Background: an optimization exercise with open tools, aiming at small area, a short achievable clock period and few clock cycles per item. Do not read the settings as production practice. Where RTL was checked, it was by simulation tests only, not by an equivalence proof against the original. Not every run is shown, and edits may drop behaviour that the tests do not exercise. Function not checked in runs 2 to 7: the RTL went through the layout flow alone.

==> flow/design.v <==
module bitcoin_hash(input logic        clk, reset_n, start,
                    input logic [15:0] message_addr, output_addr,
                   output logic        done, mem_we,
                   output logic [15:0] mem_addr,
                   output logic [31:0] mem_write_data,
                    input logic [31:0] mem_read_data);
enum logic [3:0] {IDLE,PREP,FIRST_SIXTEEN,PREP_KERNEL,KERNEL,POST_PHASE1,PREP_PHASE2,PHASE2,POSTPROCESS} state;
enum logic [2:0] {P2_PREP,P2_FIRST_SIXTEEN,P3_PREP,P3_FIRST_SIXTEEN,PREP_COMPUTE,COMPUTE} substate;
typedef enum logic {FALSE=1'b0,TRUE=1'b1} bool_t;
assign done = (state == IDLE);
parameter INIT_H0 = 32'h6a09e667;
parameter INIT_H1 = 32'hbb67ae85;
parameter INIT_H2 = 32'h3c6ef372;
parameter INIT_H3 = 32'ha54ff53a;
parameter INIT_H4 = 32'h510e527f;
parameter INIT_H5 = 32'h9b05688c;
wire [31:0] INIT_H6 = 32'h1f83d9ab;  
parameter INIT_H7 = 32'h5be0cd19;
parameter WORDS_TO_READ = 20;
reg [31:0] d_prev,b,c,d,m,f,g,h1;  
reg [5:0] nonce;
reg [0:7] [31:0] h;  
reg [0:7] [31:0] h_p1;  
reg [0:15] [31:0] w;  
reg [5:0] t;  
reg [5:0] rw;  
reg [0:2] [31:0] w_temp;
bool_t padding;  
logic        cur_we;
logic [15:0] cur_addr;
logic [31:0] cur_write_data;
assign mem_we = cur_we;
assign mem_addr = cur_addr + rw;
assign mem_write_data = cur_write_data;
wire [31:0] size_bits = 32'd640;
wire [31:0] delimiter = 32'h80000000;
wire [31:0] size_phase3 = 32'd256;
function [31:0] sha256_k1(input logic [5:0] i);
    case (i)
    6'd0: sha256_k1 = 32'h428a2f98;
    6'd1: sha256_k1 = 32'h71374491;
    6'd2: sha256_k1 = 32'hb5c0fbcf;
    6'd3: sha256_k1 = 32'he9b5dba5;
    6'd4: sha256_k1 = 32'h3956c25b;
    6'd5: sha256_k1 = 32'h59f111f1;
    6'd6: sha256_k1 = 32'h923f82a4;
    6'd7: sha256_k1 = 32'hab1c5ed5;
    6'd8: sha256_k1 = 32'hd807aa98;
    6'd9: sha256_k1 = 32'h12835b01;
    6'd10: sha256_k1 = 32'h243185be;
    6'd11: sha256_k1 = 32'h550c7dc3;
    6'd12: sha256_k1 = 32'h72be5d74;
    6'd13: sha256_k1 = 32'h80deb1fe;
    6'd14: sha256_k1 = 32'h9bdc06a7;
    6'd15: sha256_k1 = 32'hc19bf174;
    default: sha256_k1 = 32'd0;
    endcase
endfunction
function [31:0] sha256_k2(input logic [5:0] i);
    case (i)
    6'd16: sha256_k2 = 32'he49b69c1;
    6'd17: sha256_k2 = 32'hefbe4786;
    6'd18: sha256_k2 = 32'h0fc19dc6;
    6'd19: sha256_k2 = 32'h240ca1cc;
    6'd20: sha256_k2 = 32'h2de92c6f;
    6'd21: sha256_k2 = 32'h4a7484aa;
    6'd22: sha256_k2 = 32'h5cb0a9dc;
    6'd23: sha256_k2 = 32'h76f988da;
    6'd24: sha256_k2 = 32'h983e5152;
    6'd25: sha256_k2 = 32'ha831c66d;
    6'd26: sha256_k2 = 32'hb00327c8;
    6'd27: sha256_k2 = 32'hbf597fc7;
    6'd28: sha256_k2 = 32'hc6e00bf3;
    6'd29: sha256_k2 = 32'hd5a79147;
    6'd30: sha256_k2 = 32'h06ca6351;
    6'd31: sha256_k2 = 32'h14292967;
    6'd32: sha256_k2 = 32'h27b70a85;
    6'd33: sha256_k2 = 32'h2e1b2138;
    6'd34: sha256_k2 = 32'h4d2c6dfc;
    6'd35: sha256_k2 = 32'h53380d13;
    6'd36: sha256_k2 = 32'h650a7354;
    6'd37: sha256_k2 = 32'h766a0abb;
    6'd38: sha256_k2 = 32'h81c2c92e;
    6'd39: sha256_k2 = 32'h92722c85;
    6'd40: sha256_k2 = 32'ha2bfe8a1;
    6'd41: sha256_k2 = 32'ha81a664b;
    6'd42: sha256_k2 = 32'hc24b8b70;
    6'd43: sha256_k2 = 32'hc76c51a3;
    6'd44: sha256_k2 = 32'hd192e819;
    6'd45: sha256_k2 = 32'hd6990624;
    6'd46: sha256_k2 = 32'hf40e3585;
    6'd47: sha256_k2 = 32'h106aa070;
    6'd48: sha256_k2 = 32'h19a4c116;
    6'd49: sha256_k2 = 32'h1e376c08;
    6'd50: sha256_k2 = 32'h2748774c;
    6'd51: sha256_k2 = 32'h34b0bcb5;
    6'd52: sha256_k2 = 32'h391c0cb3;
    6'd53: sha256_k2 = 32'h4ed8aa4a;
    6'd54: sha256_k2 = 32'h5b9cca4f;
    6'd55: sha256_k2 = 32'h682e6ff3;
    6'd56: sha256_k2 = 32'h748f82ee;
    6'd57: sha256_k2 = 32'h78a5636f;
    6'd58: sha256_k2 = 32'h84c87814;
    6'd59: sha256_k2 = 32'h8cc70208;
    6'd60: sha256_k2 = 32'h90befffa;
    6'd61: sha256_k2 = 32'ha4506ceb;
    6'd62: sha256_k2 = 32'hbef9a3f7;
    6'd63: sha256_k2 = 32'hc67178f2;
    default: sha256_k2 = 32'd0;
    endcase
endfunction
function [31:0] rightrotate(input logic [31:0] in1,
                            input logic [31:0] r);
   rightrotate = (in1 >> r) | (in1 << (32-r));
endfunction
function logic [223:0] sha256_op(input logic [31:0] d_prev, b, c, d, f, g, h_compute, m);
begin
	logic [31:0] b_next,f_next;
    b_next = ((rightrotate(f,6)) ^ (rightrotate(f,11)) ^ (rightrotate(f,25))) + ((f & g) | ((~f) & h_compute)) + ((rightrotate(b,2))
               ^ (rightrotate(b,13)) ^ (rightrotate(b,22))) + ((b & c) | (b & d) | (c & d)) + m;
    f_next = ((rightrotate(f,6)) ^ (rightrotate(f,11)) ^ (rightrotate(f,25))) + d_prev + ((f & g) | ((~f) & h_compute)) + m;
    sha256_op = {d,b_next,b,c,f_next,f,g};
end
endfunction
wire [31:0] next_word;
assign next_word = w[0] + (rightrotate(w[1], 7) ^ rightrotate(w[1], 18) ^ (w[1]  >>  3)) + w[9] + (rightrotate(w[14], 17) ^ rightrotate(w[14], 19) ^ (w[14] >> 10));
always_ff @(posedge clk, negedge reset_n)
begin
    if (!reset_n) begin
        state <= IDLE;
        cur_we <= 1'b0;
        padding <= FALSE;
    end else case(state)
    IDLE:
        if (start) begin
            rw <= 0;
            h_p1[0:7] <= {INIT_H0,INIT_H1,INIT_H2,INIT_H3,INIT_H4,INIT_H5,INIT_H6,INIT_H7};
            cur_addr <= message_addr;
            cur_we <= 1'b0;
            cur_write_data <= 0;
            state <= PREP;
        end
    PREP:
    begin
        cur_we <= 1'b0;
        cur_addr <= message_addr;
        rw <= rw + 1;
        nonce <= 0;
        t <= 0;
        {b,c,d,d_prev,f,g,h1} <= {h_p1[0:5],h_p1[7]};
        state <= FIRST_SIXTEEN;
    end
    FIRST_SIXTEEN:
    begin
        t <= t + 1;
        if(t==0) begin
            h1 <= h_p1[6];  
        end else begin
            {d_prev,b,c,d,f,g,h1} <= sha256_op(d_prev,b,c,d,f,g,h1,m);
        end
        w[t] <= mem_read_data;
        m <= sha256_k1(t) + mem_read_data + h1;
        if (rw==16) begin
            state <= PREP_KERNEL;
        end else begin
            cur_we <= 1'b0;
            cur_addr <= message_addr;
            rw<=rw + 1;
            state <= FIRST_SIXTEEN;
        end
    end
    PREP_KERNEL:
    begin
        for (int n = 0; n < 15; n++) w[n] <= w[n+1];
        w[15] <= next_word;
        w_temp[0] <= mem_read_data;
        cur_we <= 1'b0;
        cur_addr <= message_addr;
        rw<=rw + 1;
        state <= KERNEL;
    end
    KERNEL:
    begin
        m <=  sha256_k2(t) + h1 + w[15];
        for (int n = 0; n < 15; n++) w[n] <= w[n+1];
        w[15] <= next_word;
        {d_prev,b,c,d,f,g,h1} <= sha256_op(d_prev,b,c,d,f,g,h1,m);
        if (t==0) begin  
            h_p1[1] <= b + h_p1[1];
            h_p1[5] <= f + h_p1[5];
            h_p1[2] <= c + h_p1[2];
            h_p1[3] <= d + h_p1[3];
            h_p1[6] <= g + h_p1[6];
            h_p1[7] <= h1 + h_p1[7];
            rw <= rw + 1;  
            state <= KERNEL;
        end
        if(t==1) begin
            w_temp[1] <= mem_read_data;
            h_p1[0] <= h_p1[0] + b;
            h_p1[4] <= h_p1[4] + f;
            state <= PREP_PHASE2;
        end else begin
            state <= KERNEL;
            t <= t + 1;
        end
    end
    PREP_PHASE2: begin
        w_temp[2] <= mem_read_data;
        state <= PHASE2;
        substate <= P2_PREP;
    end
    PHASE2: begin
        case(substate)
        P2_PREP: begin
            t <= 0;
            substate <= P2_FIRST_SIXTEEN;
            {b,c,d,d_prev,f,g,h1} <= {h_p1[0:5],h_p1[7]};
        end
        P2_FIRST_SIXTEEN:
        begin
            t <= t + 1;
            if(t==0) begin
                h1 <= h_p1[6];  
            end else begin
                {d_prev,b,c,d,f,g,h1} <= sha256_op(d_prev,b,c,d,f,g,h1,m);
            end
            unique case(padding)
            TRUE: begin
                if (t==15) begin  
                    w[t] <= size_bits;
                    m <= sha256_k1(t) + size_bits + h1;
                end else if(t==4) begin
                    w[t] <= delimiter;
                    m <= sha256_k1(t) + delimiter + h1;
                end else begin  
                    w[t] <= 32'd0;
                    m <= sha256_k1(t) + 32'd0 + h1;
                end
            end
            default: begin
                if (t==3) begin  
                    w[t] <= nonce;
                    m <= sha256_k1(t) + nonce + h1;
                    padding <= TRUE;
                end else begin  
                    w[t] <= w_temp[t];
                    m <= sha256_k1(t) + w_temp[t] + h1;
                end
            end
            endcase
            if (t==15) begin
                substate <= PREP_COMPUTE;
            end else begin
                substate <= P2_FIRST_SIXTEEN;
            end
        end
        PREP_COMPUTE:
        begin
            for (int n = 0; n < 15; n++) w[n] <= w[n+1];
            w[15] <= next_word;
            substate <= COMPUTE;
        end
        COMPUTE:
        begin
            m <=  sha256_k2(t) + h1 + w[15];
            for (int n = 0; n < 15; n++) w[n] <= w[n+1];
            w[15] <= next_word;
            {d_prev,b,c,d,f,g,h1} <= sha256_op(d_prev,b,c,d,f,g,h1,m);
            unique case(padding)
            TRUE: begin
                if (t==0) begin  
                    h[1] <= b + h_p1[1];  
                    h[5] <= f + h_p1[5];  
                    h[2] <= c + h_p1[2];
                    h[3] <= d + h_p1[3];
                    h[6] <= g + h_p1[6];
                    h[7] <= h1 + h_p1[7];
                    substate <= P3_PREP;
                end else begin
                    substate <= COMPUTE;
                    t <= t + 1;
                end
            end
            default: begin
                if (t==0) begin  
                    state <= POSTPROCESS;
                    substate <= P2_PREP;
                end else begin
                    substate <= COMPUTE;
                    t <= t + 1;
                end
            end
            endcase
        end
        P3_PREP:
        begin
            {b,c,d,d_prev,f,g,h1} <= {INIT_H0,INIT_H1,INIT_H2,INIT_H3,INIT_H4,INIT_H5,INIT_H7};
            padding <= FALSE;
            h[0] <= b + h_p1[0];
            h[4] <= f + h_p1[4];
            substate <= P3_FIRST_SIXTEEN;
        end
        P3_FIRST_SIXTEEN:
        begin
            t <= t + 1;
            if(t==0) begin
                h1 <= INIT_H6;
            end else begin
                {d_prev,b,c,d,f,g,h1} <= sha256_op(d_prev,b,c,d,f,g,h1,m);
            end
            unique casez(t)
            15: begin
                w[t] <= size_phase3;
                m <= size_phase3 + sha256_k1(t) + h1;
            end
            8: begin
                w[t] <= delimiter;
                m <= delimiter + sha256_k1(t) + h1;
            end
            6'b000???: begin
                w[t] <= h[t];
                m <= h[t] + sha256_k1(t) + h1;
            end
            default:begin
                w[t] <= 32'd0;
                m <= 32'd0 + sha256_k1(t) + h1;
            end
            endcase
            if (t==15) begin
                substate <= PREP_COMPUTE;
            end else begin
                substate <= P3_FIRST_SIXTEEN;
            end
        end
        endcase  
    end
    POSTPROCESS: begin
        if (nonce == 16) begin
            cur_we <= 1'b0;
            state <= IDLE;
        end else begin
            cur_we <= 1'b1;
            cur_addr <= output_addr;
            rw <= nonce;
            nonce <= nonce + 1;
            cur_write_data <= (b + INIT_H0);
            if (nonce == 15)
                state <= POSTPROCESS;
            else
                state <= PHASE2;
        end
    end
    endcase
end
endmodule
==> flow/run.sh <==
#!/bin/bash
# synth_recipe.tcl (not shown) runs the flow's synth.tcl, then flattens the netlist and writes it again
# the make line also repeats each setting of config.mk as NAME=value (left out here)
make -C /OpenROAD-flow-scripts/flow DESIGN_CONFIG=/design/flow/config.mk WORK_HOME=/design/flow/orfs CLKGATE_MAP_FILE= SYNTH_SCRIPT=/design/flow/synth_recipe.tcl finish
==> flow/config.mk <==
export PLATFORM = sky130hd
export DESIGN_NAME = bitcoin_hash
export DESIGN_NICKNAME = bitcoin_hash
export VERILOG_FILES = /design/flow/design.v
export SDC_FILE = /design/flow/constraint.sdc
export NUM_CORES = 8
export LEC_CHECK = 0
export CAP_MARGIN = 20
export CORE_MARGIN = 2
export CORE_UTILIZATION = 30
export SLEW_MARGIN = 20
==> flow/constraint.sdc <==
create_clock -name core_clock -period 10.0 [get_ports {clk}]
set_input_delay 2.0000 -clock core_clock [delete_from_list [all_inputs] [get_ports {clk}]]
set_output_delay 2.0000 -clock core_clock [all_outputs]
set_load 0.01 [all_outputs]
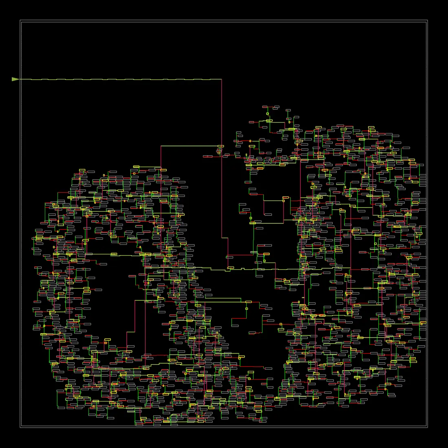
*Clock wiring as the flow saved it, run 1*
number of clock buffers in the layout: 219
cts bufs inserted: 186

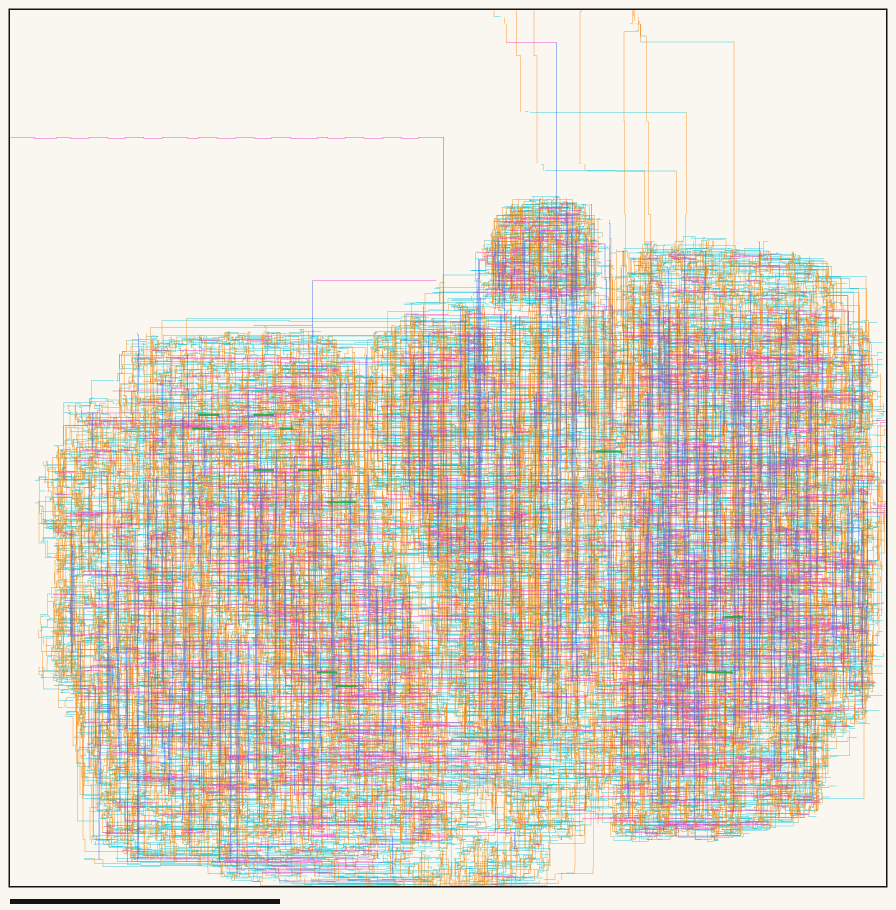
*Signal wires by layer, run 1*
Scale bar: 200 um.
blue -> met4  # wire length 43.8 mm
green -> met5  # wire length 173 um
magenta -> met3  # wire length 65.9 mm
cyan -> met1  # wire length 220 mm
orange -> met2  # wire length 244 mm
routed wire length: 574 mm
Via Count: 116000
routed len/inst: 30.2 um
GRT Util Overall: 26.3%

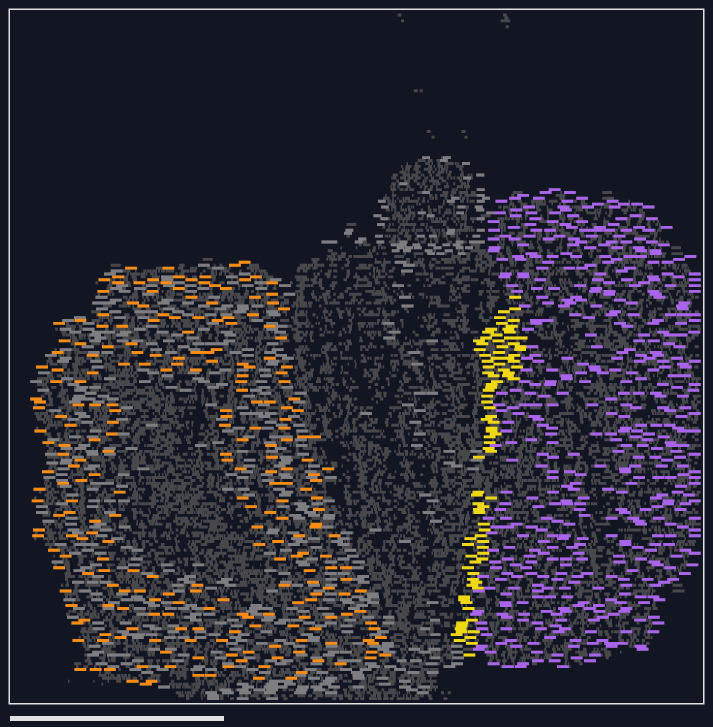
*Sequential cells grouped by signal name, run 1*
Scale bar: 200 um. Other sequential cells in the stronger grey, the rest of the logic in the fainter grey.
yellow -> w_temp  # sequential cells 96
purple -> w  # sequential cells 512
orange -> h_p1  # sequential cells 256
not coloured = 651

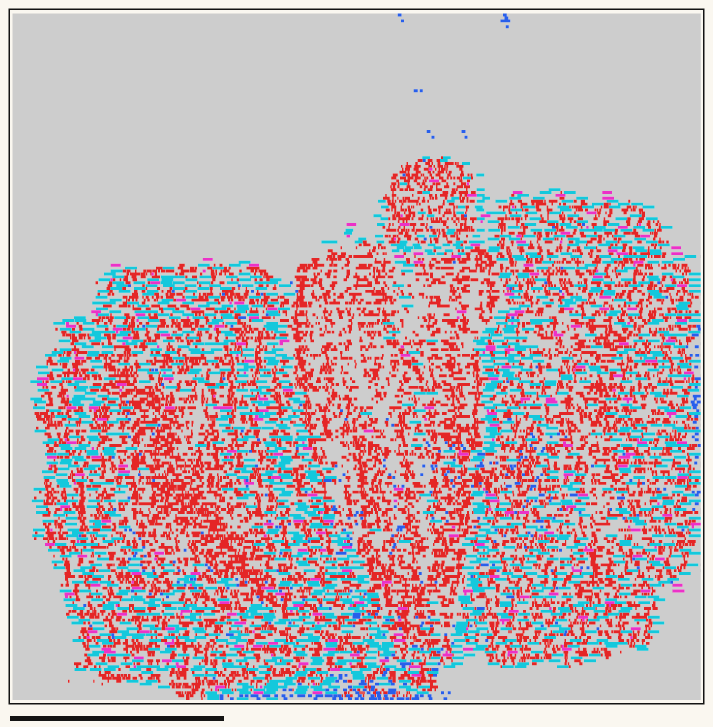
*Cell classes on the final placement, run 1*
Scale bar: 200 um. Fill, decap, tap and diode cells in grey.
cyan -> flip-flops  # cells 1515, share of their area 34%
blue -> other buffers and delay cells  # cells 439, share of their area 2.9%
magenta -> clock drivers and dummy loads  # cells 327, share of their area 4.4%
red -> all other logic  # cells 11218, share of their area 58%
core box area: 413000 um2
num rows: 236
Layout Cell Area excl Fill: 138000 um2
Final Core Density: 33.4%
sequential cell area share: 32.5%

run 1: placed cells by master (no fill, tap or decap), drive strengths merged, types with 219 or more instances in the layout:
master	netlist	final
a21oi	1413	1413
nand2	1462	1462
and2	237	237
fa	394	394
o221ai	259	259
xnor2	602	602
clkbuf	779	219
buf	182	323
ha	584	584
a22oi	317	317
nor2	1031	1031
edfxtp	1445	1445
inv	655	661
o21ai	1046	1046
a21o	223	223
run 1: cell families after synthesis:
group / Yosys count / synth area share (%)
adder cells (fa/ha/maj): 980 / 12.2
AND/OR/NAND/NOR: 3714 / 13.5
XOR/XNOR: 814 / 5.75
multiplexers: 304 / 3.13
flip-flops: 1515 / 36.0
AO/OA/AOI/OAI: 4744 / 24.4
buffers and inverters: 1623 / 5.03
run 1: Yosys cell counts, drive strengths merged, types with 206 or more instances:
cell type  number
nand3         212
fa            394
nor2         1031
o21ai        1046
xnor2         602
mux2i         206
and2          237
xor2          211
clkbuf        779
edfxtp       1445
a21oi        1413
a22oi         317
a21o          223
nand2        1462
inv           655
o22ai         213
o221ai        259
ha            584
run 1: state kept, by name, summed over array words and instances, names as in the netlist, 3 cells and up, named ones only:
signal and flops:
h1 32, nonce 6, w_temp 96, w 512, rw 6, t 6, substate 3, h 256
d_prev 32, state 4, cur_write_data 32, m 32, f 32, b 32, c 32, h_p1 256
g 32, d 32, cur_addr 16
run 1: through the flow:
| step | TNS, ns | hold WS [ns] | utilization, % | instance area (um2) |
|---|---|---|---|---|
| after floorplan | -2556.22 | 0.501 | - | 124000 |
| after detailed placement | 0 | 0.493 | 32.0 | 132000 |
| after global routing | 0 | 0.539 | 33.4 | 138000 |
| final | 0 | 0.508 | 33.4 | 138000 |
| after global placement | 0 | 0.494 | 31.9 | 132000 |
| after CTS | 0 | 0.512 | 33.4 | 138000 |
run 1: layer usage:
layer	vias up	GRT usage (%)	routed length, um
li1	49700	-	-
met1	57400	33.8	220000
met2	7417	39.4	244000
met3	1603	6.31	65900
met4	24	17.0	43800
met5	-	0	172
run 1: final timing paths:
path | from | end | slack (ns) | depth (start not counted)
hold reg to reg | cur_we | cur_we | 0.51 | 1
setup reg to reg | t[0] | m[31] | 2.67 | 18
min in group asynchronous | reset_n | padding | 1.38 | 2
setup / recovery | t[0] | m[31] | 2.67 | 18
max in group asynchronous | reset_n | state[0] | 8.36 | 2
hold / removal | cur_we | cur_we | 0.51 | 1
run 1: cell type report:
class	count	area share (%)
repair buffers	439	2.74
well taps	5474	4.97
inverters	662	1.80
flip-flops and latches	1515	32.5
clock inverters	108	0.684
clock buffers	219	3.53
diodes	19	0.0345
multi-input cells	10600	53.7
==> key figures, run 1 <==
Outcome
  • Status: complete, no violations

Synthesis
  • Post-synthesis sequential area ratio: 36.0%
  • Most common flop cell mapped by yosys: edfxtp_1
  • Mapped Cells: 13700
  • Mapped Area: 124000 um2
  • Seq cells post-synth: 1515
  • Synth warn: 1
  • Netlist cell types: 125
  • Ys async rst share: 0.396%
  • Post-synth EDFFs: 1445
  • Area leader, netlist: edfxtp_1
  • Synthesized area per cell: 9.09 um2
  • Post-synth top area share: 34.9%
  • Top post-synthesis cells by area: edfxtp_1 (35%), fa_1 (6.3%), ha_1 (5.9%), a21oi_1 (5.7%), nand2_1 (4.4%)
  • Syn nets: 14700

CTS
  • Clock Latency Late Sink: 0.95 ns
  • Clk pin slew, worst setup/hold paths: 0.06 ns
  • CTS root buf: clkbuf_16
  • Setup Buffers After CTS: 0
  • CTS tree: yes
  • Clock tree buffer depth: 4
  • CTS resizes: 0
  • # H-tree levels: 4
  • Post-CTS Hold Buffers: 0
  • CTS Sinks: 1515

Route
  • DRC Markers: 0
  • First-pass detailed-route iteration total: 9
  • Drt via density: 6.11
  • Post-route ant nets: 0
  • Iter 0 DRT Violations: 17600

Layout
  • Multi-input gate area: 74100 um2
  • Layout cells sized above 1: 6.95%
  • Post-route insts no fill: 19000
  • Register area: 44800 um2
  • Fill cell count: 42200
  • Area Overhead vs Synth: 10.8%
  • Nets: 14400

Setup path
  • WP data arrival: 7.92 ns
  • CP Capture Type: flip-flop
  • Crit-path cells: buf_4 -> buf_4 -> mux4_2 -> mux2i_1 -> nor2_1 -> fa_1 -> ha_1 -> a211oi_1 -> o211ai_1 -> o2111ai_1 -> a21oi_1 -> a2111oi_0 -> or3_1 -> o31a_1 -> o211ai_1 -> and3_1 -> o22ai_1 -> o221ai_1
  • Setup CP Type: flip-flop to flip-flop
  • CP max FO: 32
  • CP max stage cell: a2111oi_0
  • CP required: 10.60 ns
  • CP peak stage delay: 0.90 ns
  • Crit path max-delay family: compound AO/OA/AOI/OAI gates
  • Startpoint Class: flip-flop
  • Crit path buffers/inverters: 2

Floorplanning
  • IO Pins: 117
  • Die W: 648 um
  • Die span in y: 648 um
  • Initial core utilization: 30.1%
  • Die area: 420000 um2

STA
  • Max Fclk: 136 MHz
  • RSZ-0062 raised after global routing: no
  • Period utilization: 73.3%
  • Final setup fails: 0
  • Fin. max-slew vios: 0
  • Final Skew: 0.0918 ns
  • Worst slew pin tran: 1.24 ns
  • Period minus WS final: 7.33 ns
  • Fin. Hold Viols: 0
  • Rel. slew slack: 16.4%
  • Worst setup margin: 2.67 ns

Placement
  • Port Buf Inserts: 116
  • Placer Congestion: 1.02
  • DPL Wire Length: 409 mm
  • Dpl ws: 2.72 ns
  • Placed Cells: 18600

Hold path
  • Hold Crit Class: flip-flop to flip-flop

Global routing
  • Pin count of the biggest net entering global routing: 156
  • Initial antenna violation count: 35
  • Vias in the first global route: 108000
  • First-pass GRT wire length: 807 mm
  • GRT overflow: 0

Job
  • Max cap viols: 0
Testbench counts for the RTL of run 1, summed over its fixed seeds: cycles 89,240, hashes 640.
--- run 2 (changed files replaced; the others as in run 1) ---
==> flow/design.v <==
module bitcoin_hash(input logic        clk, reset_n, start,
                    input logic [15:0] message_addr, output_addr,
                   output logic        done, mem_we,
                   output logic [15:0] mem_addr,
                   output logic [31:0] mem_write_data,
                    input logic [31:0] mem_read_data);
function automatic [31:0] rotr(input [31:0] x, input integer r);
    rotr = (x >> r) | (x << (32 - r));
endfunction
function automatic [31:0] kconst(input [5:0] i);
    case (i)
    6'd0: kconst = 32'h428a2f98; 6'd1: kconst = 32'h71374491; 6'd2: kconst = 32'hb5c0fbcf; 6'd3: kconst = 32'he9b5dba5;
    6'd4: kconst = 32'h3956c25b; 6'd5: kconst = 32'h59f111f1; 6'd6: kconst = 32'h923f82a4; 6'd7: kconst = 32'hab1c5ed5;
    6'd8: kconst = 32'hd807aa98; 6'd9: kconst = 32'h12835b01; 6'd10: kconst = 32'h243185be; 6'd11: kconst = 32'h550c7dc3;
    6'd12: kconst = 32'h72be5d74; 6'd13: kconst = 32'h80deb1fe; 6'd14: kconst = 32'h9bdc06a7; 6'd15: kconst = 32'hc19bf174;
    6'd16: kconst = 32'he49b69c1; 6'd17: kconst = 32'hefbe4786; 6'd18: kconst = 32'h0fc19dc6; 6'd19: kconst = 32'h240ca1cc;
    6'd20: kconst = 32'h2de92c6f; 6'd21: kconst = 32'h4a7484aa; 6'd22: kconst = 32'h5cb0a9dc; 6'd23: kconst = 32'h76f988da;
    6'd24: kconst = 32'h983e5152; 6'd25: kconst = 32'ha831c66d; 6'd26: kconst = 32'hb00327c8; 6'd27: kconst = 32'hbf597fc7;
    6'd28: kconst = 32'hc6e00bf3; 6'd29: kconst = 32'hd5a79147; 6'd30: kconst = 32'h06ca6351; 6'd31: kconst = 32'h14292967;
    6'd32: kconst = 32'h27b70a85; 6'd33: kconst = 32'h2e1b2138; 6'd34: kconst = 32'h4d2c6dfc; 6'd35: kconst = 32'h53380d13;
    6'd36: kconst = 32'h650a7354; 6'd37: kconst = 32'h766a0abb; 6'd38: kconst = 32'h81c2c92e; 6'd39: kconst = 32'h92722c85;
    6'd40: kconst = 32'ha2bfe8a1; 6'd41: kconst = 32'ha81a664b; 6'd42: kconst = 32'hc24b8b70; 6'd43: kconst = 32'hc76c51a3;
    6'd44: kconst = 32'hd192e819; 6'd45: kconst = 32'hd6990624; 6'd46: kconst = 32'hf40e3585; 6'd47: kconst = 32'h106aa070;
    6'd48: kconst = 32'h19a4c116; 6'd49: kconst = 32'h1e376c08; 6'd50: kconst = 32'h2748774c; 6'd51: kconst = 32'h34b0bcb5;
    6'd52: kconst = 32'h391c0cb3; 6'd53: kconst = 32'h4ed8aa4a; 6'd54: kconst = 32'h5b9cca4f; 6'd55: kconst = 32'h682e6ff3;
    6'd56: kconst = 32'h748f82ee; 6'd57: kconst = 32'h78a5636f; 6'd58: kconst = 32'h84c87814; 6'd59: kconst = 32'h8cc70208;
    6'd60: kconst = 32'h90befffa; 6'd61: kconst = 32'ha4506ceb; 6'd62: kconst = 32'hbef9a3f7; default: kconst = 32'hc67178f2;
    endcase
endfunction
function automatic [31:0] ivconst(input [2:0] i);
    case (i)
    3'd0: ivconst = 32'h6a09e667; 3'd1: ivconst = 32'hbb67ae85; 3'd2: ivconst = 32'h3c6ef372; 3'd3: ivconst = 32'ha54ff53a;
    3'd4: ivconst = 32'h510e527f; 3'd5: ivconst = 32'h9b05688c; 3'd6: ivconst = 32'h1f83d9ab; default: ivconst = 32'h5be0cd19;
    endcase
endfunction
function automatic [63:0] csa(input [31:0] x, input [31:0] y, input [31:0] z);
    csa = {x ^ y ^ z, ((x & y) | (x & z) | (y & z)) << 1};
endfunction
logic [31:0] a, b, c, d, e, f, g, h;
logic [31:0] w [0:15];
logic [31:0] ra [0:3];
logic [31:0] re [0:3];
logic [31:0] m;
logic        busy;       
logic        pro;        
logic [7:0]  tau;        
logic [3:0]  nonce;
logic        we_r;
logic [15:0] addr_r;
assign done           = ~busy;
assign mem_we         = we_r;
assign mem_addr       = addr_r;
assign mem_write_data = d;
logic        busy_n, pro_n, we_n;
logic [7:0]  tau_n;
logic [3:0]  nonce_n;
always_comb begin
    busy_n = busy; pro_n = pro; tau_n = tau + 8'd1; nonce_n = nonce;
    we_n = 1'b0;
    if (!busy) begin
        tau_n = 8'd0;
        if (start) begin
            busy_n = 1'b1; pro_n = 1'b1; tau_n = 8'd1; nonce_n = 4'd0;
        end
    end else if (pro) begin
        if (tau == 8'd85) begin pro_n = 1'b0; tau_n = 8'd0; end
    end else begin
        if (tau == 8'd138) we_n = 1'b1;
        if (tau == 8'd139) begin
            tau_n = 8'd0;
            nonce_n = nonce + 4'd1;
            if (nonce == 4'd15) busy_n = 1'b0;
        end
    end
end
localparam SEL_RND = 2'd0, SEL_ROT = 2'd1, SEL_IV = 2'd2, SEL_MID = 2'd3;
typedef struct packed {
    logic [1:0] asel;       
    logic       emit_w;     
    logic       emit_r;     
    logic       yzero;      
    logic [1:0] wsel;       
    logic [2:0] wc;         
    logic       kzero;      
    logic       kfold;      
    logic       awr;        
    logic [4:0] aoff;       
} ctrl_t;
function automatic ctrl_t decode(input logic bz, input logic pr, input logic [7:0] t, input logic [3:0] n);
    ctrl_t r;
    r = '0;
    r.asel = SEL_ROT;
    r.aoff = t[4:0] + 5'd18;               
    if (!bz) begin
        r.aoff = 5'd0;
    end else if (pr) begin
        if (t <= 8'd15) r.aoff = t[4:0];
        else r.aoff = t[4:0] + 5'd8;        
        if (t >= 8'd2 && t <= 8'd17) r.wsel = 2'd1;
        if (t >= 8'd6 && t <= 8'd9) r.asel = SEL_IV;
        if (t >= 8'd10 && t <= 8'd13) begin r.emit_r = 1'b1; r.yzero = 1'b1; end
        if (t == 8'd13 || t == 8'd85) r.kzero = 1'b1;
        if (t >= 8'd14 && t <= 8'd77) r.asel = SEL_RND;
        if (t >= 8'd78 && t <= 8'd81) r.emit_r = 1'b1;
        if (t >= 8'd82) r.asel = SEL_MID;
        if (t >= 8'd74 && t <= 8'd76) r.wsel = 2'd1;
        if (t >= 8'd77) r.wsel = 2'd2;
        if (t == 8'd78) r.wc = 3'd2;         
    end else begin
        if (t <= 8'd63) r.asel = SEL_RND;
        if (t >= 8'd64 && t <= 8'd67) r.emit_w = 1'b1;
        if (t >= 8'd68 && t <= 8'd71) r.asel = SEL_IV;
        if (t == 8'd71 || t == 8'd139) r.kzero = 1'b1;
        if (t == 8'd134) r.kfold = 1'b1;
        if (t >= 8'd72 && t <= 8'd135) r.asel = SEL_RND;
        if (t >= 8'd136) r.asel = SEL_MID;
        if (t == 8'd138) begin r.awr = 1'b1; r.aoff = {1'b0, n}; end
        if (t <= 8'd3) begin r.wsel = 2'd2; r.wc = (t == 8'd3) ? 3'd3 : 3'd0; end
        if (t >= 8'd68 && t <= 8'd75) begin
            r.wsel = 2'd2;
            r.wc = (t == 8'd68) ? 3'd2 : (t == 8'd75) ? 3'd4 : 3'd0;
        end
        if (t >= 8'd128 && t <= 8'd130) r.wsel = 2'd1;
        if (t >= 8'd131) begin
            r.wsel = 2'd2;
            r.wc = (t == 8'd131) ? 3'd1 : (t == 8'd132) ? 3'd2 : 3'd0;
        end
    end
    decode = r;
endfunction
ctrl_t ct, ct_n;
assign ct_n = decode(busy_n, pro_n, tau_n, nonce_n);
logic [5:0] kidx;       
logic [3:0] wnonce;     
always_ff @(posedge clk, negedge reset_n) begin
    if (!reset_n) begin
        busy  <= 1'b0;
        pro   <= 1'b0;
        tau   <= 8'd0;
        nonce <= 4'd0;
        we_r  <= 1'b0;
        ct    <= '0;
    end else begin
        busy  <= busy_n;
        pro   <= pro_n;
        tau   <= tau_n;
        nonce <= nonce_n;
        we_r  <= we_n;
        ct    <= ct_n;
    end
end
always_ff @(posedge clk) begin
    kidx   <= ct_n.kzero ? 6'd0 : kidx + 6'd1;
    wnonce <= pro ? 4'd0 : nonce + 4'd1;
end
wire [1:0] ph  = pro ? tau[1:0] - 2'd2 : tau[1:0];
wire [31:0] s1  = rotr(e, 6) ^ rotr(e, 11) ^ rotr(e, 25);
wire [31:0] ch  = (e & f) ^ (~e & g);
wire [31:0] s0  = rotr(a, 2) ^ rotr(a, 13) ^ rotr(a, 22);
wire [31:0] maj = (a & b) ^ (a & c) ^ (b & c);
wire [31:0] c1s, c1c, c2s, c2c, c3s, c3c, c4s, c4c;
assign {c1s, c1c} = csa(s1, ch, m);
assign {c2s, c2c} = csa(c1s, c1c, d);        
assign {c3s, c3c} = csa(s0, maj, c1s);       
assign {c4s, c4c} = csa(c3s, c3c, c1c);
wire [31:0] a_rnd = c4s + c4c;
wire [31:0] e_rnd = c2s + c2c;
wire [31:0] kk = ct.kfold ? 32'hc67178f2 + 32'h6a09e667 : kconst(kidx);
wire [31:0] m1s, m1c;
assign {m1s, m1c} = csa(w[5], g, kk);
wire [31:0] sg0 = rotr(w[1], 7) ^ rotr(w[1], 18) ^ (w[1] >> 3);
wire [31:0] sg1 = rotr(w[14], 17) ^ rotr(w[14], 19) ^ (w[14] >> 10);
wire [31:0] n1s, n1c, n2s, n2c;
assign {n1s, n1c} = csa(sg1, w[9], sg0);
assign {n2s, n2c} = csa(n1s, n1c, w[0]);
wire [31:0] w_next = n2s + n2c;
wire [31:0] xa = ph[0] ? c : a;
wire [31:0] xe = ph[0] ? g : e;
wire [31:0] sum_a = xa + (ra[3] & {32{~ct.yzero}});
wire [31:0] sum_e = xe + (re[3] & {32{~ct.yzero}});
wire [31:0] mid_a = ph[0] ? ra[2] : ra[0];
wire [31:0] mid_e = ph[0] ? re[2] : re[0];
logic [31:0] wconst, w_in, a_in, e_in;
always_comb begin
    case (ct.wc)
    3'd1:    wconst = {28'd0, wnonce};
    3'd2:    wconst = 32'h80000000;
    3'd3:    wconst = 32'd640;
    3'd4:    wconst = 32'd256;
    default: wconst = 32'd0;
    endcase
    if (ct.emit_w) w_in = sum_e;
    else case (ct.wsel)
    2'd0:    w_in = w_next;
    2'd1:    w_in = mem_read_data;
    default: w_in = wconst;
    endcase
    case (ct.asel)
    SEL_RND: begin a_in = a_rnd; e_in = e_rnd; end
    SEL_IV:  begin a_in = ivconst({1'b0, ~ph}); e_in = ivconst({1'b1, ~ph}); end
    SEL_MID: begin a_in = mid_a; e_in = mid_e; end
    default: begin a_in = d; e_in = h; end
    endcase
end
always_ff @(posedge clk) begin
    a <= a_in; b <= a; c <= b; d <= c;
    e <= e_in; f <= e; g <= f; h <= g;
    for (int i = 0; i < 15; i++) w[i] <= w[i+1];
    w[11] <= ct.emit_w ? sum_a : w[12];
    w[15] <= w_in;
    ra[0] <= ct.emit_r ? sum_a : ra[3]; ra[1] <= ra[0]; ra[2] <= ra[1]; ra[3] <= ra[2];
    re[0] <= ct.emit_r ? sum_e : re[3]; re[1] <= re[0]; re[2] <= re[1]; re[3] <= re[2];
    m <= m1s + m1c;
    addr_r <= (ct.awr ? output_addr : message_addr) + {11'd0, ct.aoff};
end
endmodule
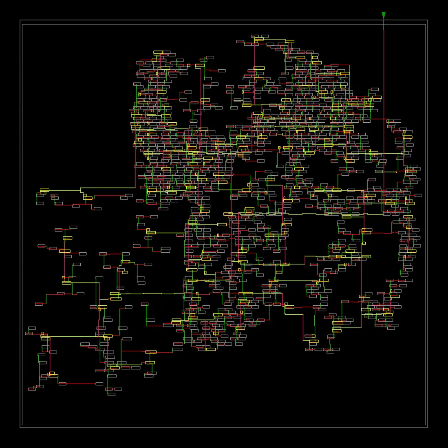
*Clock wiring as the flow saved it, run 2*
cts bufs inserted: 115
FFs & Latches: 1146
Final Skew: 0.0660 ns

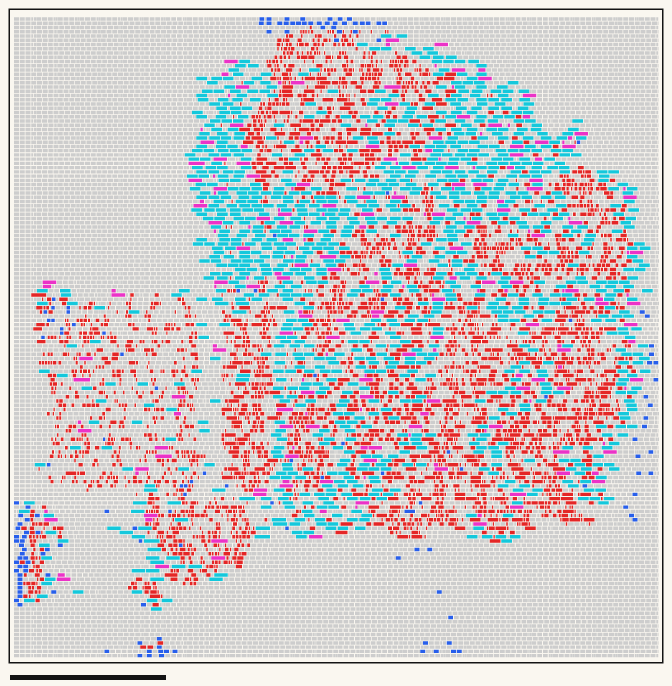
*Cell classes on the final placement, run 2*
Scale bar: 100 um. Fill, decap, tap and diode cells in grey.
magenta -> clock drivers and dummy loads  # cells 217, share of their area 7.0%
blue -> other buffers and delay cells  # cells 159, share of their area 2.7%
red -> all other logic  # cells 3589, share of their area 49%
cyan -> flip-flops  # cells 1146, share of their area 41%
Final Core Density: 34.5%
Layout Cell Area excl Fill: 58700 um2
sequential cell area share: 39.4%
core box area: 170000 um2
num rows: 151

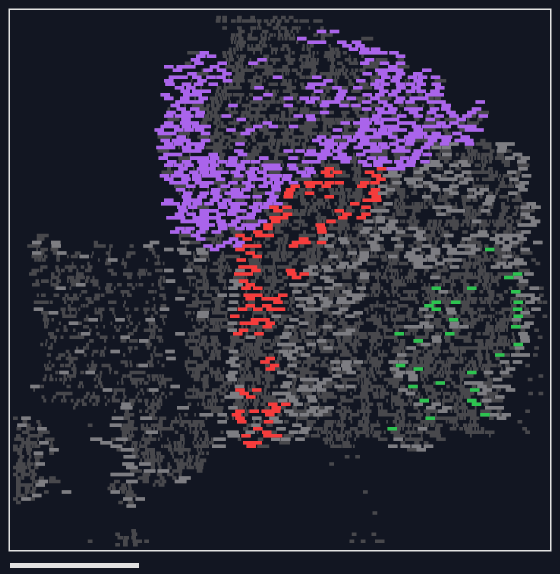
*Sequential cells grouped by signal name, run 2*
Scale bar: 100 um. Other sequential cells in the stronger grey, the rest of the logic in the fainter grey.
purple -> w  # sequential cells 512, where top centre
green -> a  # sequential cells 32, where middle right
red -> re  # sequential cells 128
not coloured = 474
register area: 23100 um2

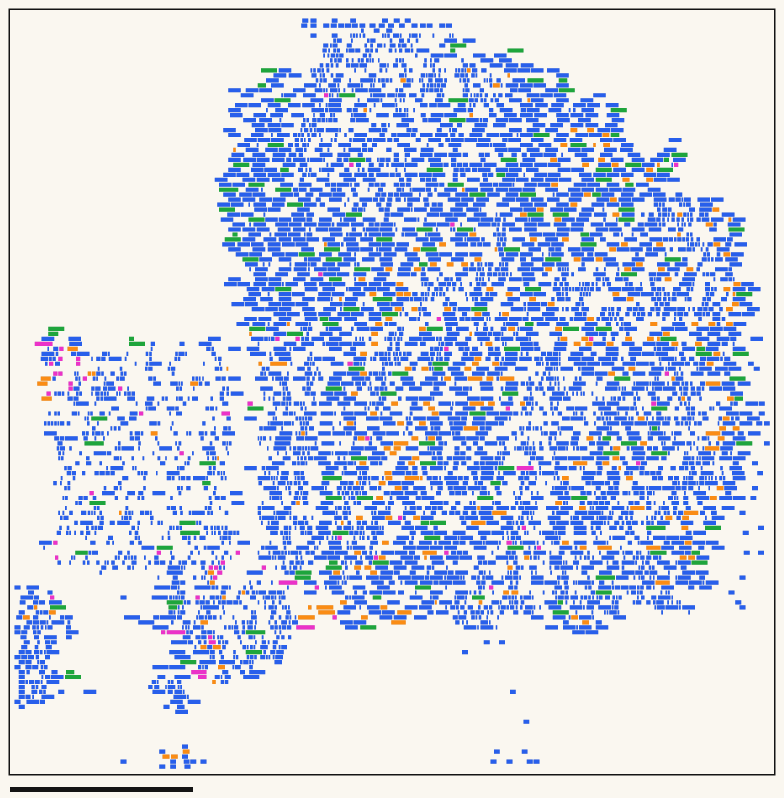
*Drive-strength map, run 2*
Scale bar: 100 um.
magenta -> drive 3 to 4  # cells 65, share 1.3%
green -> drive 6 and up  # cells 158, share 3.1%
orange -> drive 2  # cells 258, share 5.0%
blue -> drive 1 or less  # cells 4630, share 91%
Area Overhead vs Synth: 14.2%
Signal buffers: 159
worst setup margin: 3.44 ns

==> run 2 against run 1 <==
Net effect: global-route usage is 6.4 points lower; design area is 57% lower; die area is 58% lower; wire length is 69% lower; count of clock-buffer cells in the layout is 53 lower; utilization is 1.2 points higher.
==> key figures, run 2 <==
Outcome
  • Status: complete, no violations

CTS
  • CTS root buf: clkbuf_16
  • CTS Sinks: 1146
  • Clock tree buffer depth: 3
  • CTS resizes: 0

Route
  • Routed len/inst: 24.1 um
  • Post-route ant nets: 0
  • DRC Markers: 0

Synthesis
  • Area leader, netlist: dfxtp_1
  • Commonest cells in the synthesized netlist: dfxtp_1 (1114), inv_1 (472), xnor2_1 (304)
  • Top post-synthesis cells by area: dfxtp_1 (43%), fa_1 (8.6%), ha_1 (5.4%), xnor2_1 (5.2%), mux2_2 (3.8%)
  • Post-synthesis sequential area ratio: 44.9%
  • Mapped Cells: 4967
  • Ys async rst share: 2.79%
  • Seq cells post-synth: 1146
  • Most common flop cell mapped by yosys: dfxtp_1

Layout
  • Post-route insts no fill: 7330
  • Largest reg by FF count: w
  • Fill cell count: 16900
  • Layout cells sized above 1: 9.41%
  • Most common cell after layout, fill and taps aside: dfxtp_1

STA
  • Max Fclk: 152 MHz
  • Worst slew pin tran: 1.13 ns
  • Final setup fails: 0
  • Final hold slack: 0.296 ns
  • Setup TNS: 0 ns
  • Period minus WS final: 6.56 ns
  • Rel. slew slack: 24.6%
  • RSZ-0062 raised after global routing: no

Floorplanning
  • Initial core utilization: 30.3%
  • Die span in y: 418 um
  • IO Pins: 117
  • Die W: 418 um

Setup path
  • CP Capture Type: flip-flop
  • Setup CP Type: primary input to flip-flop
  • CP max FO: 28
  • WP data arrival: 7.12 ns
  • Startpoint Class: primary input

Placement
  • Area of placed instances: 54800 um2
  • Placed Cells: 7112

Global routing
  • GRT overflow: 0

Hold path
  • Hold Crit Class: flip-flop to flip-flop
==> run 2: changes by cell type in the layout (fill, tap and decap cells not counted), sizes merged, moves of 279 or more <==
cell and change:
edfxtp -1445, nand2 -1218, a21oi -1135, dfxtp +1050, o21ai -835, nor2 -776, ha -361, a22oi -305
xnor2 -298, buf -279
==> run 2: area by class of cell <==
class / count / area [um2] / share of cell area (%)
Timing Repair Buffer: 159 / 1490 / 2.54
Clock buffer: 166 / 3310 / 5.64
Clock inverter: 51 / 576 / 0.981
Tap cell: 2218 / 2780 / 4.73
Multi-Input combinational cell: 3110 / 25600 / 43.6
Inverter: 479 / 1800 / 3.07
Antenna cell: 1 / 2.50 / 0.00426
Sequential cell: 1146 / 23100 / 39.4
==> run 2: cell families (layout without fill, tap and decap cells) <==
kind of cell	Yosys count	in the layout	share of synthesized area, %
compound gates	985	985	12.4
xor+xnor	453	453	7.72
fa+ha+maj	472	472	14.6
buf+inv	711	855	5.33
flops	1146	1146	44.9
mux	283	283	6.42
other cells	0	1	0
simple gates	917	917	8.61
==> run 2: path summary, 6_finish.rpt <==
kind | startpoint | end | cells after the start | slack (ns)
worst max register to register | tau[0] | flip-flop | 14 | 4.01
min in group asynchronous | reset_n | ct[9] | 1 | 1.40
worst min-delay path | re[2][3] | re[3][3] | 0 | 0.30
max in group asynchronous | reset_n | tau[0] | 1 | 7.94
worst min register to register | re[2][3] | re[3][3] | 0 | 0.30
worst max-delay path | start | flip-flop | 13 | 3.44
==> run 2: critical path, cell delays in order <==
cell	delay, ns
clkdlybuf4s50_1	0.48
o22ai_1	0.42
inv_1	0.23
nand2_2	0.17
a2111o_1	0.25
and2_4	0.51
nand2_1	0.44
ha_1	1.19
nand2_1	0.68
o31ai_1	0.25
a21oi_1	0.12
a211oi_1	0.27
a21oi_1	0.06
==> run 2: metal layers <==
layer,wire (um),global-route usage [%],up-vias
li1,-,-,16900
met1,77900,27.1,18100
met2,79400,31.5,1413
met3,10900,2.89,308
met4,8390,8.57,4
met5,19,0,-
### Signal wires by layer, run 2

Scale bar: 100 um.
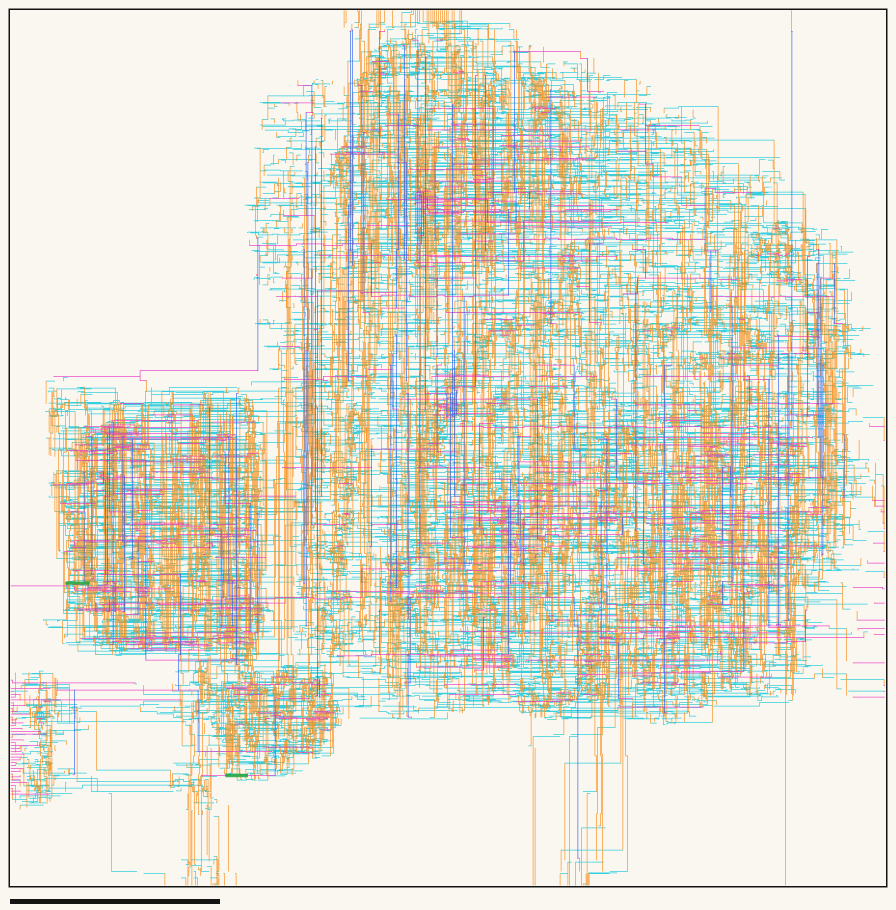

==> run 3: changes to the inputs <==
--- a/flow/config.mk
+++ b/flow/config.mk
@@ -7,5 +7,6 @@
 export LEC_CHECK = 0
 export CAP_MARGIN = 20
 export CORE_MARGIN = 2
-export CORE_UTILIZATION = 30
+export CORE_UTILIZATION = 50
+export SETUP_SLACK_MARGIN = 5
 export SLEW_MARGIN = 20
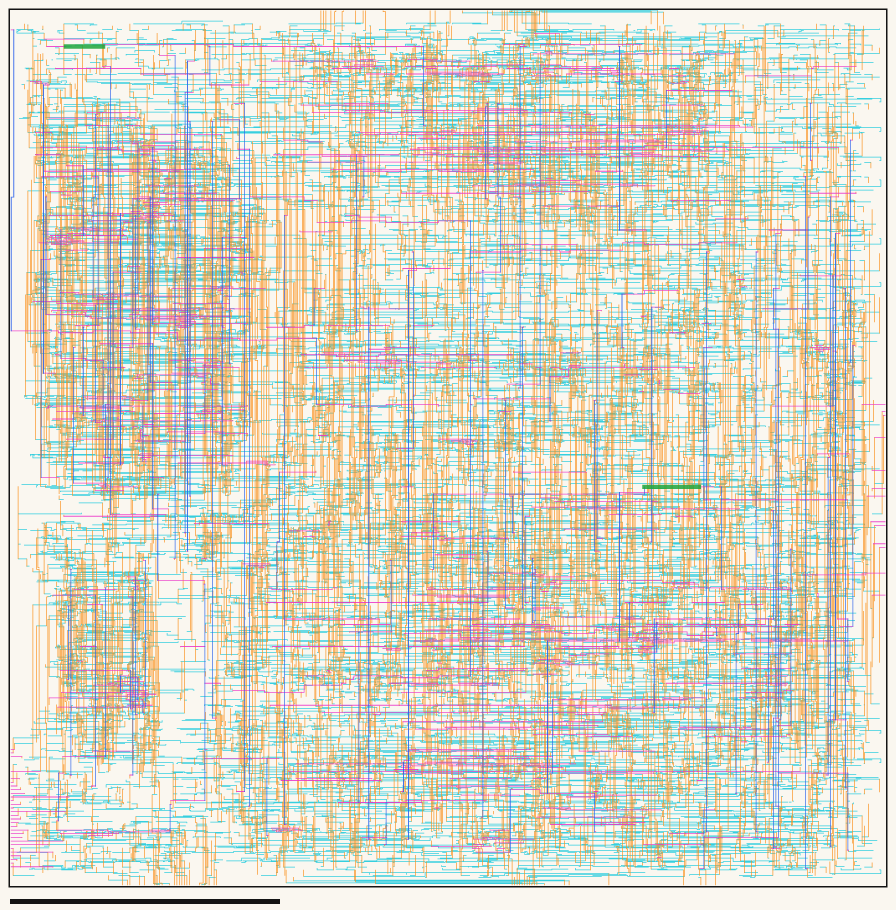
*Signal wires by layer, run 3*
Scale bar: 100 um.
blue -> met4  # wire length 9080 um
magenta -> met3  # wire length 11000 um
green -> met5  # wire length 34.0 um
cyan -> met1  # wire length 75.9 mm
orange -> met2  # wire length 76.9 mm
Via Count: 36800
routed wire length: 173 mm
GRT Util Overall: 32.3%
routed len/inst: 26.5 um

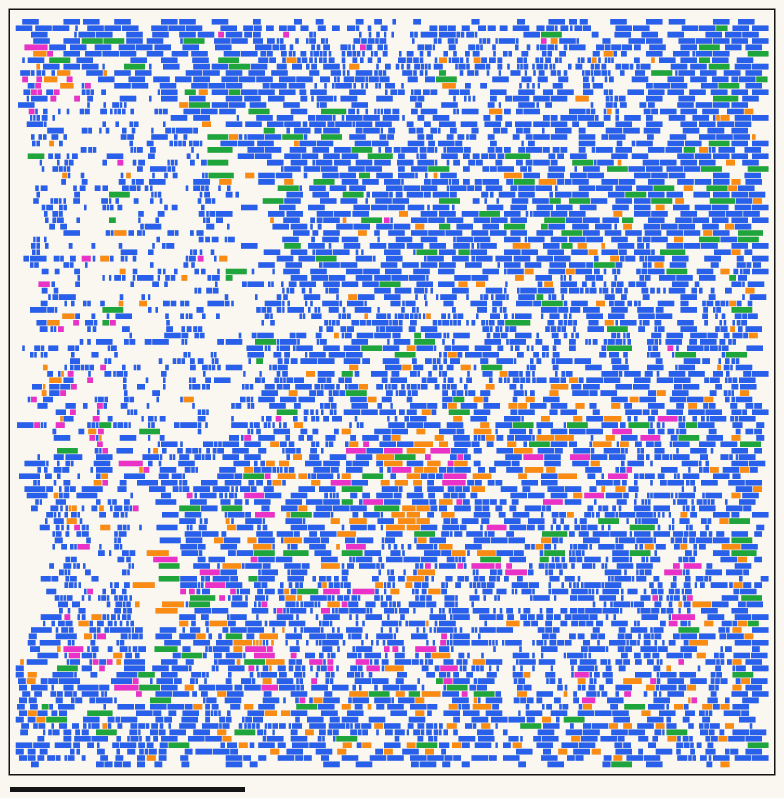
*Drive-strength map, run 3*
Scale bar: 100 um.
green -> drive 6 and up  # cells 174, share 3.4%
orange -> drive 2  # cells 350, share 6.8%
blue -> drive 1 or less  # cells 4487, share 87%
magenta -> drive 3 to 4  # cells 142, share 2.8%
Layout Cell Area excl Fill: 58900 um2
worst setup margin: 4.98 ns
Signal buffers: 201
Area Overhead vs Synth: 14.7%

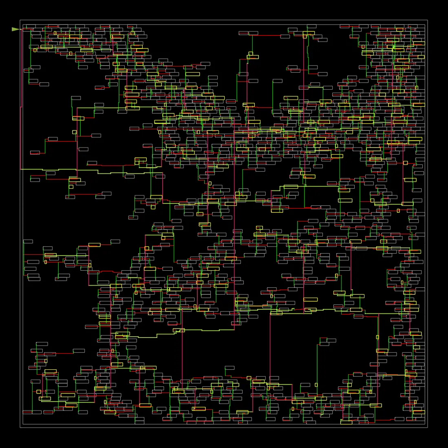
*Clock wiring as the flow saved it, run 3*
CTS Sinks: 1146

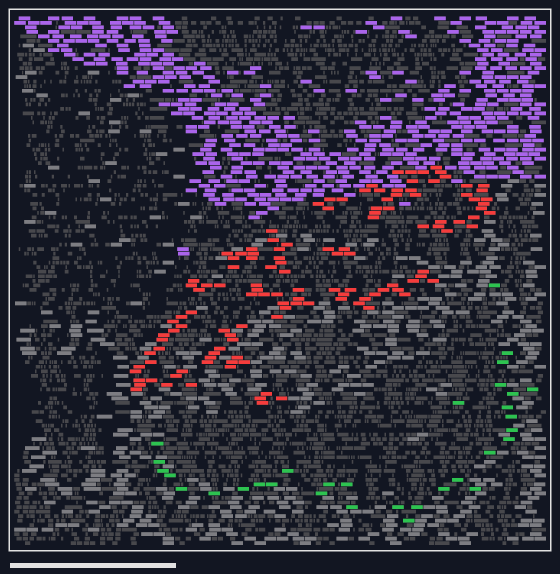
*Sequential cells grouped by signal name, run 3*
Scale bar: 100 um. Other sequential cells in the stronger grey, the rest of the logic in the fainter grey.
red -> re  # sequential cells 128
green -> a  # sequential cells 32, where a horizontal strip, bottom
purple -> w  # sequential cells 512
not coloured = 474

==> run 3 against run 2 <==
Net effect: count of clock-buffer cells in the layout fell by 11; synthesized area did not move; maximum frequency rose by 31%; utilization rose by 23 points; critical path depth rose by 8; non-clock buffer count rose by 42; still clean; sequential cell count did not move.
==> key figures, run 3 <==
Synthesis
  • Post-synth EDFFs: 0
  • Top post-synthesis cells by area: dfxtp_1 (43%), fa_1 (8.6%), ha_1 (5.4%), xnor2_1 (5.2%), mux2_2 (3.8%)
  • Mapped Cells: 4967
  • Most common cell in the netlist: dfxtp_1
  • Synthesized area per cell: 10.3 um2
  • Syn nets: 5478
  • Post-synth top area share: 43.4%
  • Netlist cell types: 95
  • Post-synthesis sequential area ratio: 44.9%
  • Ys async rst share: 2.79%
  • Most common flop cell mapped by yosys: dfxtp_1
  • Seq cells post-synth: 1146
  • Area leader, netlist: dfxtp_1

Placement
  • Dpl ws: 3.32 ns
  • DPL Wire Length: 132 mm
  • Port Buf Inserts: 116

Setup path
  • CP required: 10.60 ns
  • CP max stage cell: fa_1
  • Worst reg2reg path depth: 21
  • Startpoint Class: flip-flop
  • Crit-path cells: xor2_4 -> xnor2_4 -> fa_1 -> inv_1 -> fa_1 -> inv_2 -> fa_1 -> inv_2 -> ha_4 -> inv_2 -> fa_2 -> nor2b_1 -> o21a_1 -> o21ai_4 -> a2111o_1 -> nand3_4 -> nand2_4 -> o31ai_4 -> a21oi_2 -> xnor2_1 -> mux4_2
  • WP data arrival: 5.62 ns
  • Crit. path cell count: 21
  • CP peak stage delay: 0.54 ns

STA
  • RSZ-0062 raised after global routing: yes
  • Fin. max-slew vios: 0
  • Fin. Hold Viols: 0
  • Final Skew: 0.0487 ns
  • Setup TNS: 0 ns
  • Rel. slew slack: 26.1%
  • Max Fclk: 199 MHz

Layout
  • Multi-input gate area: 26300 um2
  • ANT cells: 0
  • Top flop regs: w x512, ra x128, re x128
  • Fill cell count: 8855
  • Most common cell after layout, fill and taps aside: dfxtp_1
  • Largest register FFs: 512
  • Largest reg by FF count: w
  • Register area: 23200 um2

Floorplanning
  • Die W: 325 um
  • IO Pins: 117
  • Core box area: 102000 um2
  • Num rows: 117
  • Die area: 105000 um2
  • Initial core utilization: 50.4%
  • Die span in y: 325 um

Global routing
  • First-pass GRT wire length: 250 mm
  • Initial antenna violation count: 6

Hold path
  • Hold path cells: 0
  • Hold Crit Class: flip-flop to flip-flop

CTS
  • Clock tree buffer depth: 3
  • Post-CTS Hold Buffers: 0
  • Cts bufs inserted: 116
  • Clk pin slew, worst setup/hold paths: 0.07 ns
  • CTS root buf: clkbuf_16

Route
  • DRC Markers: 0
  • Post-route ant nets: 0
  • Drt via density: 5.64
  • Iter 0 DRT Violations: 3123

Outcome
  • Status: complete, no violations
==> run 3: cell count changes in the layout (fill, tap and decap cells not counted), moves of 9 or more <==
cell	previous run	this run
o21ai_0	207	193
o21ai_1	4	15
clkbuf_1	28	19
buf_4	42	78
inv_2	3	13
inv_1	472	462
dfxtp_1	1114	1080
xnor2_1	301	287
dfxtp_4	0	19
xnor2_2	3	16
dfxtp_2	0	15
==> run 3: final cells by class <==
| type | instances | area share, % |
|---|---|---|
| clock inverter | 61 | 1.42 |
| clock buffer | 155 | 5.53 |
| tap | 1368 | 2.90 |
| multi-input combinational | 3111 | 44.5 |
| sequential | 1146 | 39.4 |
| timing repair buffer | 201 | 3.18 |
| inverter | 479 | 3.05 |
==> run 3: final timing paths <==
path	start	slack (ns)	end
worst max-delay path	e[8]	4.98	a[28]
min in group asynchronous	reset_n	1.34	ct[4]
worst min register to register	w[15][11]	0.30	w[14][11]
max in group asynchronous	reset_n	8.09	ct[16]
worst max register to register	e[8]	4.98	a[28]
worst min-delay path	w[15][11]	0.30	w[14][11]
==> run 3: kinds of logic (layout without fill, tap and decap cells) <==
logic type,Yosys count,after routing,share of synthesized area [%]
flip-flops,1146,1146,44.9
AO/OA/AOI/OAI,985,985,12.4
AND/OR/NAND/NOR,917,918,8.61
buffers and inverters,711,896,5.33
adder cells (fa/ha/maj),472,472,14.6
XOR/XNOR,453,453,7.72
multiplexers,283,283,6.42
==> run 3: through the flow <==
step	hold slack (ns)	area, um2	utilization, %	cells
after global routing	0.308	58900	57.9	6521
after global placement	0.310	53800	52.8	6270
final	0.301	58900	57.9	6521
after detailed placement	0.312	53800	52.8	6270
after CTS	0.299	58500	57.4	6504
after floorplan	0.310	51400	-	4967
==> run 3: repair_timing <==
item | 4_1_cts | 5_1_grt
gates cloned | 1 | 0
endpoints found under the setup margin | 89 | 63
resized for setup | 116 | 84
pin swaps | 32 | 31
buffers inserted | 17 | 17
==> run 3: metal layers <==
layer	global-route usage (%)	part of all wire [%]
met1	44.3	44
met2	50.5	44
met3	4.87	6.4
met4	14.6	5.2
met5	0	0.020
### Cell classes on the final placement, run 3

Scale bar: 100 um. Fill, decap, tap and diode cells in grey.
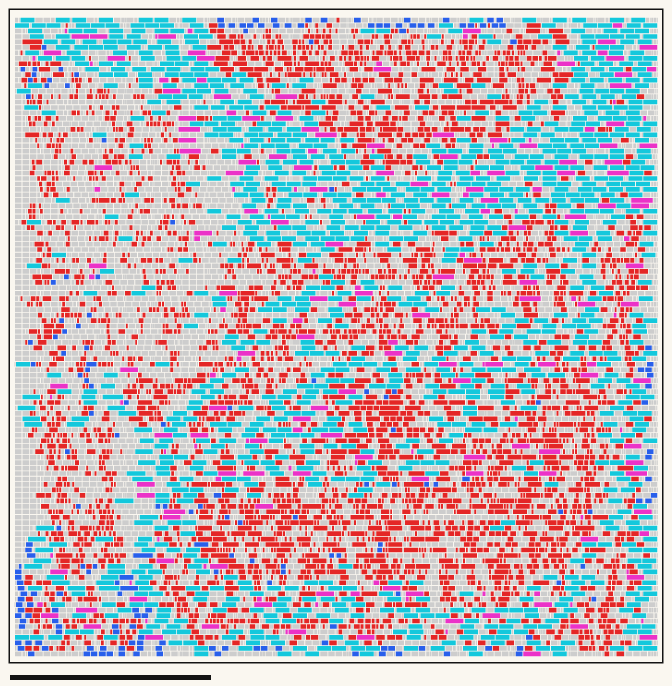

## Run 4: files that changed since run 3, shown whole
==> flow/design.v <==
module bitcoin_hash(input logic        clk, reset_n, start,
                    input logic [15:0] message_addr, output_addr,
                   output logic        done, mem_we,
                   output logic [15:0] mem_addr,
                   output logic [31:0] mem_write_data,
                    input logic [31:0] mem_read_data);
function automatic [31:0] rotr(input [31:0] x, input integer r);
    rotr = (x >> r) | (x << (32 - r));
endfunction
localparam logic [2047:0] KTAB = {
    32'hc67178f2, 32'hbef9a3f7, 32'ha4506ceb, 32'h90befffa,
    32'h8cc70208, 32'h84c87814, 32'h78a5636f, 32'h748f82ee,
    32'h682e6ff3, 32'h5b9cca4f, 32'h4ed8aa4a, 32'h391c0cb3,
    32'h34b0bcb5, 32'h2748774c, 32'h1e376c08, 32'h19a4c116,
    32'h106aa070, 32'hf40e3585, 32'hd6990624, 32'hd192e819,
    32'hc76c51a3, 32'hc24b8b70, 32'ha81a664b, 32'ha2bfe8a1,
    32'h92722c85, 32'h81c2c92e, 32'h766a0abb, 32'h650a7354,
    32'h53380d13, 32'h4d2c6dfc, 32'h2e1b2138, 32'h27b70a85,
    32'h14292967, 32'h06ca6351, 32'hd5a79147, 32'hc6e00bf3,
    32'hbf597fc7, 32'hb00327c8, 32'ha831c66d, 32'h983e5152,
    32'h76f988da, 32'h5cb0a9dc, 32'h4a7484aa, 32'h2de92c6f,
    32'h240ca1cc, 32'h0fc19dc6, 32'hefbe4786, 32'he49b69c1,
    32'hc19bf174, 32'h9bdc06a7, 32'h80deb1fe, 32'h72be5d74,
    32'h550c7dc3, 32'h243185be, 32'h12835b01, 32'hd807aa98,
    32'hab1c5ed5, 32'h923f82a4, 32'h59f111f1, 32'h3956c25b,
    32'he9b5dba5, 32'hb5c0fbcf, 32'h71374491, 32'h428a2f98};
localparam logic [255:0] IVTAB = {
    32'h5be0cd19, 32'h1f83d9ab, 32'h9b05688c, 32'h510e527f,
    32'ha54ff53a, 32'h3c6ef372, 32'hbb67ae85, 32'h6a09e667};
function automatic [63:0] csa(input [31:0] x, input [31:0] y, input [31:0] z);
    csa = {x ^ y ^ z, ((x & y) | (x & z) | (y & z)) << 1};
endfunction
logic [31:0] a, b, c, d, e, f, g, h;
logic [31:0] w [0:15];
logic [31:0] ra [0:3];
logic [31:0] re [0:3];
logic [31:0] m;
logic        busy;       
logic        pro;        
logic [7:0]  tau;        
logic [3:0]  nonce;
logic        we_r;
logic [15:0] addr_r;
assign done           = ~busy;
assign mem_we         = we_r;
assign mem_addr       = addr_r;
assign mem_write_data = d;
logic        busy_n, pro_n, we_n;
logic [7:0]  tau_n;
logic [3:0]  nonce_n;
always_comb begin
    busy_n = busy; pro_n = pro; tau_n = tau + 8'd1; nonce_n = nonce;
    we_n = 1'b0;
    if (!busy) begin
        tau_n = 8'd0;
        if (start) begin
            busy_n = 1'b1; pro_n = 1'b1; tau_n = 8'd1; nonce_n = 4'd0;
        end
    end else if (pro) begin
        if (tau == 8'd85) begin pro_n = 1'b0; tau_n = 8'd0; end
    end else begin
        if (tau == 8'd138) we_n = 1'b1;
        if (tau == 8'd139) begin
            tau_n = 8'd0;
            nonce_n = nonce + 4'd1;
            if (nonce == 4'd15) busy_n = 1'b0;
        end
    end
end
localparam SEL_RND = 2'd0, SEL_ROT = 2'd1, SEL_IV = 2'd2, SEL_MID = 2'd3;
typedef struct packed {
    logic [1:0] asel;       
    logic       emit_w;     
    logic       emit_r;     
    logic       yzero;      
    logic [1:0] wsel;       
    logic [2:0] wc;         
    logic       kz1;        
    logic       kfold;      
    logic       awr;        
    logic [4:0] aoff;       
} ctrl_t;
function automatic ctrl_t decode(input logic bz, input logic pr, input logic [7:0] t, input logic [3:0] n);
    ctrl_t r;
    r = '0;
    r.asel = SEL_ROT;
    r.aoff = t[4:0] + 5'd18;               
    if (!bz) begin
        r.aoff = 5'd0;
    end else if (pr) begin
        if (t <= 8'd15) r.aoff = t[4:0];
        else r.aoff = t[4:0] + 5'd8;        
        if (t >= 8'd2 && t <= 8'd17) r.wsel = 2'd1;
        if (t >= 8'd6 && t <= 8'd9) r.asel = SEL_IV;
        if (t >= 8'd10 && t <= 8'd13) begin r.emit_r = 1'b1; r.yzero = 1'b1; end
        if (t == 8'd12 || t == 8'd84) r.kz1 = 1'b1;
        if (t >= 8'd14 && t <= 8'd77) r.asel = SEL_RND;
        if (t >= 8'd78 && t <= 8'd81) r.emit_r = 1'b1;
        if (t >= 8'd82) r.asel = SEL_MID;
        if (t >= 8'd74 && t <= 8'd76) r.wsel = 2'd1;
        if (t >= 8'd77) r.wsel = 2'd2;
        if (t == 8'd78) r.wc = 3'd2;         
    end else begin
        if (t <= 8'd63) r.asel = SEL_RND;
        if (t >= 8'd64 && t <= 8'd67) r.emit_w = 1'b1;
        if (t >= 8'd68 && t <= 8'd71) r.asel = SEL_IV;
        if (t == 8'd70 || t == 8'd138) r.kz1 = 1'b1;
        if (t == 8'd134) r.kfold = 1'b1;
        if (t >= 8'd72 && t <= 8'd135) r.asel = SEL_RND;
        if (t >= 8'd136) r.asel = SEL_MID;
        if (t == 8'd138) begin r.awr = 1'b1; r.aoff = {1'b0, n}; end
        if (t <= 8'd3) begin r.wsel = 2'd2; r.wc = (t == 8'd3) ? 3'd3 : 3'd0; end
        if (t >= 8'd68 && t <= 8'd75) begin
            r.wsel = 2'd2;
            r.wc = (t == 8'd68) ? 3'd2 : (t == 8'd75) ? 3'd4 : 3'd0;
        end
        if (t >= 8'd128 && t <= 8'd130) r.wsel = 2'd1;
        if (t >= 8'd131) begin
            r.wsel = 2'd2;
            r.wc = (t == 8'd131) ? 3'd1 : (t == 8'd132) ? 3'd2 : 3'd0;
        end
    end
    decode = r;
endfunction
ctrl_t ct, ct_n;
assign ct_n = decode(busy_n, pro_n, tau_n, nonce_n);
logic [5:0] kidx;       
logic [31:0] kr;        
logic [3:0] wnonce;     
always_ff @(posedge clk, negedge reset_n) begin
    if (!reset_n) begin
        busy  <= 1'b0;
        pro   <= 1'b0;
        tau   <= 8'd0;
        nonce <= 4'd0;
        we_r  <= 1'b0;
        ct    <= '0;
    end else begin
        busy  <= busy_n;
        pro   <= pro_n;
        tau   <= tau_n;
        nonce <= nonce_n;
        we_r  <= we_n;
        ct    <= ct_n;
    end
end
always_ff @(posedge clk) begin
    kidx   <= ct_n.kz1 ? 6'd0 : kidx + 6'd1;
    kr     <= ct_n.kfold ? 32'hc67178f2 + 32'h6a09e667 : KTAB[32*kidx +: 32];
    wnonce <= pro ? 4'd0 : nonce + 4'd1;
end
wire [1:0] ph  = pro ? tau[1:0] - 2'd2 : tau[1:0];
wire [31:0] s1  = rotr(e, 6) ^ rotr(e, 11) ^ rotr(e, 25);
wire [31:0] ch  = (e & f) ^ (~e & g);
wire [31:0] s0  = rotr(a, 2) ^ rotr(a, 13) ^ rotr(a, 22);
wire [31:0] maj = (a & b) ^ (a & c) ^ (b & c);
wire [31:0] c1s, c1c, c2s, c2c, c3s, c3c, e1s, e1c, e2s, e2c;
assign {c1s, c1c} = csa(ch, maj, m);         
assign {c2s, c2c} = csa(s0, s1, c1s);
assign {c3s, c3c} = csa(c2s, c2c, c1c);
assign {e1s, e1c} = csa(ch, m, d);           
assign {e2s, e2c} = csa(e1s, e1c, s1);
wire        rnd   = (ct.asel == SEL_RND);
wire [31:0] a_cy  = (c3s + c3c) ^ c3s ^ c3c;
wire [31:0] e_cy  = (e2s + e2c) ^ e2s ^ e2c;
wire [31:0] m1s, m1c;
assign {m1s, m1c} = csa(w[5], g, kr);
wire [31:0] sg0 = rotr(w[1], 7) ^ rotr(w[1], 18) ^ (w[1] >> 3);
wire [31:0] sg1 = rotr(w[14], 17) ^ rotr(w[14], 19) ^ (w[14] >> 10);
wire [31:0] n1s, n1c, n2s, n2c;
assign {n1s, n1c} = csa(sg1, w[9], sg0);
assign {n2s, n2c} = csa(n1s, n1c, w[0]);
wire [31:0] w_next = n2s + n2c;
wire [31:0] xa = ph[0] ? c : a;
wire [31:0] xe = ph[0] ? g : e;
wire [31:0] sum_a = xa + (ra[3] & {32{~ct.yzero}});
wire [31:0] sum_e = xe + (re[3] & {32{~ct.yzero}});
wire [31:0] mid_a = ph[0] ? ra[2] : ra[0];
wire [31:0] mid_e = ph[0] ? re[2] : re[0];
logic [31:0] wconst, w_in, a_in, e_in, a_oth, e_oth;
always_comb begin
    case (ct.wc)
    3'd1:    wconst = {28'd0, wnonce};
    3'd2:    wconst = 32'h80000000;
    3'd3:    wconst = 32'd640;
    3'd4:    wconst = 32'd256;
    default: wconst = 32'd0;
    endcase
    if (ct.emit_w) w_in = sum_e;
    else case (ct.wsel)
    2'd0:    w_in = w_next;
    2'd1:    w_in = mem_read_data;
    default: w_in = wconst;
    endcase
    case (ct.asel)
    SEL_IV:  begin a_oth = IVTAB[32*{1'b0, ~ph} +: 32]; e_oth = IVTAB[32*{1'b1, ~ph} +: 32]; end
    SEL_MID: begin a_oth = mid_a; e_oth = mid_e; end
    default: begin a_oth = d; e_oth = h; end
    endcase
    a_in = (rnd ? c3s ^ c3c : a_oth) ^ (a_cy & {32{rnd}});
    e_in = (rnd ? e2s ^ e2c : e_oth) ^ (e_cy & {32{rnd}});
end
always_ff @(posedge clk) begin
    a <= a_in; b <= a; c <= b; d <= c;
    e <= e_in; f <= e; g <= f; h <= g;
    for (int i = 0; i < 15; i++) w[i] <= w[i+1];
    w[11] <= ct.emit_w ? sum_a : w[12];
    w[15] <= w_in;
    ra[0] <= ct.emit_r ? sum_a : ra[3]; ra[1] <= ra[0]; ra[2] <= ra[1]; ra[3] <= ra[2];
    re[0] <= ct.emit_r ? sum_e : re[3]; re[1] <= re[0]; re[2] <= re[1]; re[3] <= re[2];
    m <= m1s + m1c;
    addr_r <= (ct.awr ? output_addr : message_addr) + {11'd0, ct.aoff};
end
endmodule
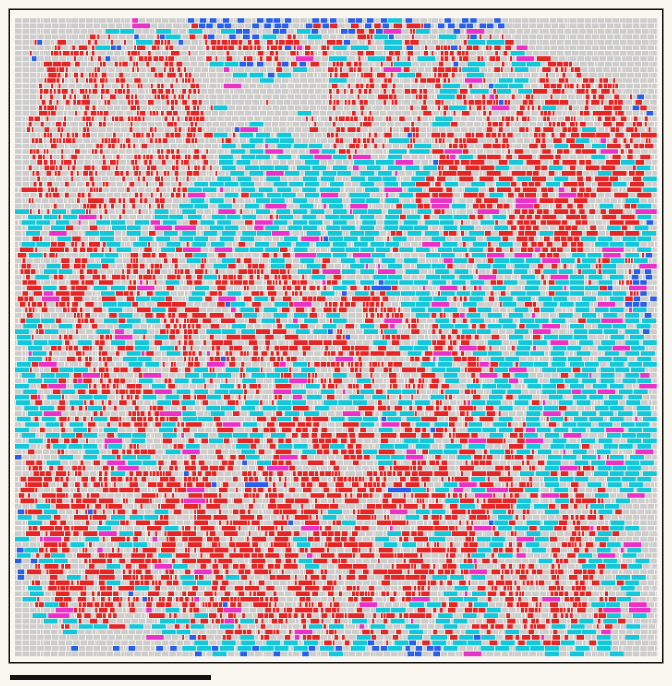
*Cell classes on the final placement, run 4*
Scale bar: 100 um. Fill, decap, tap and diode cells in grey.
magenta -> clock drivers and dummy loads  # cells 211, share of their area 7.0%
red -> all other logic  # cells 3516, share of their area 49%
blue -> other buffers and delay cells  # cells 154, share of their area 2.7%
cyan -> flip-flops  # cells 1145, share of their area 41%

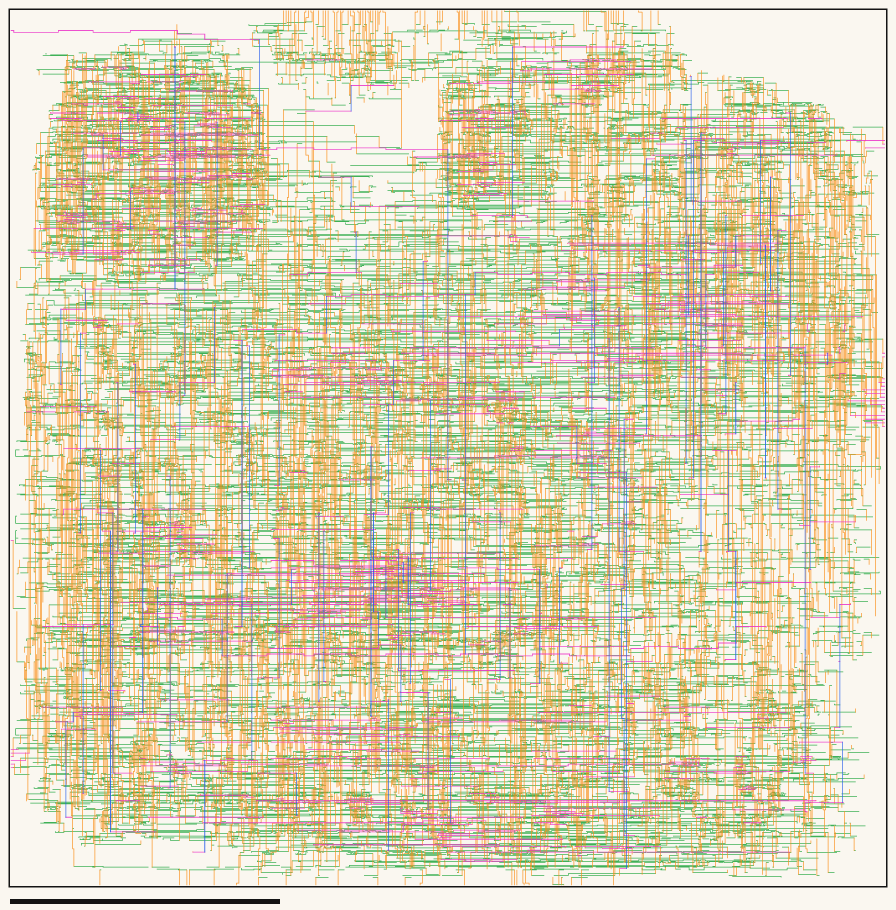
*Signal wires by layer, run 4*
Scale bar: 100 um.
orange -> met2  # wire length 74.3 mm
blue -> met4  # wire length 5270 um
green -> met1  # wire length 76.0 mm
magenta -> met3  # wire length 12000 um
routed wire length: 168 mm
GRT Util Overall: 31.1%
routed len/inst: 26.2 um
Via Count: 36300

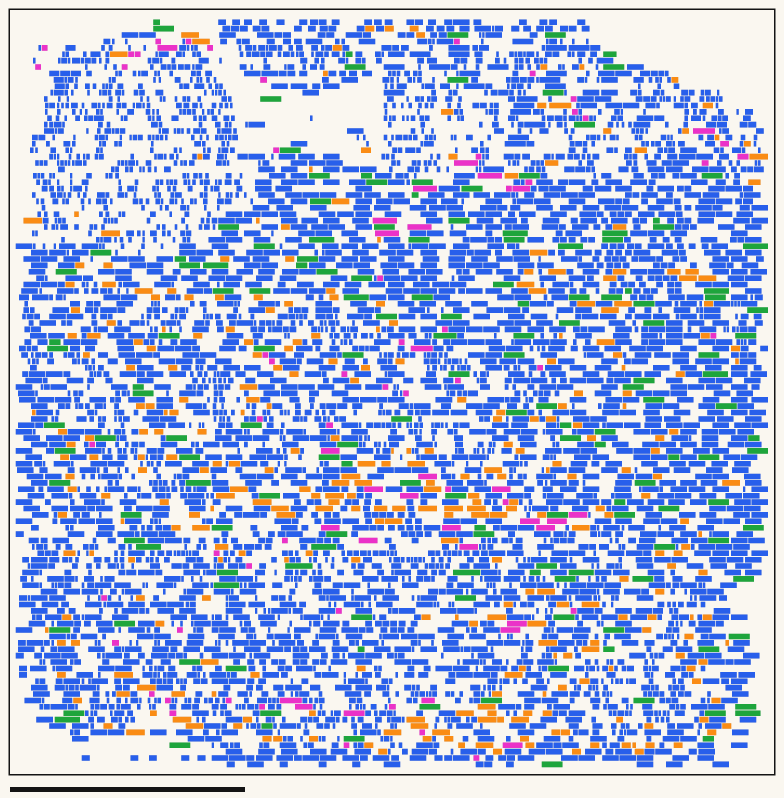
*Drive-strength map, run 4*
Scale bar: 100 um.
blue -> drive 1 or less  # cells 4459, share 89%
orange -> drive 2  # cells 324, share 6.4%
magenta -> drive 3 to 4  # cells 84, share 1.7%
green -> drive 6 and up  # cells 159, share 3.2%
Layout Cell Area excl Fill: 58400 um2
Signal buffers: 154
worst setup margin: 5.08 ns
Area Overhead vs Synth: 13.5%

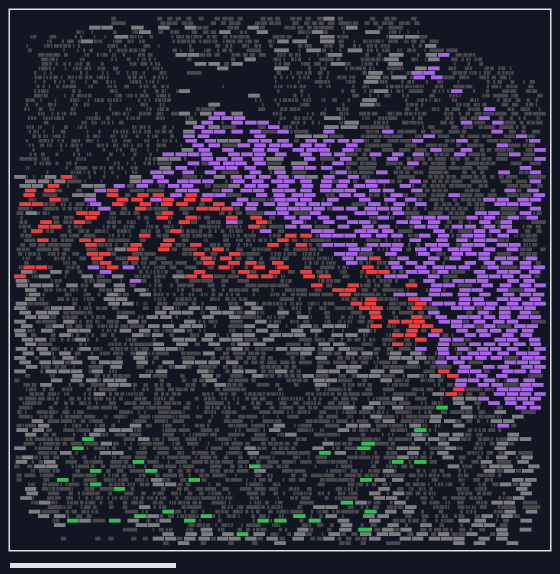
*Sequential cells grouped by signal name, run 4*
Scale bar: 100 um. Other sequential cells in the stronger grey, the rest of the logic in the fainter grey.
purple -> w  # sequential cells 512
green -> a  # sequential cells 32
red -> re  # sequential cells 128, where a horizontal strip, middle

==> run 4 against run 3 <==
Net effect: global-route usage decreased by 1.2 points; clock skew is 0.011 ns higher; sequential cell count fell by 1; wire length down 3.2%; maximum frequency grew 2.0%; synthesized area grew 0.13%; synthesized cell count down 1.6%; critical path depth decreased by 7; first-iteration DRC count increased by 19%; worst setup slack better by 0.10 ns; highest routed layer is now met4.
==> key figures, run 4 <==
Outcome
  • Status: complete, no violations

Hold path
  • Hold Crit Class: flip-flop to flip-flop
  • Hold path cells: 0
  • Hold Path End: w[10][22]
  • Hold wc startpoint: w[11][22]

Setup path
  • Setup CP Type: flip-flop to flip-flop
  • CP max stage cell: dfxtp_1
  • Crit path max-delay family: compound AO/OA/AOI/OAI gates
  • WP data arrival: 5.55 ns
  • CP Capture Type: flip-flop
  • Critical R2R Capture: w[15][31]
  • Crit path buffers/inverters: 0
  • Reg-to-reg setup timing slack: 5.08 ns
  • Crit Reg-Reg Startpoint: w[14][25]
  • Worst reg2reg path depth: 14
  • CP peak stage delay: 0.55 ns
  • CP max FO: 4
  • Startpoint Class: flip-flop

STA
  • Rel. slew slack: 29.5%
  • Worst slew pin tran: 1.06 ns
  • Fin. Hold Viols: 0
  • Fin. max-slew vios: 0
  • RSZ-0062 raised after global routing: no
  • Max Fclk: 203 MHz
  • Setup TNS: 0 ns
  • Final Skew: 0.0596 ns
  • Period utilization: 49.2%
  • Final setup fails: 0
  • Period minus WS final: 4.92 ns

Layout
  • Fill cell count: 8889
  • Most common cell after layout, fill and taps aside: dfxtp_1
  • Most frequent cells in the layout: dfxtp_1 (1063), xnor2_1 (406), a21oi_1 (308)
  • Layout cells sized above 1: 11.3%
  • Largest register FFs: 512
  • Register area: 23200 um2
  • Nets: 5472
  • Post-route insts no fill: 6398
  • Largest reg by FF count: w
  • Multi-input gate area: 26900 um2
  • Top flop regs: w x512, ra x128, re x128

Floorplanning
  • Initial core utilization: 50.5%
  • Core box area: 102000 um2
  • Num rows: 117
  • IO Pins: 117
  • Die W: 325 um
  • Die span in y: 325 um

CTS
  • # H-tree levels: 3
  • CTS root buf: clkbuf_16
  • Clock Latency Late Sink: 0.74 ns
  • CTS tree: yes
  • CTS Sinks: 1145
  • Clock tree buffer depth: 3
  • Clk pin slew, worst setup/hold paths: 0.07 ns

Synthesis
  • Commonest cells in the synthesized netlist: dfxtp_1 (1114), xnor2_1 (415), a21oi_1 (311)
  • Most common cell in the netlist: dfxtp_1
  • Seq cells post-synth: 1145
  • Post-synth EDFFs: 0
  • Syn nets: 5427
  • Post-synth top area share: 43.3%
  • Mapped Area: 51500 um2
  • Post-synthesis sequential area ratio: 44.8%
  • Mapped Cells: 4886
  • Top post-synthesis cells by area: dfxtp_1 (43%), fa_1 (9.8%), xnor2_1 (7.1%), ha_1 (5.4%), mux2_2 (3.7%)
  • Area leader, netlist: dfxtp_1
  • Most common flop cell mapped by yosys: dfxtp_1
  • Ys async rst share: 2.71%
  • Netlist cell types: 86
  • Synthesized area per cell: 10.5 um2

Placement
  • Dpl ws: 4.43 ns
  • Area of placed instances: 53800 um2
  • Placed Cells: 6175
  • DPL Wire Length: 129 mm
  • Port Buf Inserts: 116
  • Placer Congestion: 0.949

Global routing
  • First-pass GRT wire length: 239 mm
  • Vias in the first global route: 34200
  • Initial antenna violation count: 15
  • Pin count of the biggest net entering global routing: 102

Route
  • Drt via density: 5.67
  • DRC Markers: 0
  • Iter 0 DRT Violations: 3713
  • First-pass detailed-route iteration total: 6
  • Post-route ant nets: 0

Job
  • Max cap viols: 0
[run 4: cell types whose count changed in the layout (fill, tap and decap cells not counted), moves of 35 or more]
cell | previous run | this run
inv_1 | 462 | 287
xnor2_1 | 287 | 406
o21ai_0 | 193 | 273
buf_4 | 78 | 35
a21o_1 | 75 | 114
xor2_1 | 139 | 103
fa_1 | 214 | 249
[run 4: layout make-up]
type / count / share of cell area [%]
Clock inverter: 62 / 1.36
Tap cell: 1368 / 2.93
Timing Repair Buffer: 154 / 2.60
Clock buffer: 149 / 5.48
Inverter: 294 / 1.89
Sequential cell: 1145 / 39.7
Multi-Input combinational cell: 3222 / 46.0
Antenna cell: 4 / 0.0171
[run 4: logic make-up (layout without fill, tap and decap cells)]
logic type	count (synthesis)	count (layout)	synth area share, %
flip-flops	1145	1145	44.8
buffers and inverters	519	659	3.79
XOR/XNOR	519	519	8.83
AO/OA/AOI/OAI	1053	1053	12.8
other	0	4	0
adder cells (fa/ha/maj)	475	475	15.2
AND/OR/NAND/NOR	903	903	8.38
multiplexers	272	272	6.12
[run 4: how the worst max path moves through the flow]
stage                     depth (start not counted)        end  slack [ns]      start
after global routing                             14      a[28]        4.96      e[31]
after detailed placement                         18      a[30]        4.43       e[1]
after global placement                           20      a[30]        4.42       e[2]
after CTS                                        20      a[30]        4.98       e[2]
final                                            14  w[15][31]        5.08  w[14][25]
after floorplan                                  21      a[30]        5.19       e[2]
[run 4: metrics by stage]
| step | util (%) | hold WS [ns] |
|---|---|---|
| after floorplan | - | 0.310 |
| after global placement | 52.8 | 0.310 |
| after detailed placement | 52.8 | 0.312 |
| after CTS | 56.9 | 0.321 |
| after global routing | 57.3 | 0.324 |
| final | 57.3 | 0.322 |
[run 4: routing by layer]
layer	vias up	GRT usage, %	share of wire, %
met5	-	0	0
met4	0	9.34	3.1
met3	227	4.38	7.1
met2	1375	47.6	44
met1	17900	45.7	45
li1	16800	-	-
[run 4: timing repair]
item	in CTS	in global routing
pin swaps	7	18
gates cloned	2	0
gates resized for setup	42	92
setup endpoints to repair	26	25
hold buffers	0	0
setup buffers	1	5
[run 4: worst register-to-register path, cell delays in order, from the launching register on]
cell and delay (ns):
dfxtp_1 0.55, xnor2_1 0.16, xnor2_1 0.34, fa_1 0.50, fa_1 0.45, ha_1 0.38, o2111a_1 0.19, or4_4 0.51
a311oi_4 0.41, nor3_2 0.10, a2111o_1 0.48, a31oi_4 0.17, o21ai_1 0.11, xnor2_1 0.14, a221o_1 0.34
### Clock wiring as the flow saved it, run 4

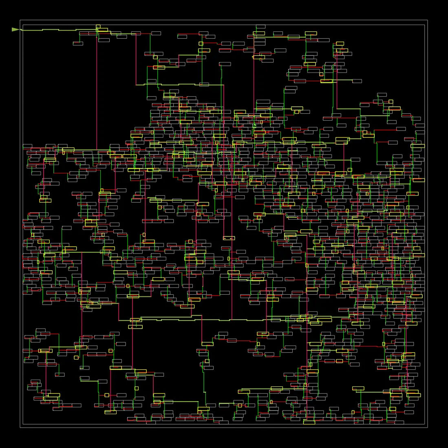

==> run 5: changes to the inputs <==
--- a/flow/config.mk
+++ b/flow/config.mk
@@ -5,6 +5,7 @@
 export SDC_FILE = /design/flow/constraint.sdc
 export NUM_CORES = 8
 export LEC_CHECK = 0
+export ABC_AREA = 1
 export CAP_MARGIN = 20
 export CORE_MARGIN = 2
 export CORE_UTILIZATION = 50
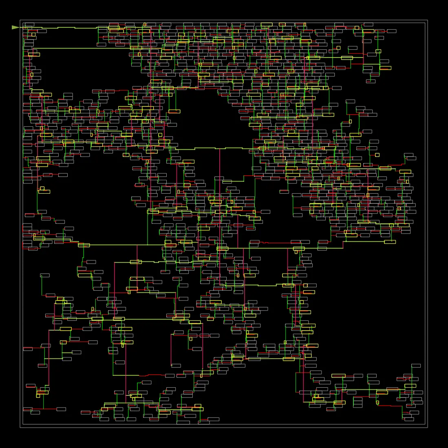
*Clock wiring as the flow saved it, run 5*
CTS Sinks: 1145
Final Skew: 0.0632 ns

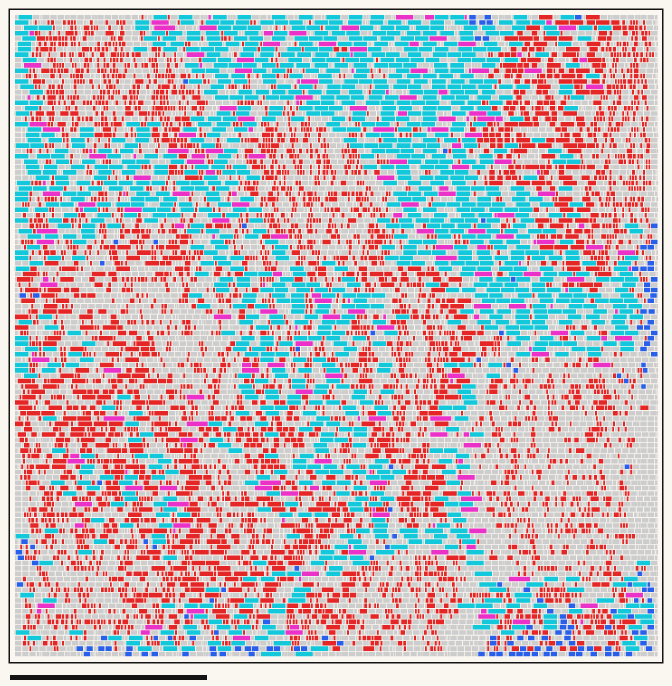
*Cell classes on the final placement, run 5*
Scale bar: 100 um. Fill, decap, tap and diode cells in grey.
red -> all other logic  # cells 4904, share of their area 51%
blue -> other buffers and delay cells  # cells 159, share of their area 2.5%
magenta -> clock drivers and dummy loads  # cells 208, share of their area 6.6%
cyan -> flip-flops  # cells 1145, share of their area 40%

==> run 5 against run 4 <==
Net effect: critical path type unchanged; highest routed layer is now met5; critical endpoint is now w[11][18]; synthesized area is 4.2% higher; sequential share of layout area is 1.3 points lower; first-iteration DRC count increased by 15%; non-clock buffer count rose by 5; worst setup slack improved by 0.18 ns; utilization decreased by 1.0 points; register-to-register slack improved by 0.18 ns.
==> key figures, run 5 <==
Route
  • Post-route ant nets: 0
  • DRC Markers: 0
  • Max layer used: met5
  • Iter 0 DRT Violations: 4280
  • Routed wire length: 207 mm
  • Wire length on met1: 85.8 mm
  • Drt via density: 5.50

Synthesis
  • Syn nets: 6754
  • Simple-gate share of the synthesized area: 16.2%
  • Synthesized area per cell: 8.63 um2
  • Seq cells post-synth: 1145
  • XOR/XNOR Fraction of Synth Area: 7.20%
  • Mapped Cells: 6213
  • Post-synthesis mux area share: 0.740%
  • Most common flop cell mapped by yosys: dfxtp_1
  • Post-synthesis sequential area ratio: 43.1%
  • Synth warn: 4
  • Netlist cell types: 72

Layout
  • Layout cells sized above 1: 5.39%
  • Largest register FFs: 512
  • Top flop regs: w x512, ra x128, re x128
  • Nets: 6864
  • Area Overhead vs Synth: 12.1%
  • Largest reg by FF count: w
  • Most frequent cells in the layout: nand2_1 (1135), dfxtp_1 (1114), inv_1 (795)

CTS
  • Clock Latency Late Sink: 0.73 ns

Placement
  • Port Buf Inserts: 116
  • Placer Congestion: 1.06

Outcome
  • Status: complete, no violations

Setup path
  • CP required: 10.60 ns
  • Cell mode on critical path: nand3_1
  • Crit-path cells: buf_6 -> buf_4 -> o21ai_0 -> ha_1 -> inv_1 -> fa_1 -> inv_1 -> nand3_1 -> nand3_1 -> a21oi_1 -> o21ai_0 -> or2_2 -> nand3_1 -> nand2_1

Floorplanning
  • IO Pins: 117
  • Die span in y: 331 um

STA
  • Fin. Hold Viols: 0
  • RSZ-0062 raised after global routing: no
  • Fin. max-slew vios: 0
  • Final setup fails: 0

Global routing
  • GRT Util Overall: 37.2%
  • Vias in the first global route: 42400
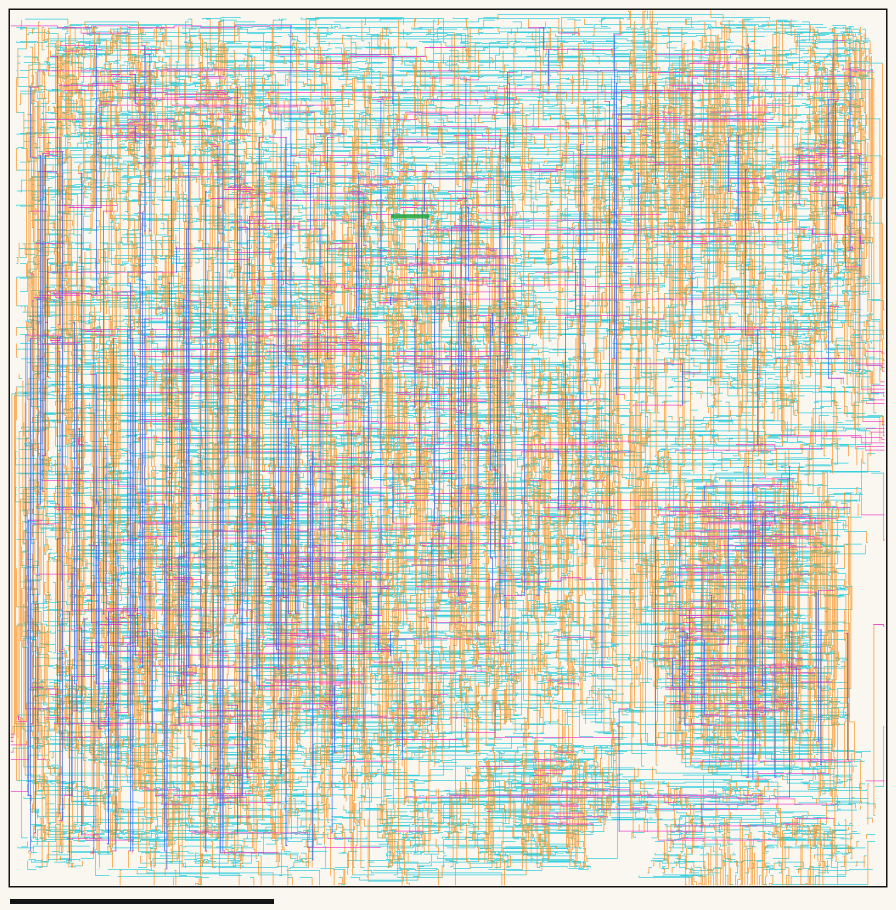
*Signal wires by layer, run 5*
Scale bar: 100 um.
cyan -> met1  # wire length 85.8 mm
green -> met5  # wire length 12.9 um
magenta -> met3  # wire length 12300 um
blue -> met4  # wire length 17200 um
orange -> met2  # wire length 91.8 mm

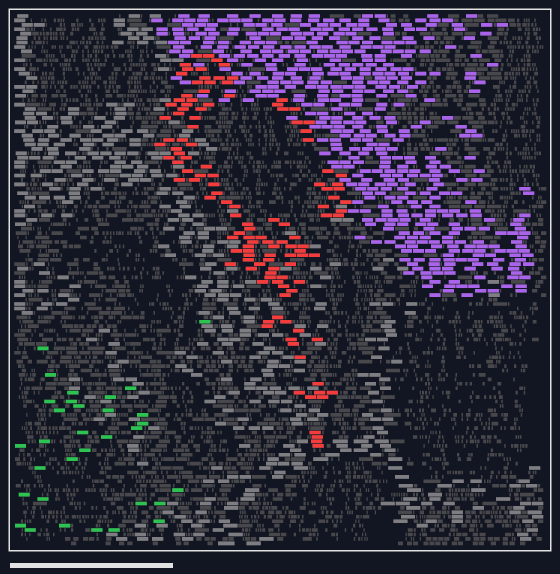
*Sequential cells grouped by signal name, run 5*
Scale bar: 100 um. Other sequential cells in the stronger grey, the rest of the logic in the fainter grey.
green -> a  # sequential cells 32, where lower left
purple -> w  # sequential cells 512
red -> re  # sequential cells 128
Final Core Density: 56.3%
register area: 23100 um2

run 5: cell types whose count changed after synthesis, moves of 166 or more:
| cell | change |
|---|---|
| xnor2_1 | -221 |
| mux2_2 | -166 |
| inv_1 | +509 |
| o21ai_0 | +175 |
| nand2_1 | +868 |
| nor2_1 | +275 |
run 5: area by class of cell:
class / instances / share of cell area, %
antenna: 5 / 0.0208
clock buffer: 155 / 5.37
clock inverter: 53 / 1.06
inverter: 822 / 5.14
multi-input combinational: 4082 / 44.6
sequential: 1145 / 38.4
tap: 1403 / 2.92
timing repair buffer: 159 / 2.47
run 5: cells by family after synthesis:
kind of cell / after synthesis
flip-flops: 1145
buffers and inverters: 986
AND/OR/NAND/NOR: 2071
AO/OA/AOI/OAI: 1058
multiplexers: 39
XOR/XNOR: 440
adder cells (fa/ha/maj): 474
run 5: through the flow:
stage	area [um2]	hold slack [ns]	util, %	instances
2_1_floorplan	53600	0.310	-	6213
3_3_place_gp	56200	0.310	52.7	7610
3_5_place_dp	56200	0.312	52.7	7611
4_1_cts	60100	0.309	56.3	7819
5_1_grt	60100	0.317	56.3	7819
6_report	60100	0.309	56.3	7824
run 5: worst paths after layout:
| check | from | endpoint | slack (ns) | depth (start not counted) |
|---|---|---|---|---|
| setup / recovery | tau[0] | w[11][18] | 5.26 | 14 |
| hold / removal | f[1] | g[1] | 0.31 | 0 |
| setup reg to reg | tau[0] | w[11][18] | 5.26 | 14 |
| hold reg to reg | f[1] | g[1] | 0.31 | 0 |
| max in group asynchronous | reset_n | ct[13] | 8.05 | 1 |
| min in group asynchronous | reset_n | tau[1] | 1.37 | 1 |
run 5: layer usage:
metal	vias to the layer above	track usage (%)
met5	-	0
met4	2	26.2
met3	477	4.41
met2	1733	58.6
met1	20700	47.9
li1	20100	-
run 5: worst max-delay path, delay by kind of cell (launching register included):
family | cells | cell delay (ns)
buffers and inverters | 4 | 1.28
DFF | 1 | 0.89
and+or+nand+nor | 5 | 0.89
AOI/OAI and AO/OA | 3 | 0.84
adders and majority gates | 2 | 0.59
run 5: what timing repair did:
item	4_1_cts	5_1_grt
endpoints found under the setup margin	0	15
setup buffers	0	0
gates resized for setup	0	5
hold buffers	0	0
### Drive-strength map, run 5

Scale bar: 100 um.
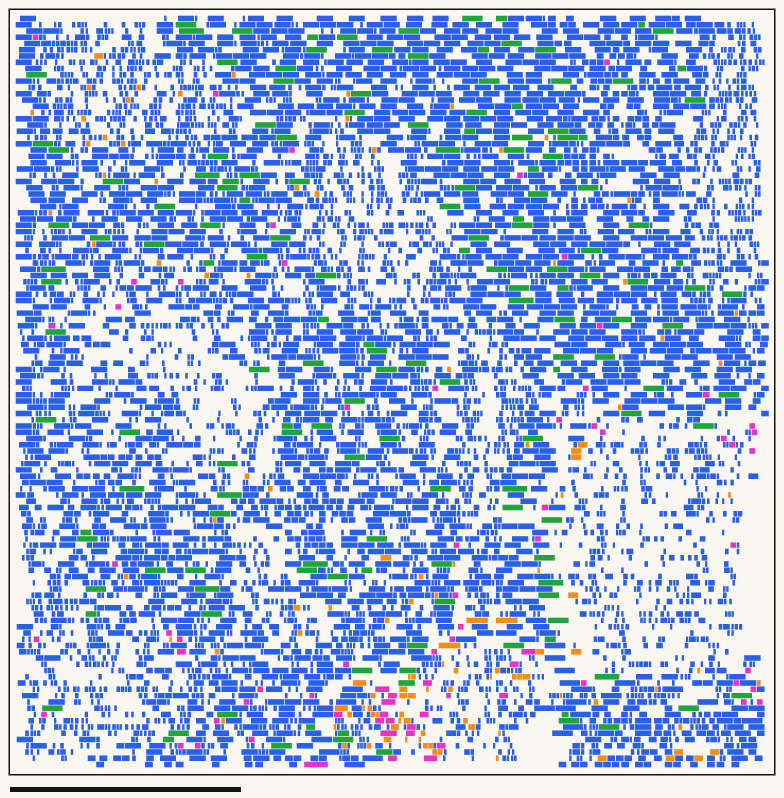

==> run 6: changes to the inputs <==
--- a/flow/design.v
+++ b/flow/design.v
@@ -29,6 +29,24 @@
     32'ha54ff53a, 32'h3c6ef372, 32'hbb67ae85, 32'h6a09e667};
 function automatic [63:0] csa(input [31:0] x, input [31:0] y, input [31:0] z);
     csa = {x ^ y ^ z, ((x & y) | (x & z) | (y & z)) << 1};
+endfunction
+function automatic [31:0] add_bk(input [31:0] x, input [31:0] y);
+    logic [31:0] gg, pp;
+    gg = x & y;
+    pp = x ^ y;
+    for (int l = 0; l < 5; l++)
+        for (int i = 0; i < 32; i++)
+            if (((i + 1) % (2 << l)) == 0) begin
+                gg[i] = gg[i] | (pp[i] & gg[i - (1 << l)]);
+                pp[i] = pp[i] & pp[i - (1 << l)];
+            end
+    for (int l = 3; l >= 0; l--)
+        for (int i = 0; i < 32; i++)
+            if (((i + 1) % (2 << l)) == (1 << l) && i >= (2 << l)) begin
+                gg[i] = gg[i] | (pp[i] & gg[i - (1 << l)]);
+                pp[i] = pp[i] & pp[i - (1 << l)];
+            end
+    add_bk = (x ^ y) ^ {gg[30:0], 1'b0};
 endfunction
 logic [31:0] a, b, c, d, e, f, g, h;
 logic [31:0] w [0:15];
@@ -170,11 +188,11 @@
 wire [31:0] n1s, n1c, n2s, n2c;
 assign {n1s, n1c} = csa(sg1, w[9], sg0);
 assign {n2s, n2c} = csa(n1s, n1c, w[0]);
-wire [31:0] w_next = n2s + n2c;
+wire [31:0] w_next = add_bk(n2s, n2c);
 wire [31:0] xa = ph[0] ? c : a;
 wire [31:0] xe = ph[0] ? g : e;
-wire [31:0] sum_a = xa + (ra[3] & {32{~ct.yzero}});
-wire [31:0] sum_e = xe + (re[3] & {32{~ct.yzero}});
+wire [31:0] sum_a = add_bk(xa, ra[3] & {32{~ct.yzero}});
+wire [31:0] sum_e = add_bk(xe, re[3] & {32{~ct.yzero}});
 wire [31:0] mid_a = ph[0] ? ra[2] : ra[0];
 wire [31:0] mid_e = ph[0] ? re[2] : re[0];
 logic [31:0] wconst, w_in, a_in, e_in, a_oth, e_oth;
@@ -208,7 +226,7 @@
     w[15] <= w_in;
     ra[0] <= ct.emit_r ? sum_a : ra[3]; ra[1] <= ra[0]; ra[2] <= ra[1]; ra[3] <= ra[2];
     re[0] <= ct.emit_r ? sum_e : re[3]; re[1] <= re[0]; re[2] <= re[1]; re[3] <= re[2];
-    m <= m1s + m1c;
+    m <= add_bk(m1s, m1c);
     addr_r <= (ct.awr ? output_addr : message_addr) + {11'd0, ct.aoff};
 end
 endmodule
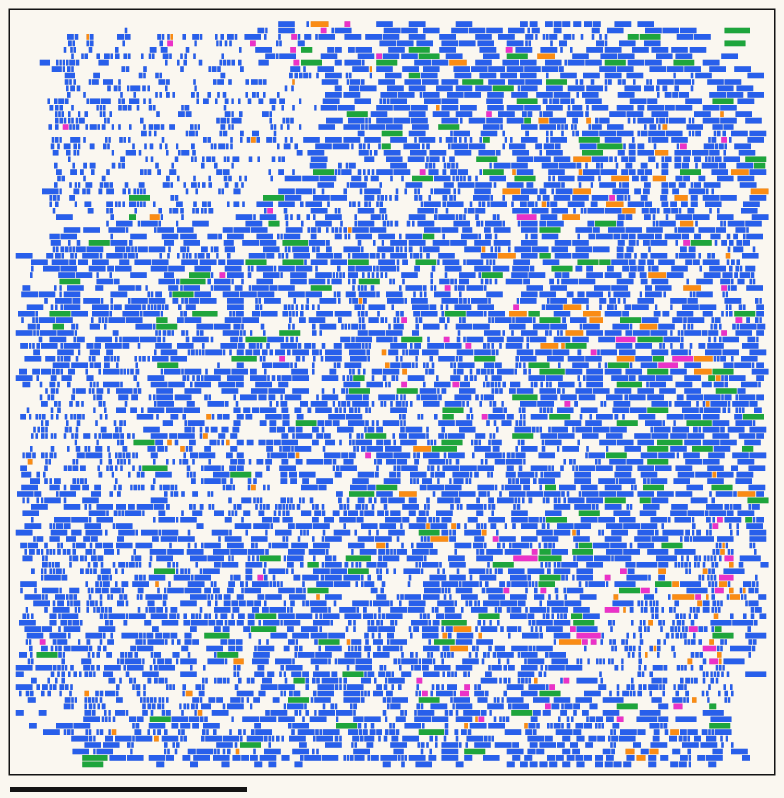
*Drive-strength map, run 6*
Scale bar: 100 um.
magenta -> drive 3 to 4  # cells 71, share 1.3%
blue -> drive 1 or less  # cells 5302, share 94%
green -> drive 6 and up  # cells 169, share 3.0%
orange -> drive 2  # cells 118, share 2.1%

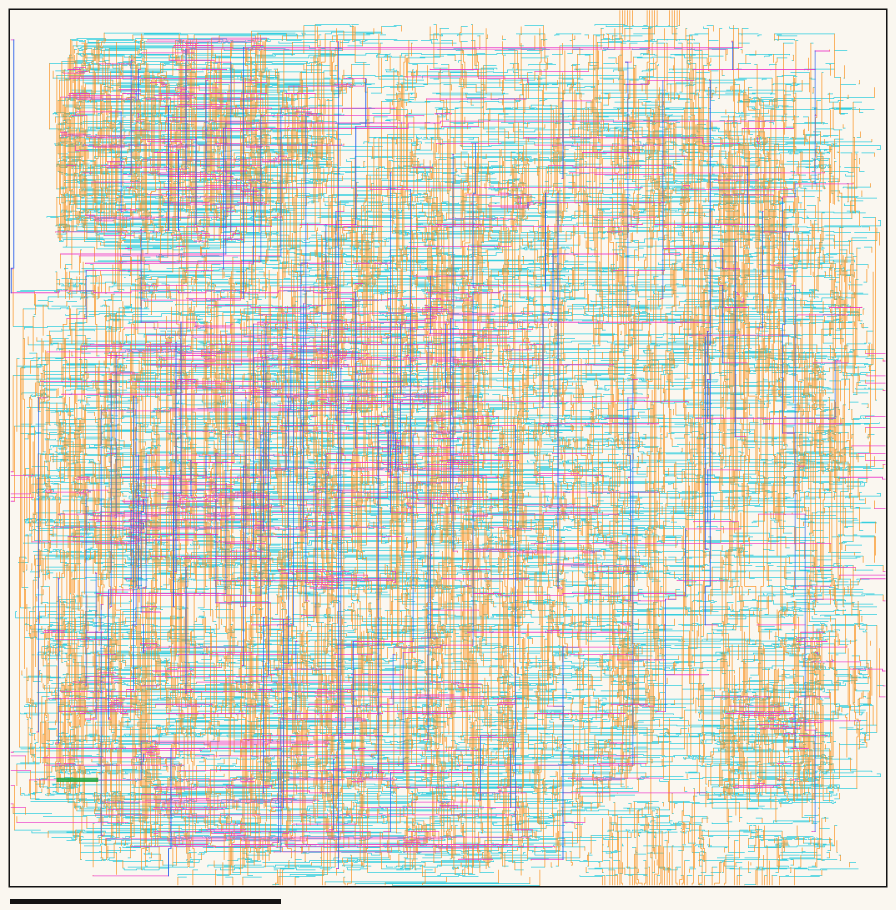
*Signal wires by layer, run 6*
Scale bar: 100 um.
green -> met5  # wire length 13.8 um
magenta -> met3  # wire length 15200 um
cyan -> met1  # wire length 78.7 mm
blue -> met4  # wire length 7570 um
orange -> met2  # wire length 77.8 mm

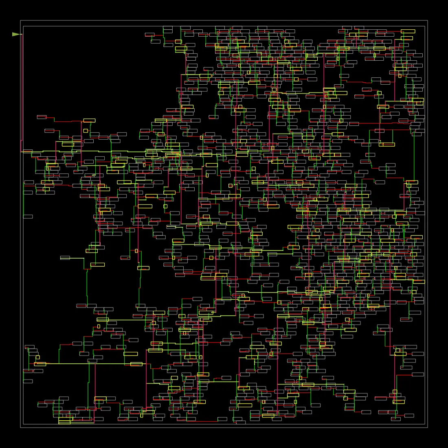
*Clock wiring as the flow saved it, run 6*
number of clock buffers in the layout: 146
cts bufs inserted: 114

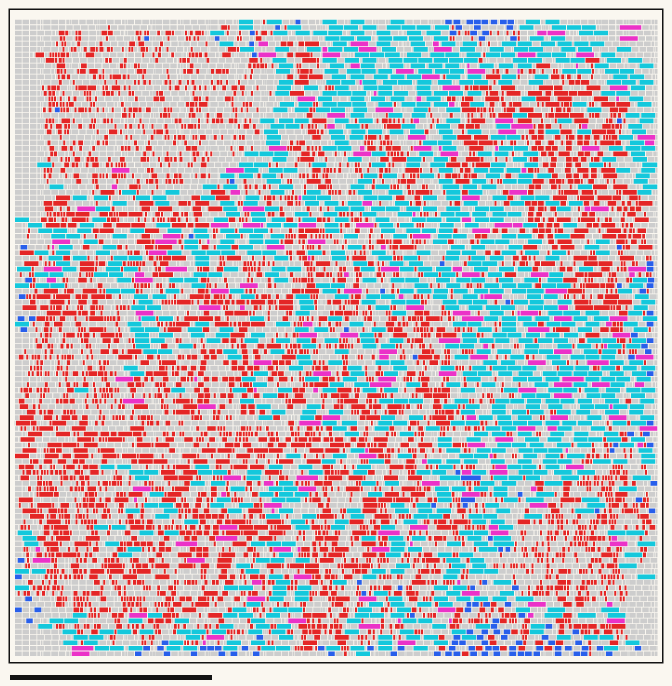
*Cell classes on the final placement, run 6*
Scale bar: 100 um. Fill, decap, tap and diode cells in grey.
cyan -> flip-flops  # cells 1145, share of their area 41%
red -> all other logic  # cells 4145, share of their area 49%
blue -> other buffers and delay cells  # cells 153, share of their area 2.6%
magenta -> clock drivers and dummy loads  # cells 217, share of their area 7.5%
Layout Cell Area excl Fill: 57700 um2
num rows: 116
Final Core Density: 57.4%
sequential cell area share: 40.1%

==> run 6 against run 5 <==
Net effect: worst setup slack lost 0.064 ns; sequential cell count did not move; synthesized area down 5.2%; first-iteration DRC count fell by 1.9%; design area is 4.0% lower; wire length fell by 13%; sequential share of layout area is 1.7 points higher; largest cell class unchanged.
==> key figures, run 6 <==
Outcome
  • Status: complete, no violations

Job
  • Max cap viols: 0

Global routing
  • Vias in the first global route: 36700
  • GRT overflow: 0

STA
  • RSZ-0062 raised after global routing: yes
  • Period minus WS final: 4.80 ns
  • Worst setup margin: 5.20 ns
  • Fin. Hold Viols: 0
  • Final setup fails: 0

Layout
  • Largest register FFs: 512
  • Top flop regs: w x512, ra x128, re x128
  • Most common cell after layout, fill and taps aside: dfxtp_1
  • Layout cells sized above 1: 6.33%
  • Largest reg by FF count: w
  • Nets: 6152

Route
  • Iter 0 DRT Violations: 4197
  • First-pass detailed-route iteration total: 6
  • Via Count: 37800
  • Routed wire length: 179 mm
  • Routed len/inst: 25.5 um
  • DRC Markers: 0

Floorplanning
  • Die span in y: 323 um
  • Die area: 104000 um2
  • Initial core utilization: 50.6%

Setup path
  • Cell mode on critical path: nand2_1
  • Critical R2R Capture: a[30]
  • CP max FO: 5
  • Setup CP Type: flip-flop to flip-flop
  • WP data arrival: 5.45 ns
  • Worst reg2reg path depth: 17
  • Reg-to-reg setup timing slack: 5.20 ns
  • CP max stage cell: dfxtp_1
  • CP Capture Type: flip-flop

Synthesis
  • Synth warn: 4
  • Main combinational cell family by area after synthesis: adder cells
  • Post-synthesis sequential area ratio: 45.4%
  • Post-synth top area share: 43.9%
  • Most common cell in the netlist: dfxtp_1
  • Ys async rst share: 2.71%
  • Most common flop cell mapped by yosys: dfxtp_1

Hold path
  • Hold Path End: re[2][19]
  • Hold path cells: 0

CTS
  • CTS Sinks: 1145
  • Clk pin slew, worst setup/hold paths: 0.07 ns
[run 6: cell types whose count changed after synthesis, sizes merged, moves of 15 or more]
cell | previous run | this run
inv | 816 | 706
fa | 252 | 310
nand2 | 1153 | 954
nand3 | 249 | 163
o21bai | 28 | 13
xor2 | 246 | 229
a21oi | 316 | 194
o21ai | 465 | 402
nor2 | 524 | 390
[run 6: timing repair]
item | 4_1_cts | 5_1_grt
buffers inserted | 0 | 5
resized for setup | 2 | 50
pin swaps | 0 | 9
endpoints found under the setup margin | 10 | 48
[run 6: worst max path at each step]
| stage | end | slack [ns] | startpoint |
|---|---|---|---|
| global route | w[15][31] | 4.97 | w[1][31] |
| floorplan | w[15][31] | 5.75 | w[1][21] |
| CTS | w[15][31] | 4.96 | w[1][5] |
| global placement | w[15][31] | 4.86 | tau[0] |
| detailed placement | w[15][31] | 4.73 | tau[0] |
| finish | a[30] | 5.20 | a[27] |
[run 6: cells by family after synthesis]
logic type      after synthesis
mux                          46
simple gates               1614
fa+ha+maj                   526
compound gates              824
buf+inv                     878
flops                      1145
xor+xnor                    424
[run 6: layout make-up]
class	count	area share, %
diodes	4	0.0174
clock buffers	146	5.55
clock inverters	71	1.70
inverters	711	4.63
multi-input cells	3434	42.5
flip-flops and latches	1145	40.1
well taps	1357	2.94
repair buffers	153	2.55
[run 6: per-stage QoR]
stage,std cells,area (um2),hold WS [ns]
after floorplan,5457,50800,0.310
after global placement,6795,53300,0.310
after detailed placement,6795,53300,0.312
after CTS,7012,57500,0.280
after global routing,7017,57700,0.286
final,7021,57700,0.293
[run 6: worst max-delay path, delay by kind of cell, from the launching register on]
family	cells	cell delay, ns
fa+ha+maj	4	1.91
buf+inv	4	0.39
simple gates	6	1.06
flops	1	0.66
compound gates	2	0.54
xor+xnor	1	0.18
[run 6: metal layers]
metal	vias up	GRT usage, %	wire [um]
met4	2	12.4	7570
li1	17500	-	-
met1	18400	48.8	78700
met5	-	0	13
met2	1571	52.3	77800
met3	327	6.78	15200
### Sequential cells grouped by signal name, run 6

Scale bar: 100 um. Other sequential cells in the stronger grey, the rest of the logic in the fainter grey.
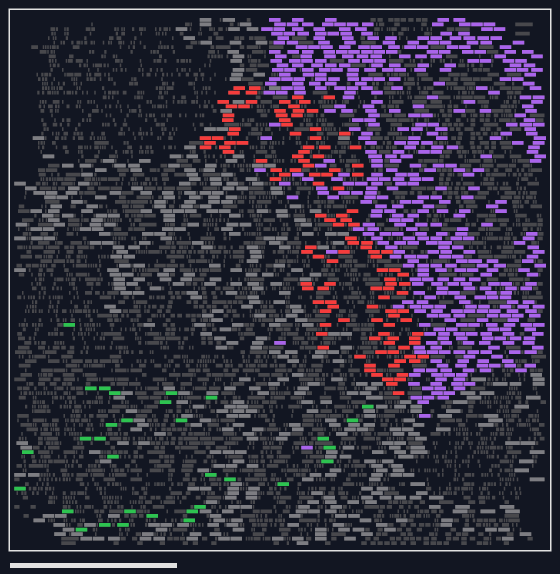

==> run 7: changes to the inputs <==
==> flow/flow/run.sh (new file) <==
#!/bin/bash
set -euo pipefail
MARGIN=6.5
bash standard.sh synth > synth.log 2>&1
sed 's/"\${@:-finish}"/SETUP_SLACK_MARGIN='"$MARGIN"' "${@:-finish}"/' standard.sh > standard_margin.sh
grep -q "SETUP_SLACK_MARGIN=$MARGIN" standard_margin.sh
bash standard_margin.sh finish > layout.log 2>&1
==> flow/standard.sh (new file) <==
#!/bin/bash
# synth_recipe.tcl (not shown) runs the flow's synth.tcl, then flattens the netlist and writes it again
# the make line also repeats each setting of config.mk as NAME=value (left out here)
make -C /OpenROAD-flow-scripts/flow DESIGN_CONFIG=/design/flow/config.mk WORK_HOME=/design/flow/orfs CLKGATE_MAP_FILE= SYNTH_SCRIPT=/design/flow/synth_recipe.tcl "${@:-finish}"
removed: flow/run.sh
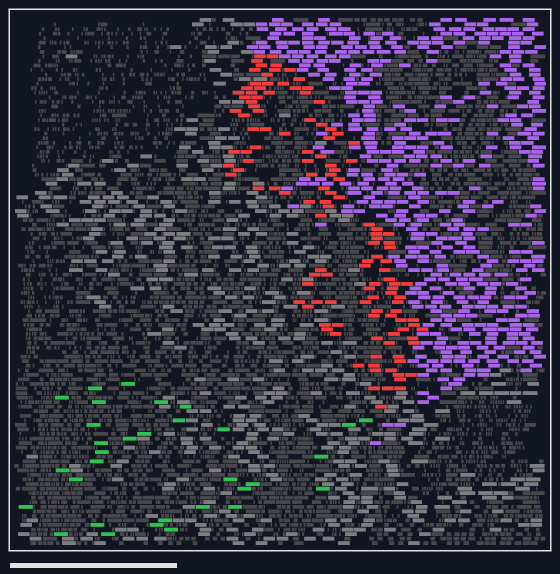
*Sequential cells grouped by signal name, run 7*
Scale bar: 100 um. Other sequential cells in the stronger grey, the rest of the logic in the fainter grey.
green -> a  # sequential cells 32
red -> re  # sequential cells 128
purple -> w  # sequential cells 512
sequential cell area share: 36.4%
Final Core Density: 64.5%
register area: 23600 um2

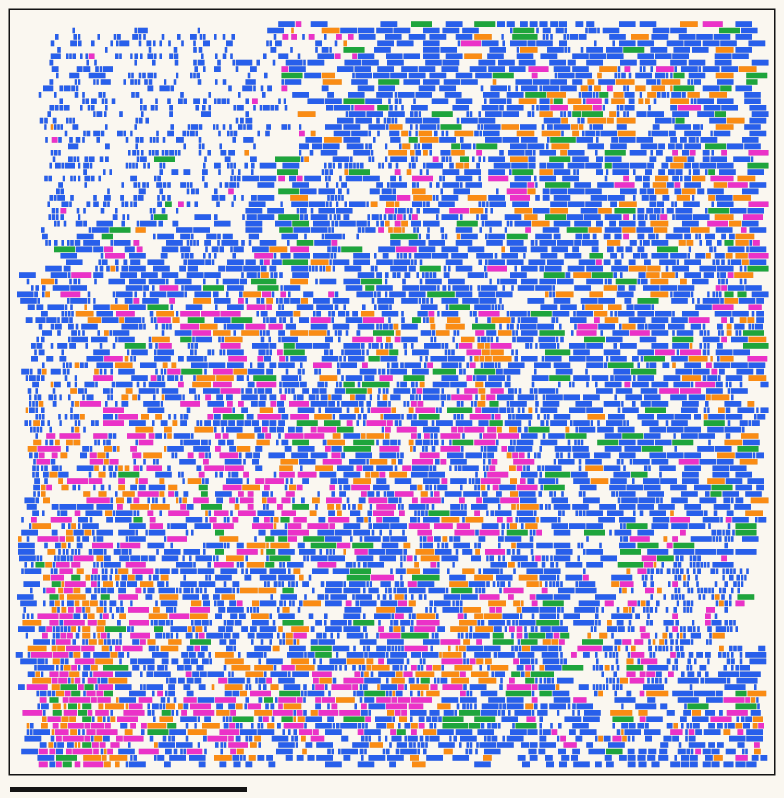
*Drive-strength map, run 7*
Scale bar: 100 um.
magenta -> drive 3 to 4  # cells 597, share 10%
blue -> drive 1 or less  # cells 4477, share 75%
orange -> drive 2  # cells 633, share 11%
green -> drive 6 and up  # cells 235, share 4.0%
Layout Cell Area excl Fill: 64700 um2
worst setup margin: 5.52 ns
Area Overhead vs Synth: 27.4%
Signal buffers: 440

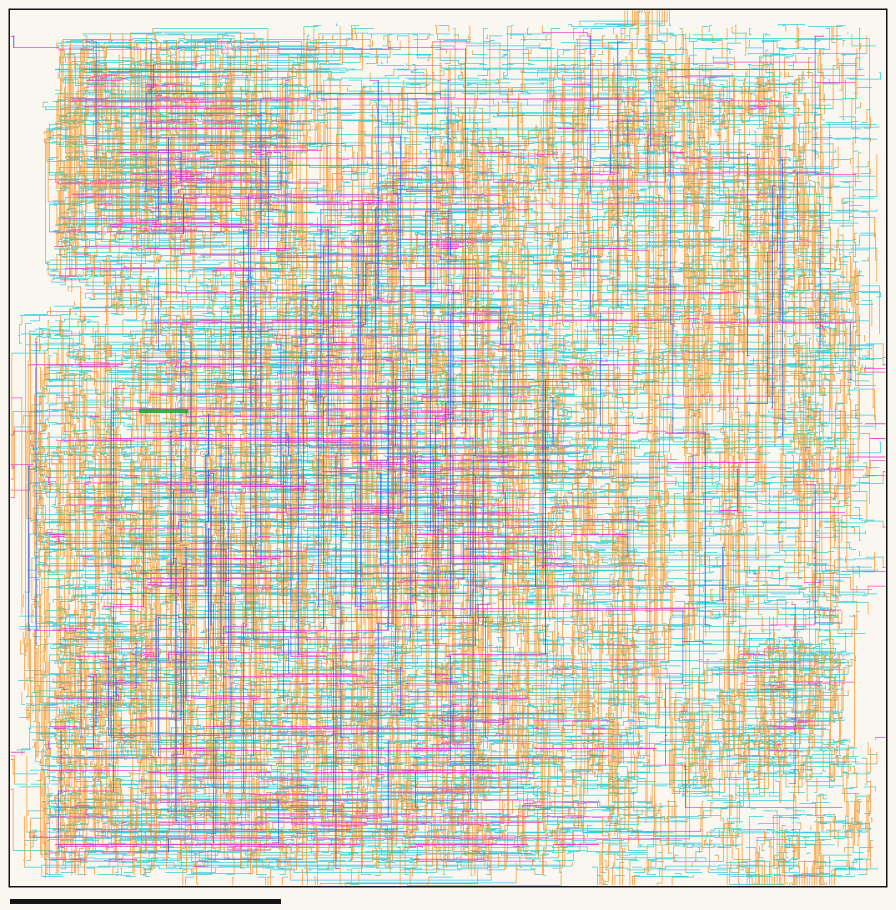
*Signal wires by layer, run 7*
Scale bar: 100 um.
green -> met5  # wire length 16.6 um
orange -> met2  # wire length 86.0 mm
magenta -> met3  # wire length 16500 um
cyan -> met1  # wire length 82.6 mm
blue -> met4  # wire length 8420 um

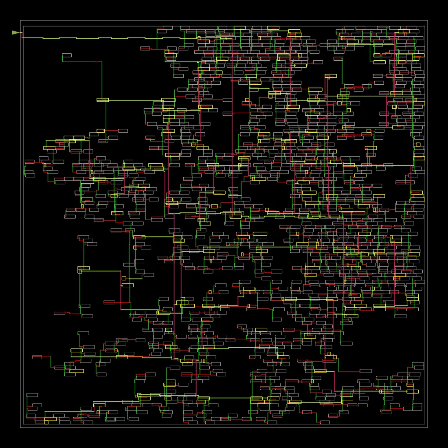
*Clock wiring as the flow saved it, run 7*
number of clock buffers in the layout: 153
FFs & Latches: 1145
Clock Latency Late Sink: 0.75 ns

==> run 7 against run 6 <==
Net effect: via count increased by 6.0%; die area unchanged; critical endpoint is now w[15][31]; utilization increased by 7.0 points; synthesized cell count unchanged; maximum frequency increased by 7.3%; still clean; synthesized area unchanged; wire length increased by 7.8%.
==> key figures, run 7 <==
Synthesis
  • Post-synthesis sequential area ratio: 45.4%
  • Commonest cells in the synthesized netlist: dfxtp_1 (1114), nand2_1 (949), inv_1 (697)
  • Seq cells post-synth: 1145

STA
  • Final setup fails: 0
  • Rel. slew slack: 28.0%
  • Final hold slack: 0.278 ns
  • Final Skew: 0.0791 ns

Global routing
  • GRT Util Overall: 36.3%
  • GRT overflow: 0
  • Vias in the first global route: 38400
  • Initial antenna violation count: 8

Placement
  • Placer Congestion: 0.998

Route
  • Routed wire length: 193 mm
  • Iter 0 DRT Violations: 3960

Setup path
  • Crit. path cell count: 20

Outcome
  • Status: complete, no violations

CTS
  • CTS root buf: clkbuf_16
-- run 7: what timing repair did --
item | in CTS | in global routing
hold buffers | 0 | 0
setup endpoints to repair | 238 | 170
pin swaps | 186 | 272
resized for setup | 839 | 429
cloned | 8 | 4
setup buffers | 154 | 128
hold endpoints to repair | 0 | 0
-- run 7: cell type report --
type / instances / area [um2] / area share, %
Inverter: 711 / 2730 / 4.22
Timing Repair inverter: 3 / 36.3 / 0.0561
Sequential cell: 1145 / 23600 / 36.4
Antenna cell: 4 / 10.0 / 0.0155
Timing Repair Buffer: 440 / 4180 / 6.46
Tap cell: 1357 / 1700 / 2.62
Multi-Input combinational cell: 3434 / 28500 / 44.1
Clock buffer: 153 / 3160 / 4.88
Clock inverter: 56 / 811 / 1.25
-- run 7: cells by family (layout without fill, tap and decap cells) --
group	after synthesis	after routing	synth area share (%)
compound gates	824	824	9.33
xor+xnor	424	424	7.31
fa+ha+maj	526	526	17.5
buf+inv	878	1363	6.52
flops	1145	1145	45.4
mux	46	46	0.916
other cells	0	4	0
simple gates	1614	1614	13.0

separate check: timing with driven ports:
How much do the figures lean on ideal ports? The routed layouts below were timed once more, with nothing changed but the port constraints. Step 1: set_driving_cell puts a clkbuf_16 on clk and a buf_2 on each other input, an assumption about the parent block. Step 2 moves the port delays by t, midway between the first and last clock arrival at a register: inputs arrive t later, outputs are due t later. That takes back most of the time a late clock gives input paths. Three values: ideal ports, drivers, drivers and shift; two values: the first two.
run | t (ns) | slack for setup (ns) | worst setup path after step 2 | clock arrival spread, ns | worst register clock-pin slew, ns
run 1 | 1.016 | 2.674 / 2.674 / 2.537 | input to register | 0.093 / 0.092 | 0.08 / 0.08
run 2 | 0.812 | 3.435 / 3.467 / 2.655 | input to register | 0.066 / 0.066 | 0.07 / 0.07
run 3 | 0.785 | 4.978 / 4.978 / 4.565 | input to register | 0.048 / 0.048 | 0.07 / 0.07
run 4 | 0.788 | 5.078 / 5.078 / 4.956 | input to register | 0.063 / 0.063 | 0.07 / 0.07
run 5 | 0.774 | 5.260 / 5.260 / 4.877 | input to register | 0.067 / 0.067 | 0.07 / 0.07
run 6 | 0.786 | 5.196 / 5.196 / 5.196 | register to register | 0.051 / 0.051 | 0.07 / 0.07
run 7 | 0.792 | 5.523 / 5.523 / 5.523 | register to register | 0.080 / 0.080 | 0.07 / 0.07
After both steps setup and hold are still met in every run listed. For run 2, which loses most, drivers alone change the setup slack by +0.032 ns; drivers and shift together by -0.780 ns.
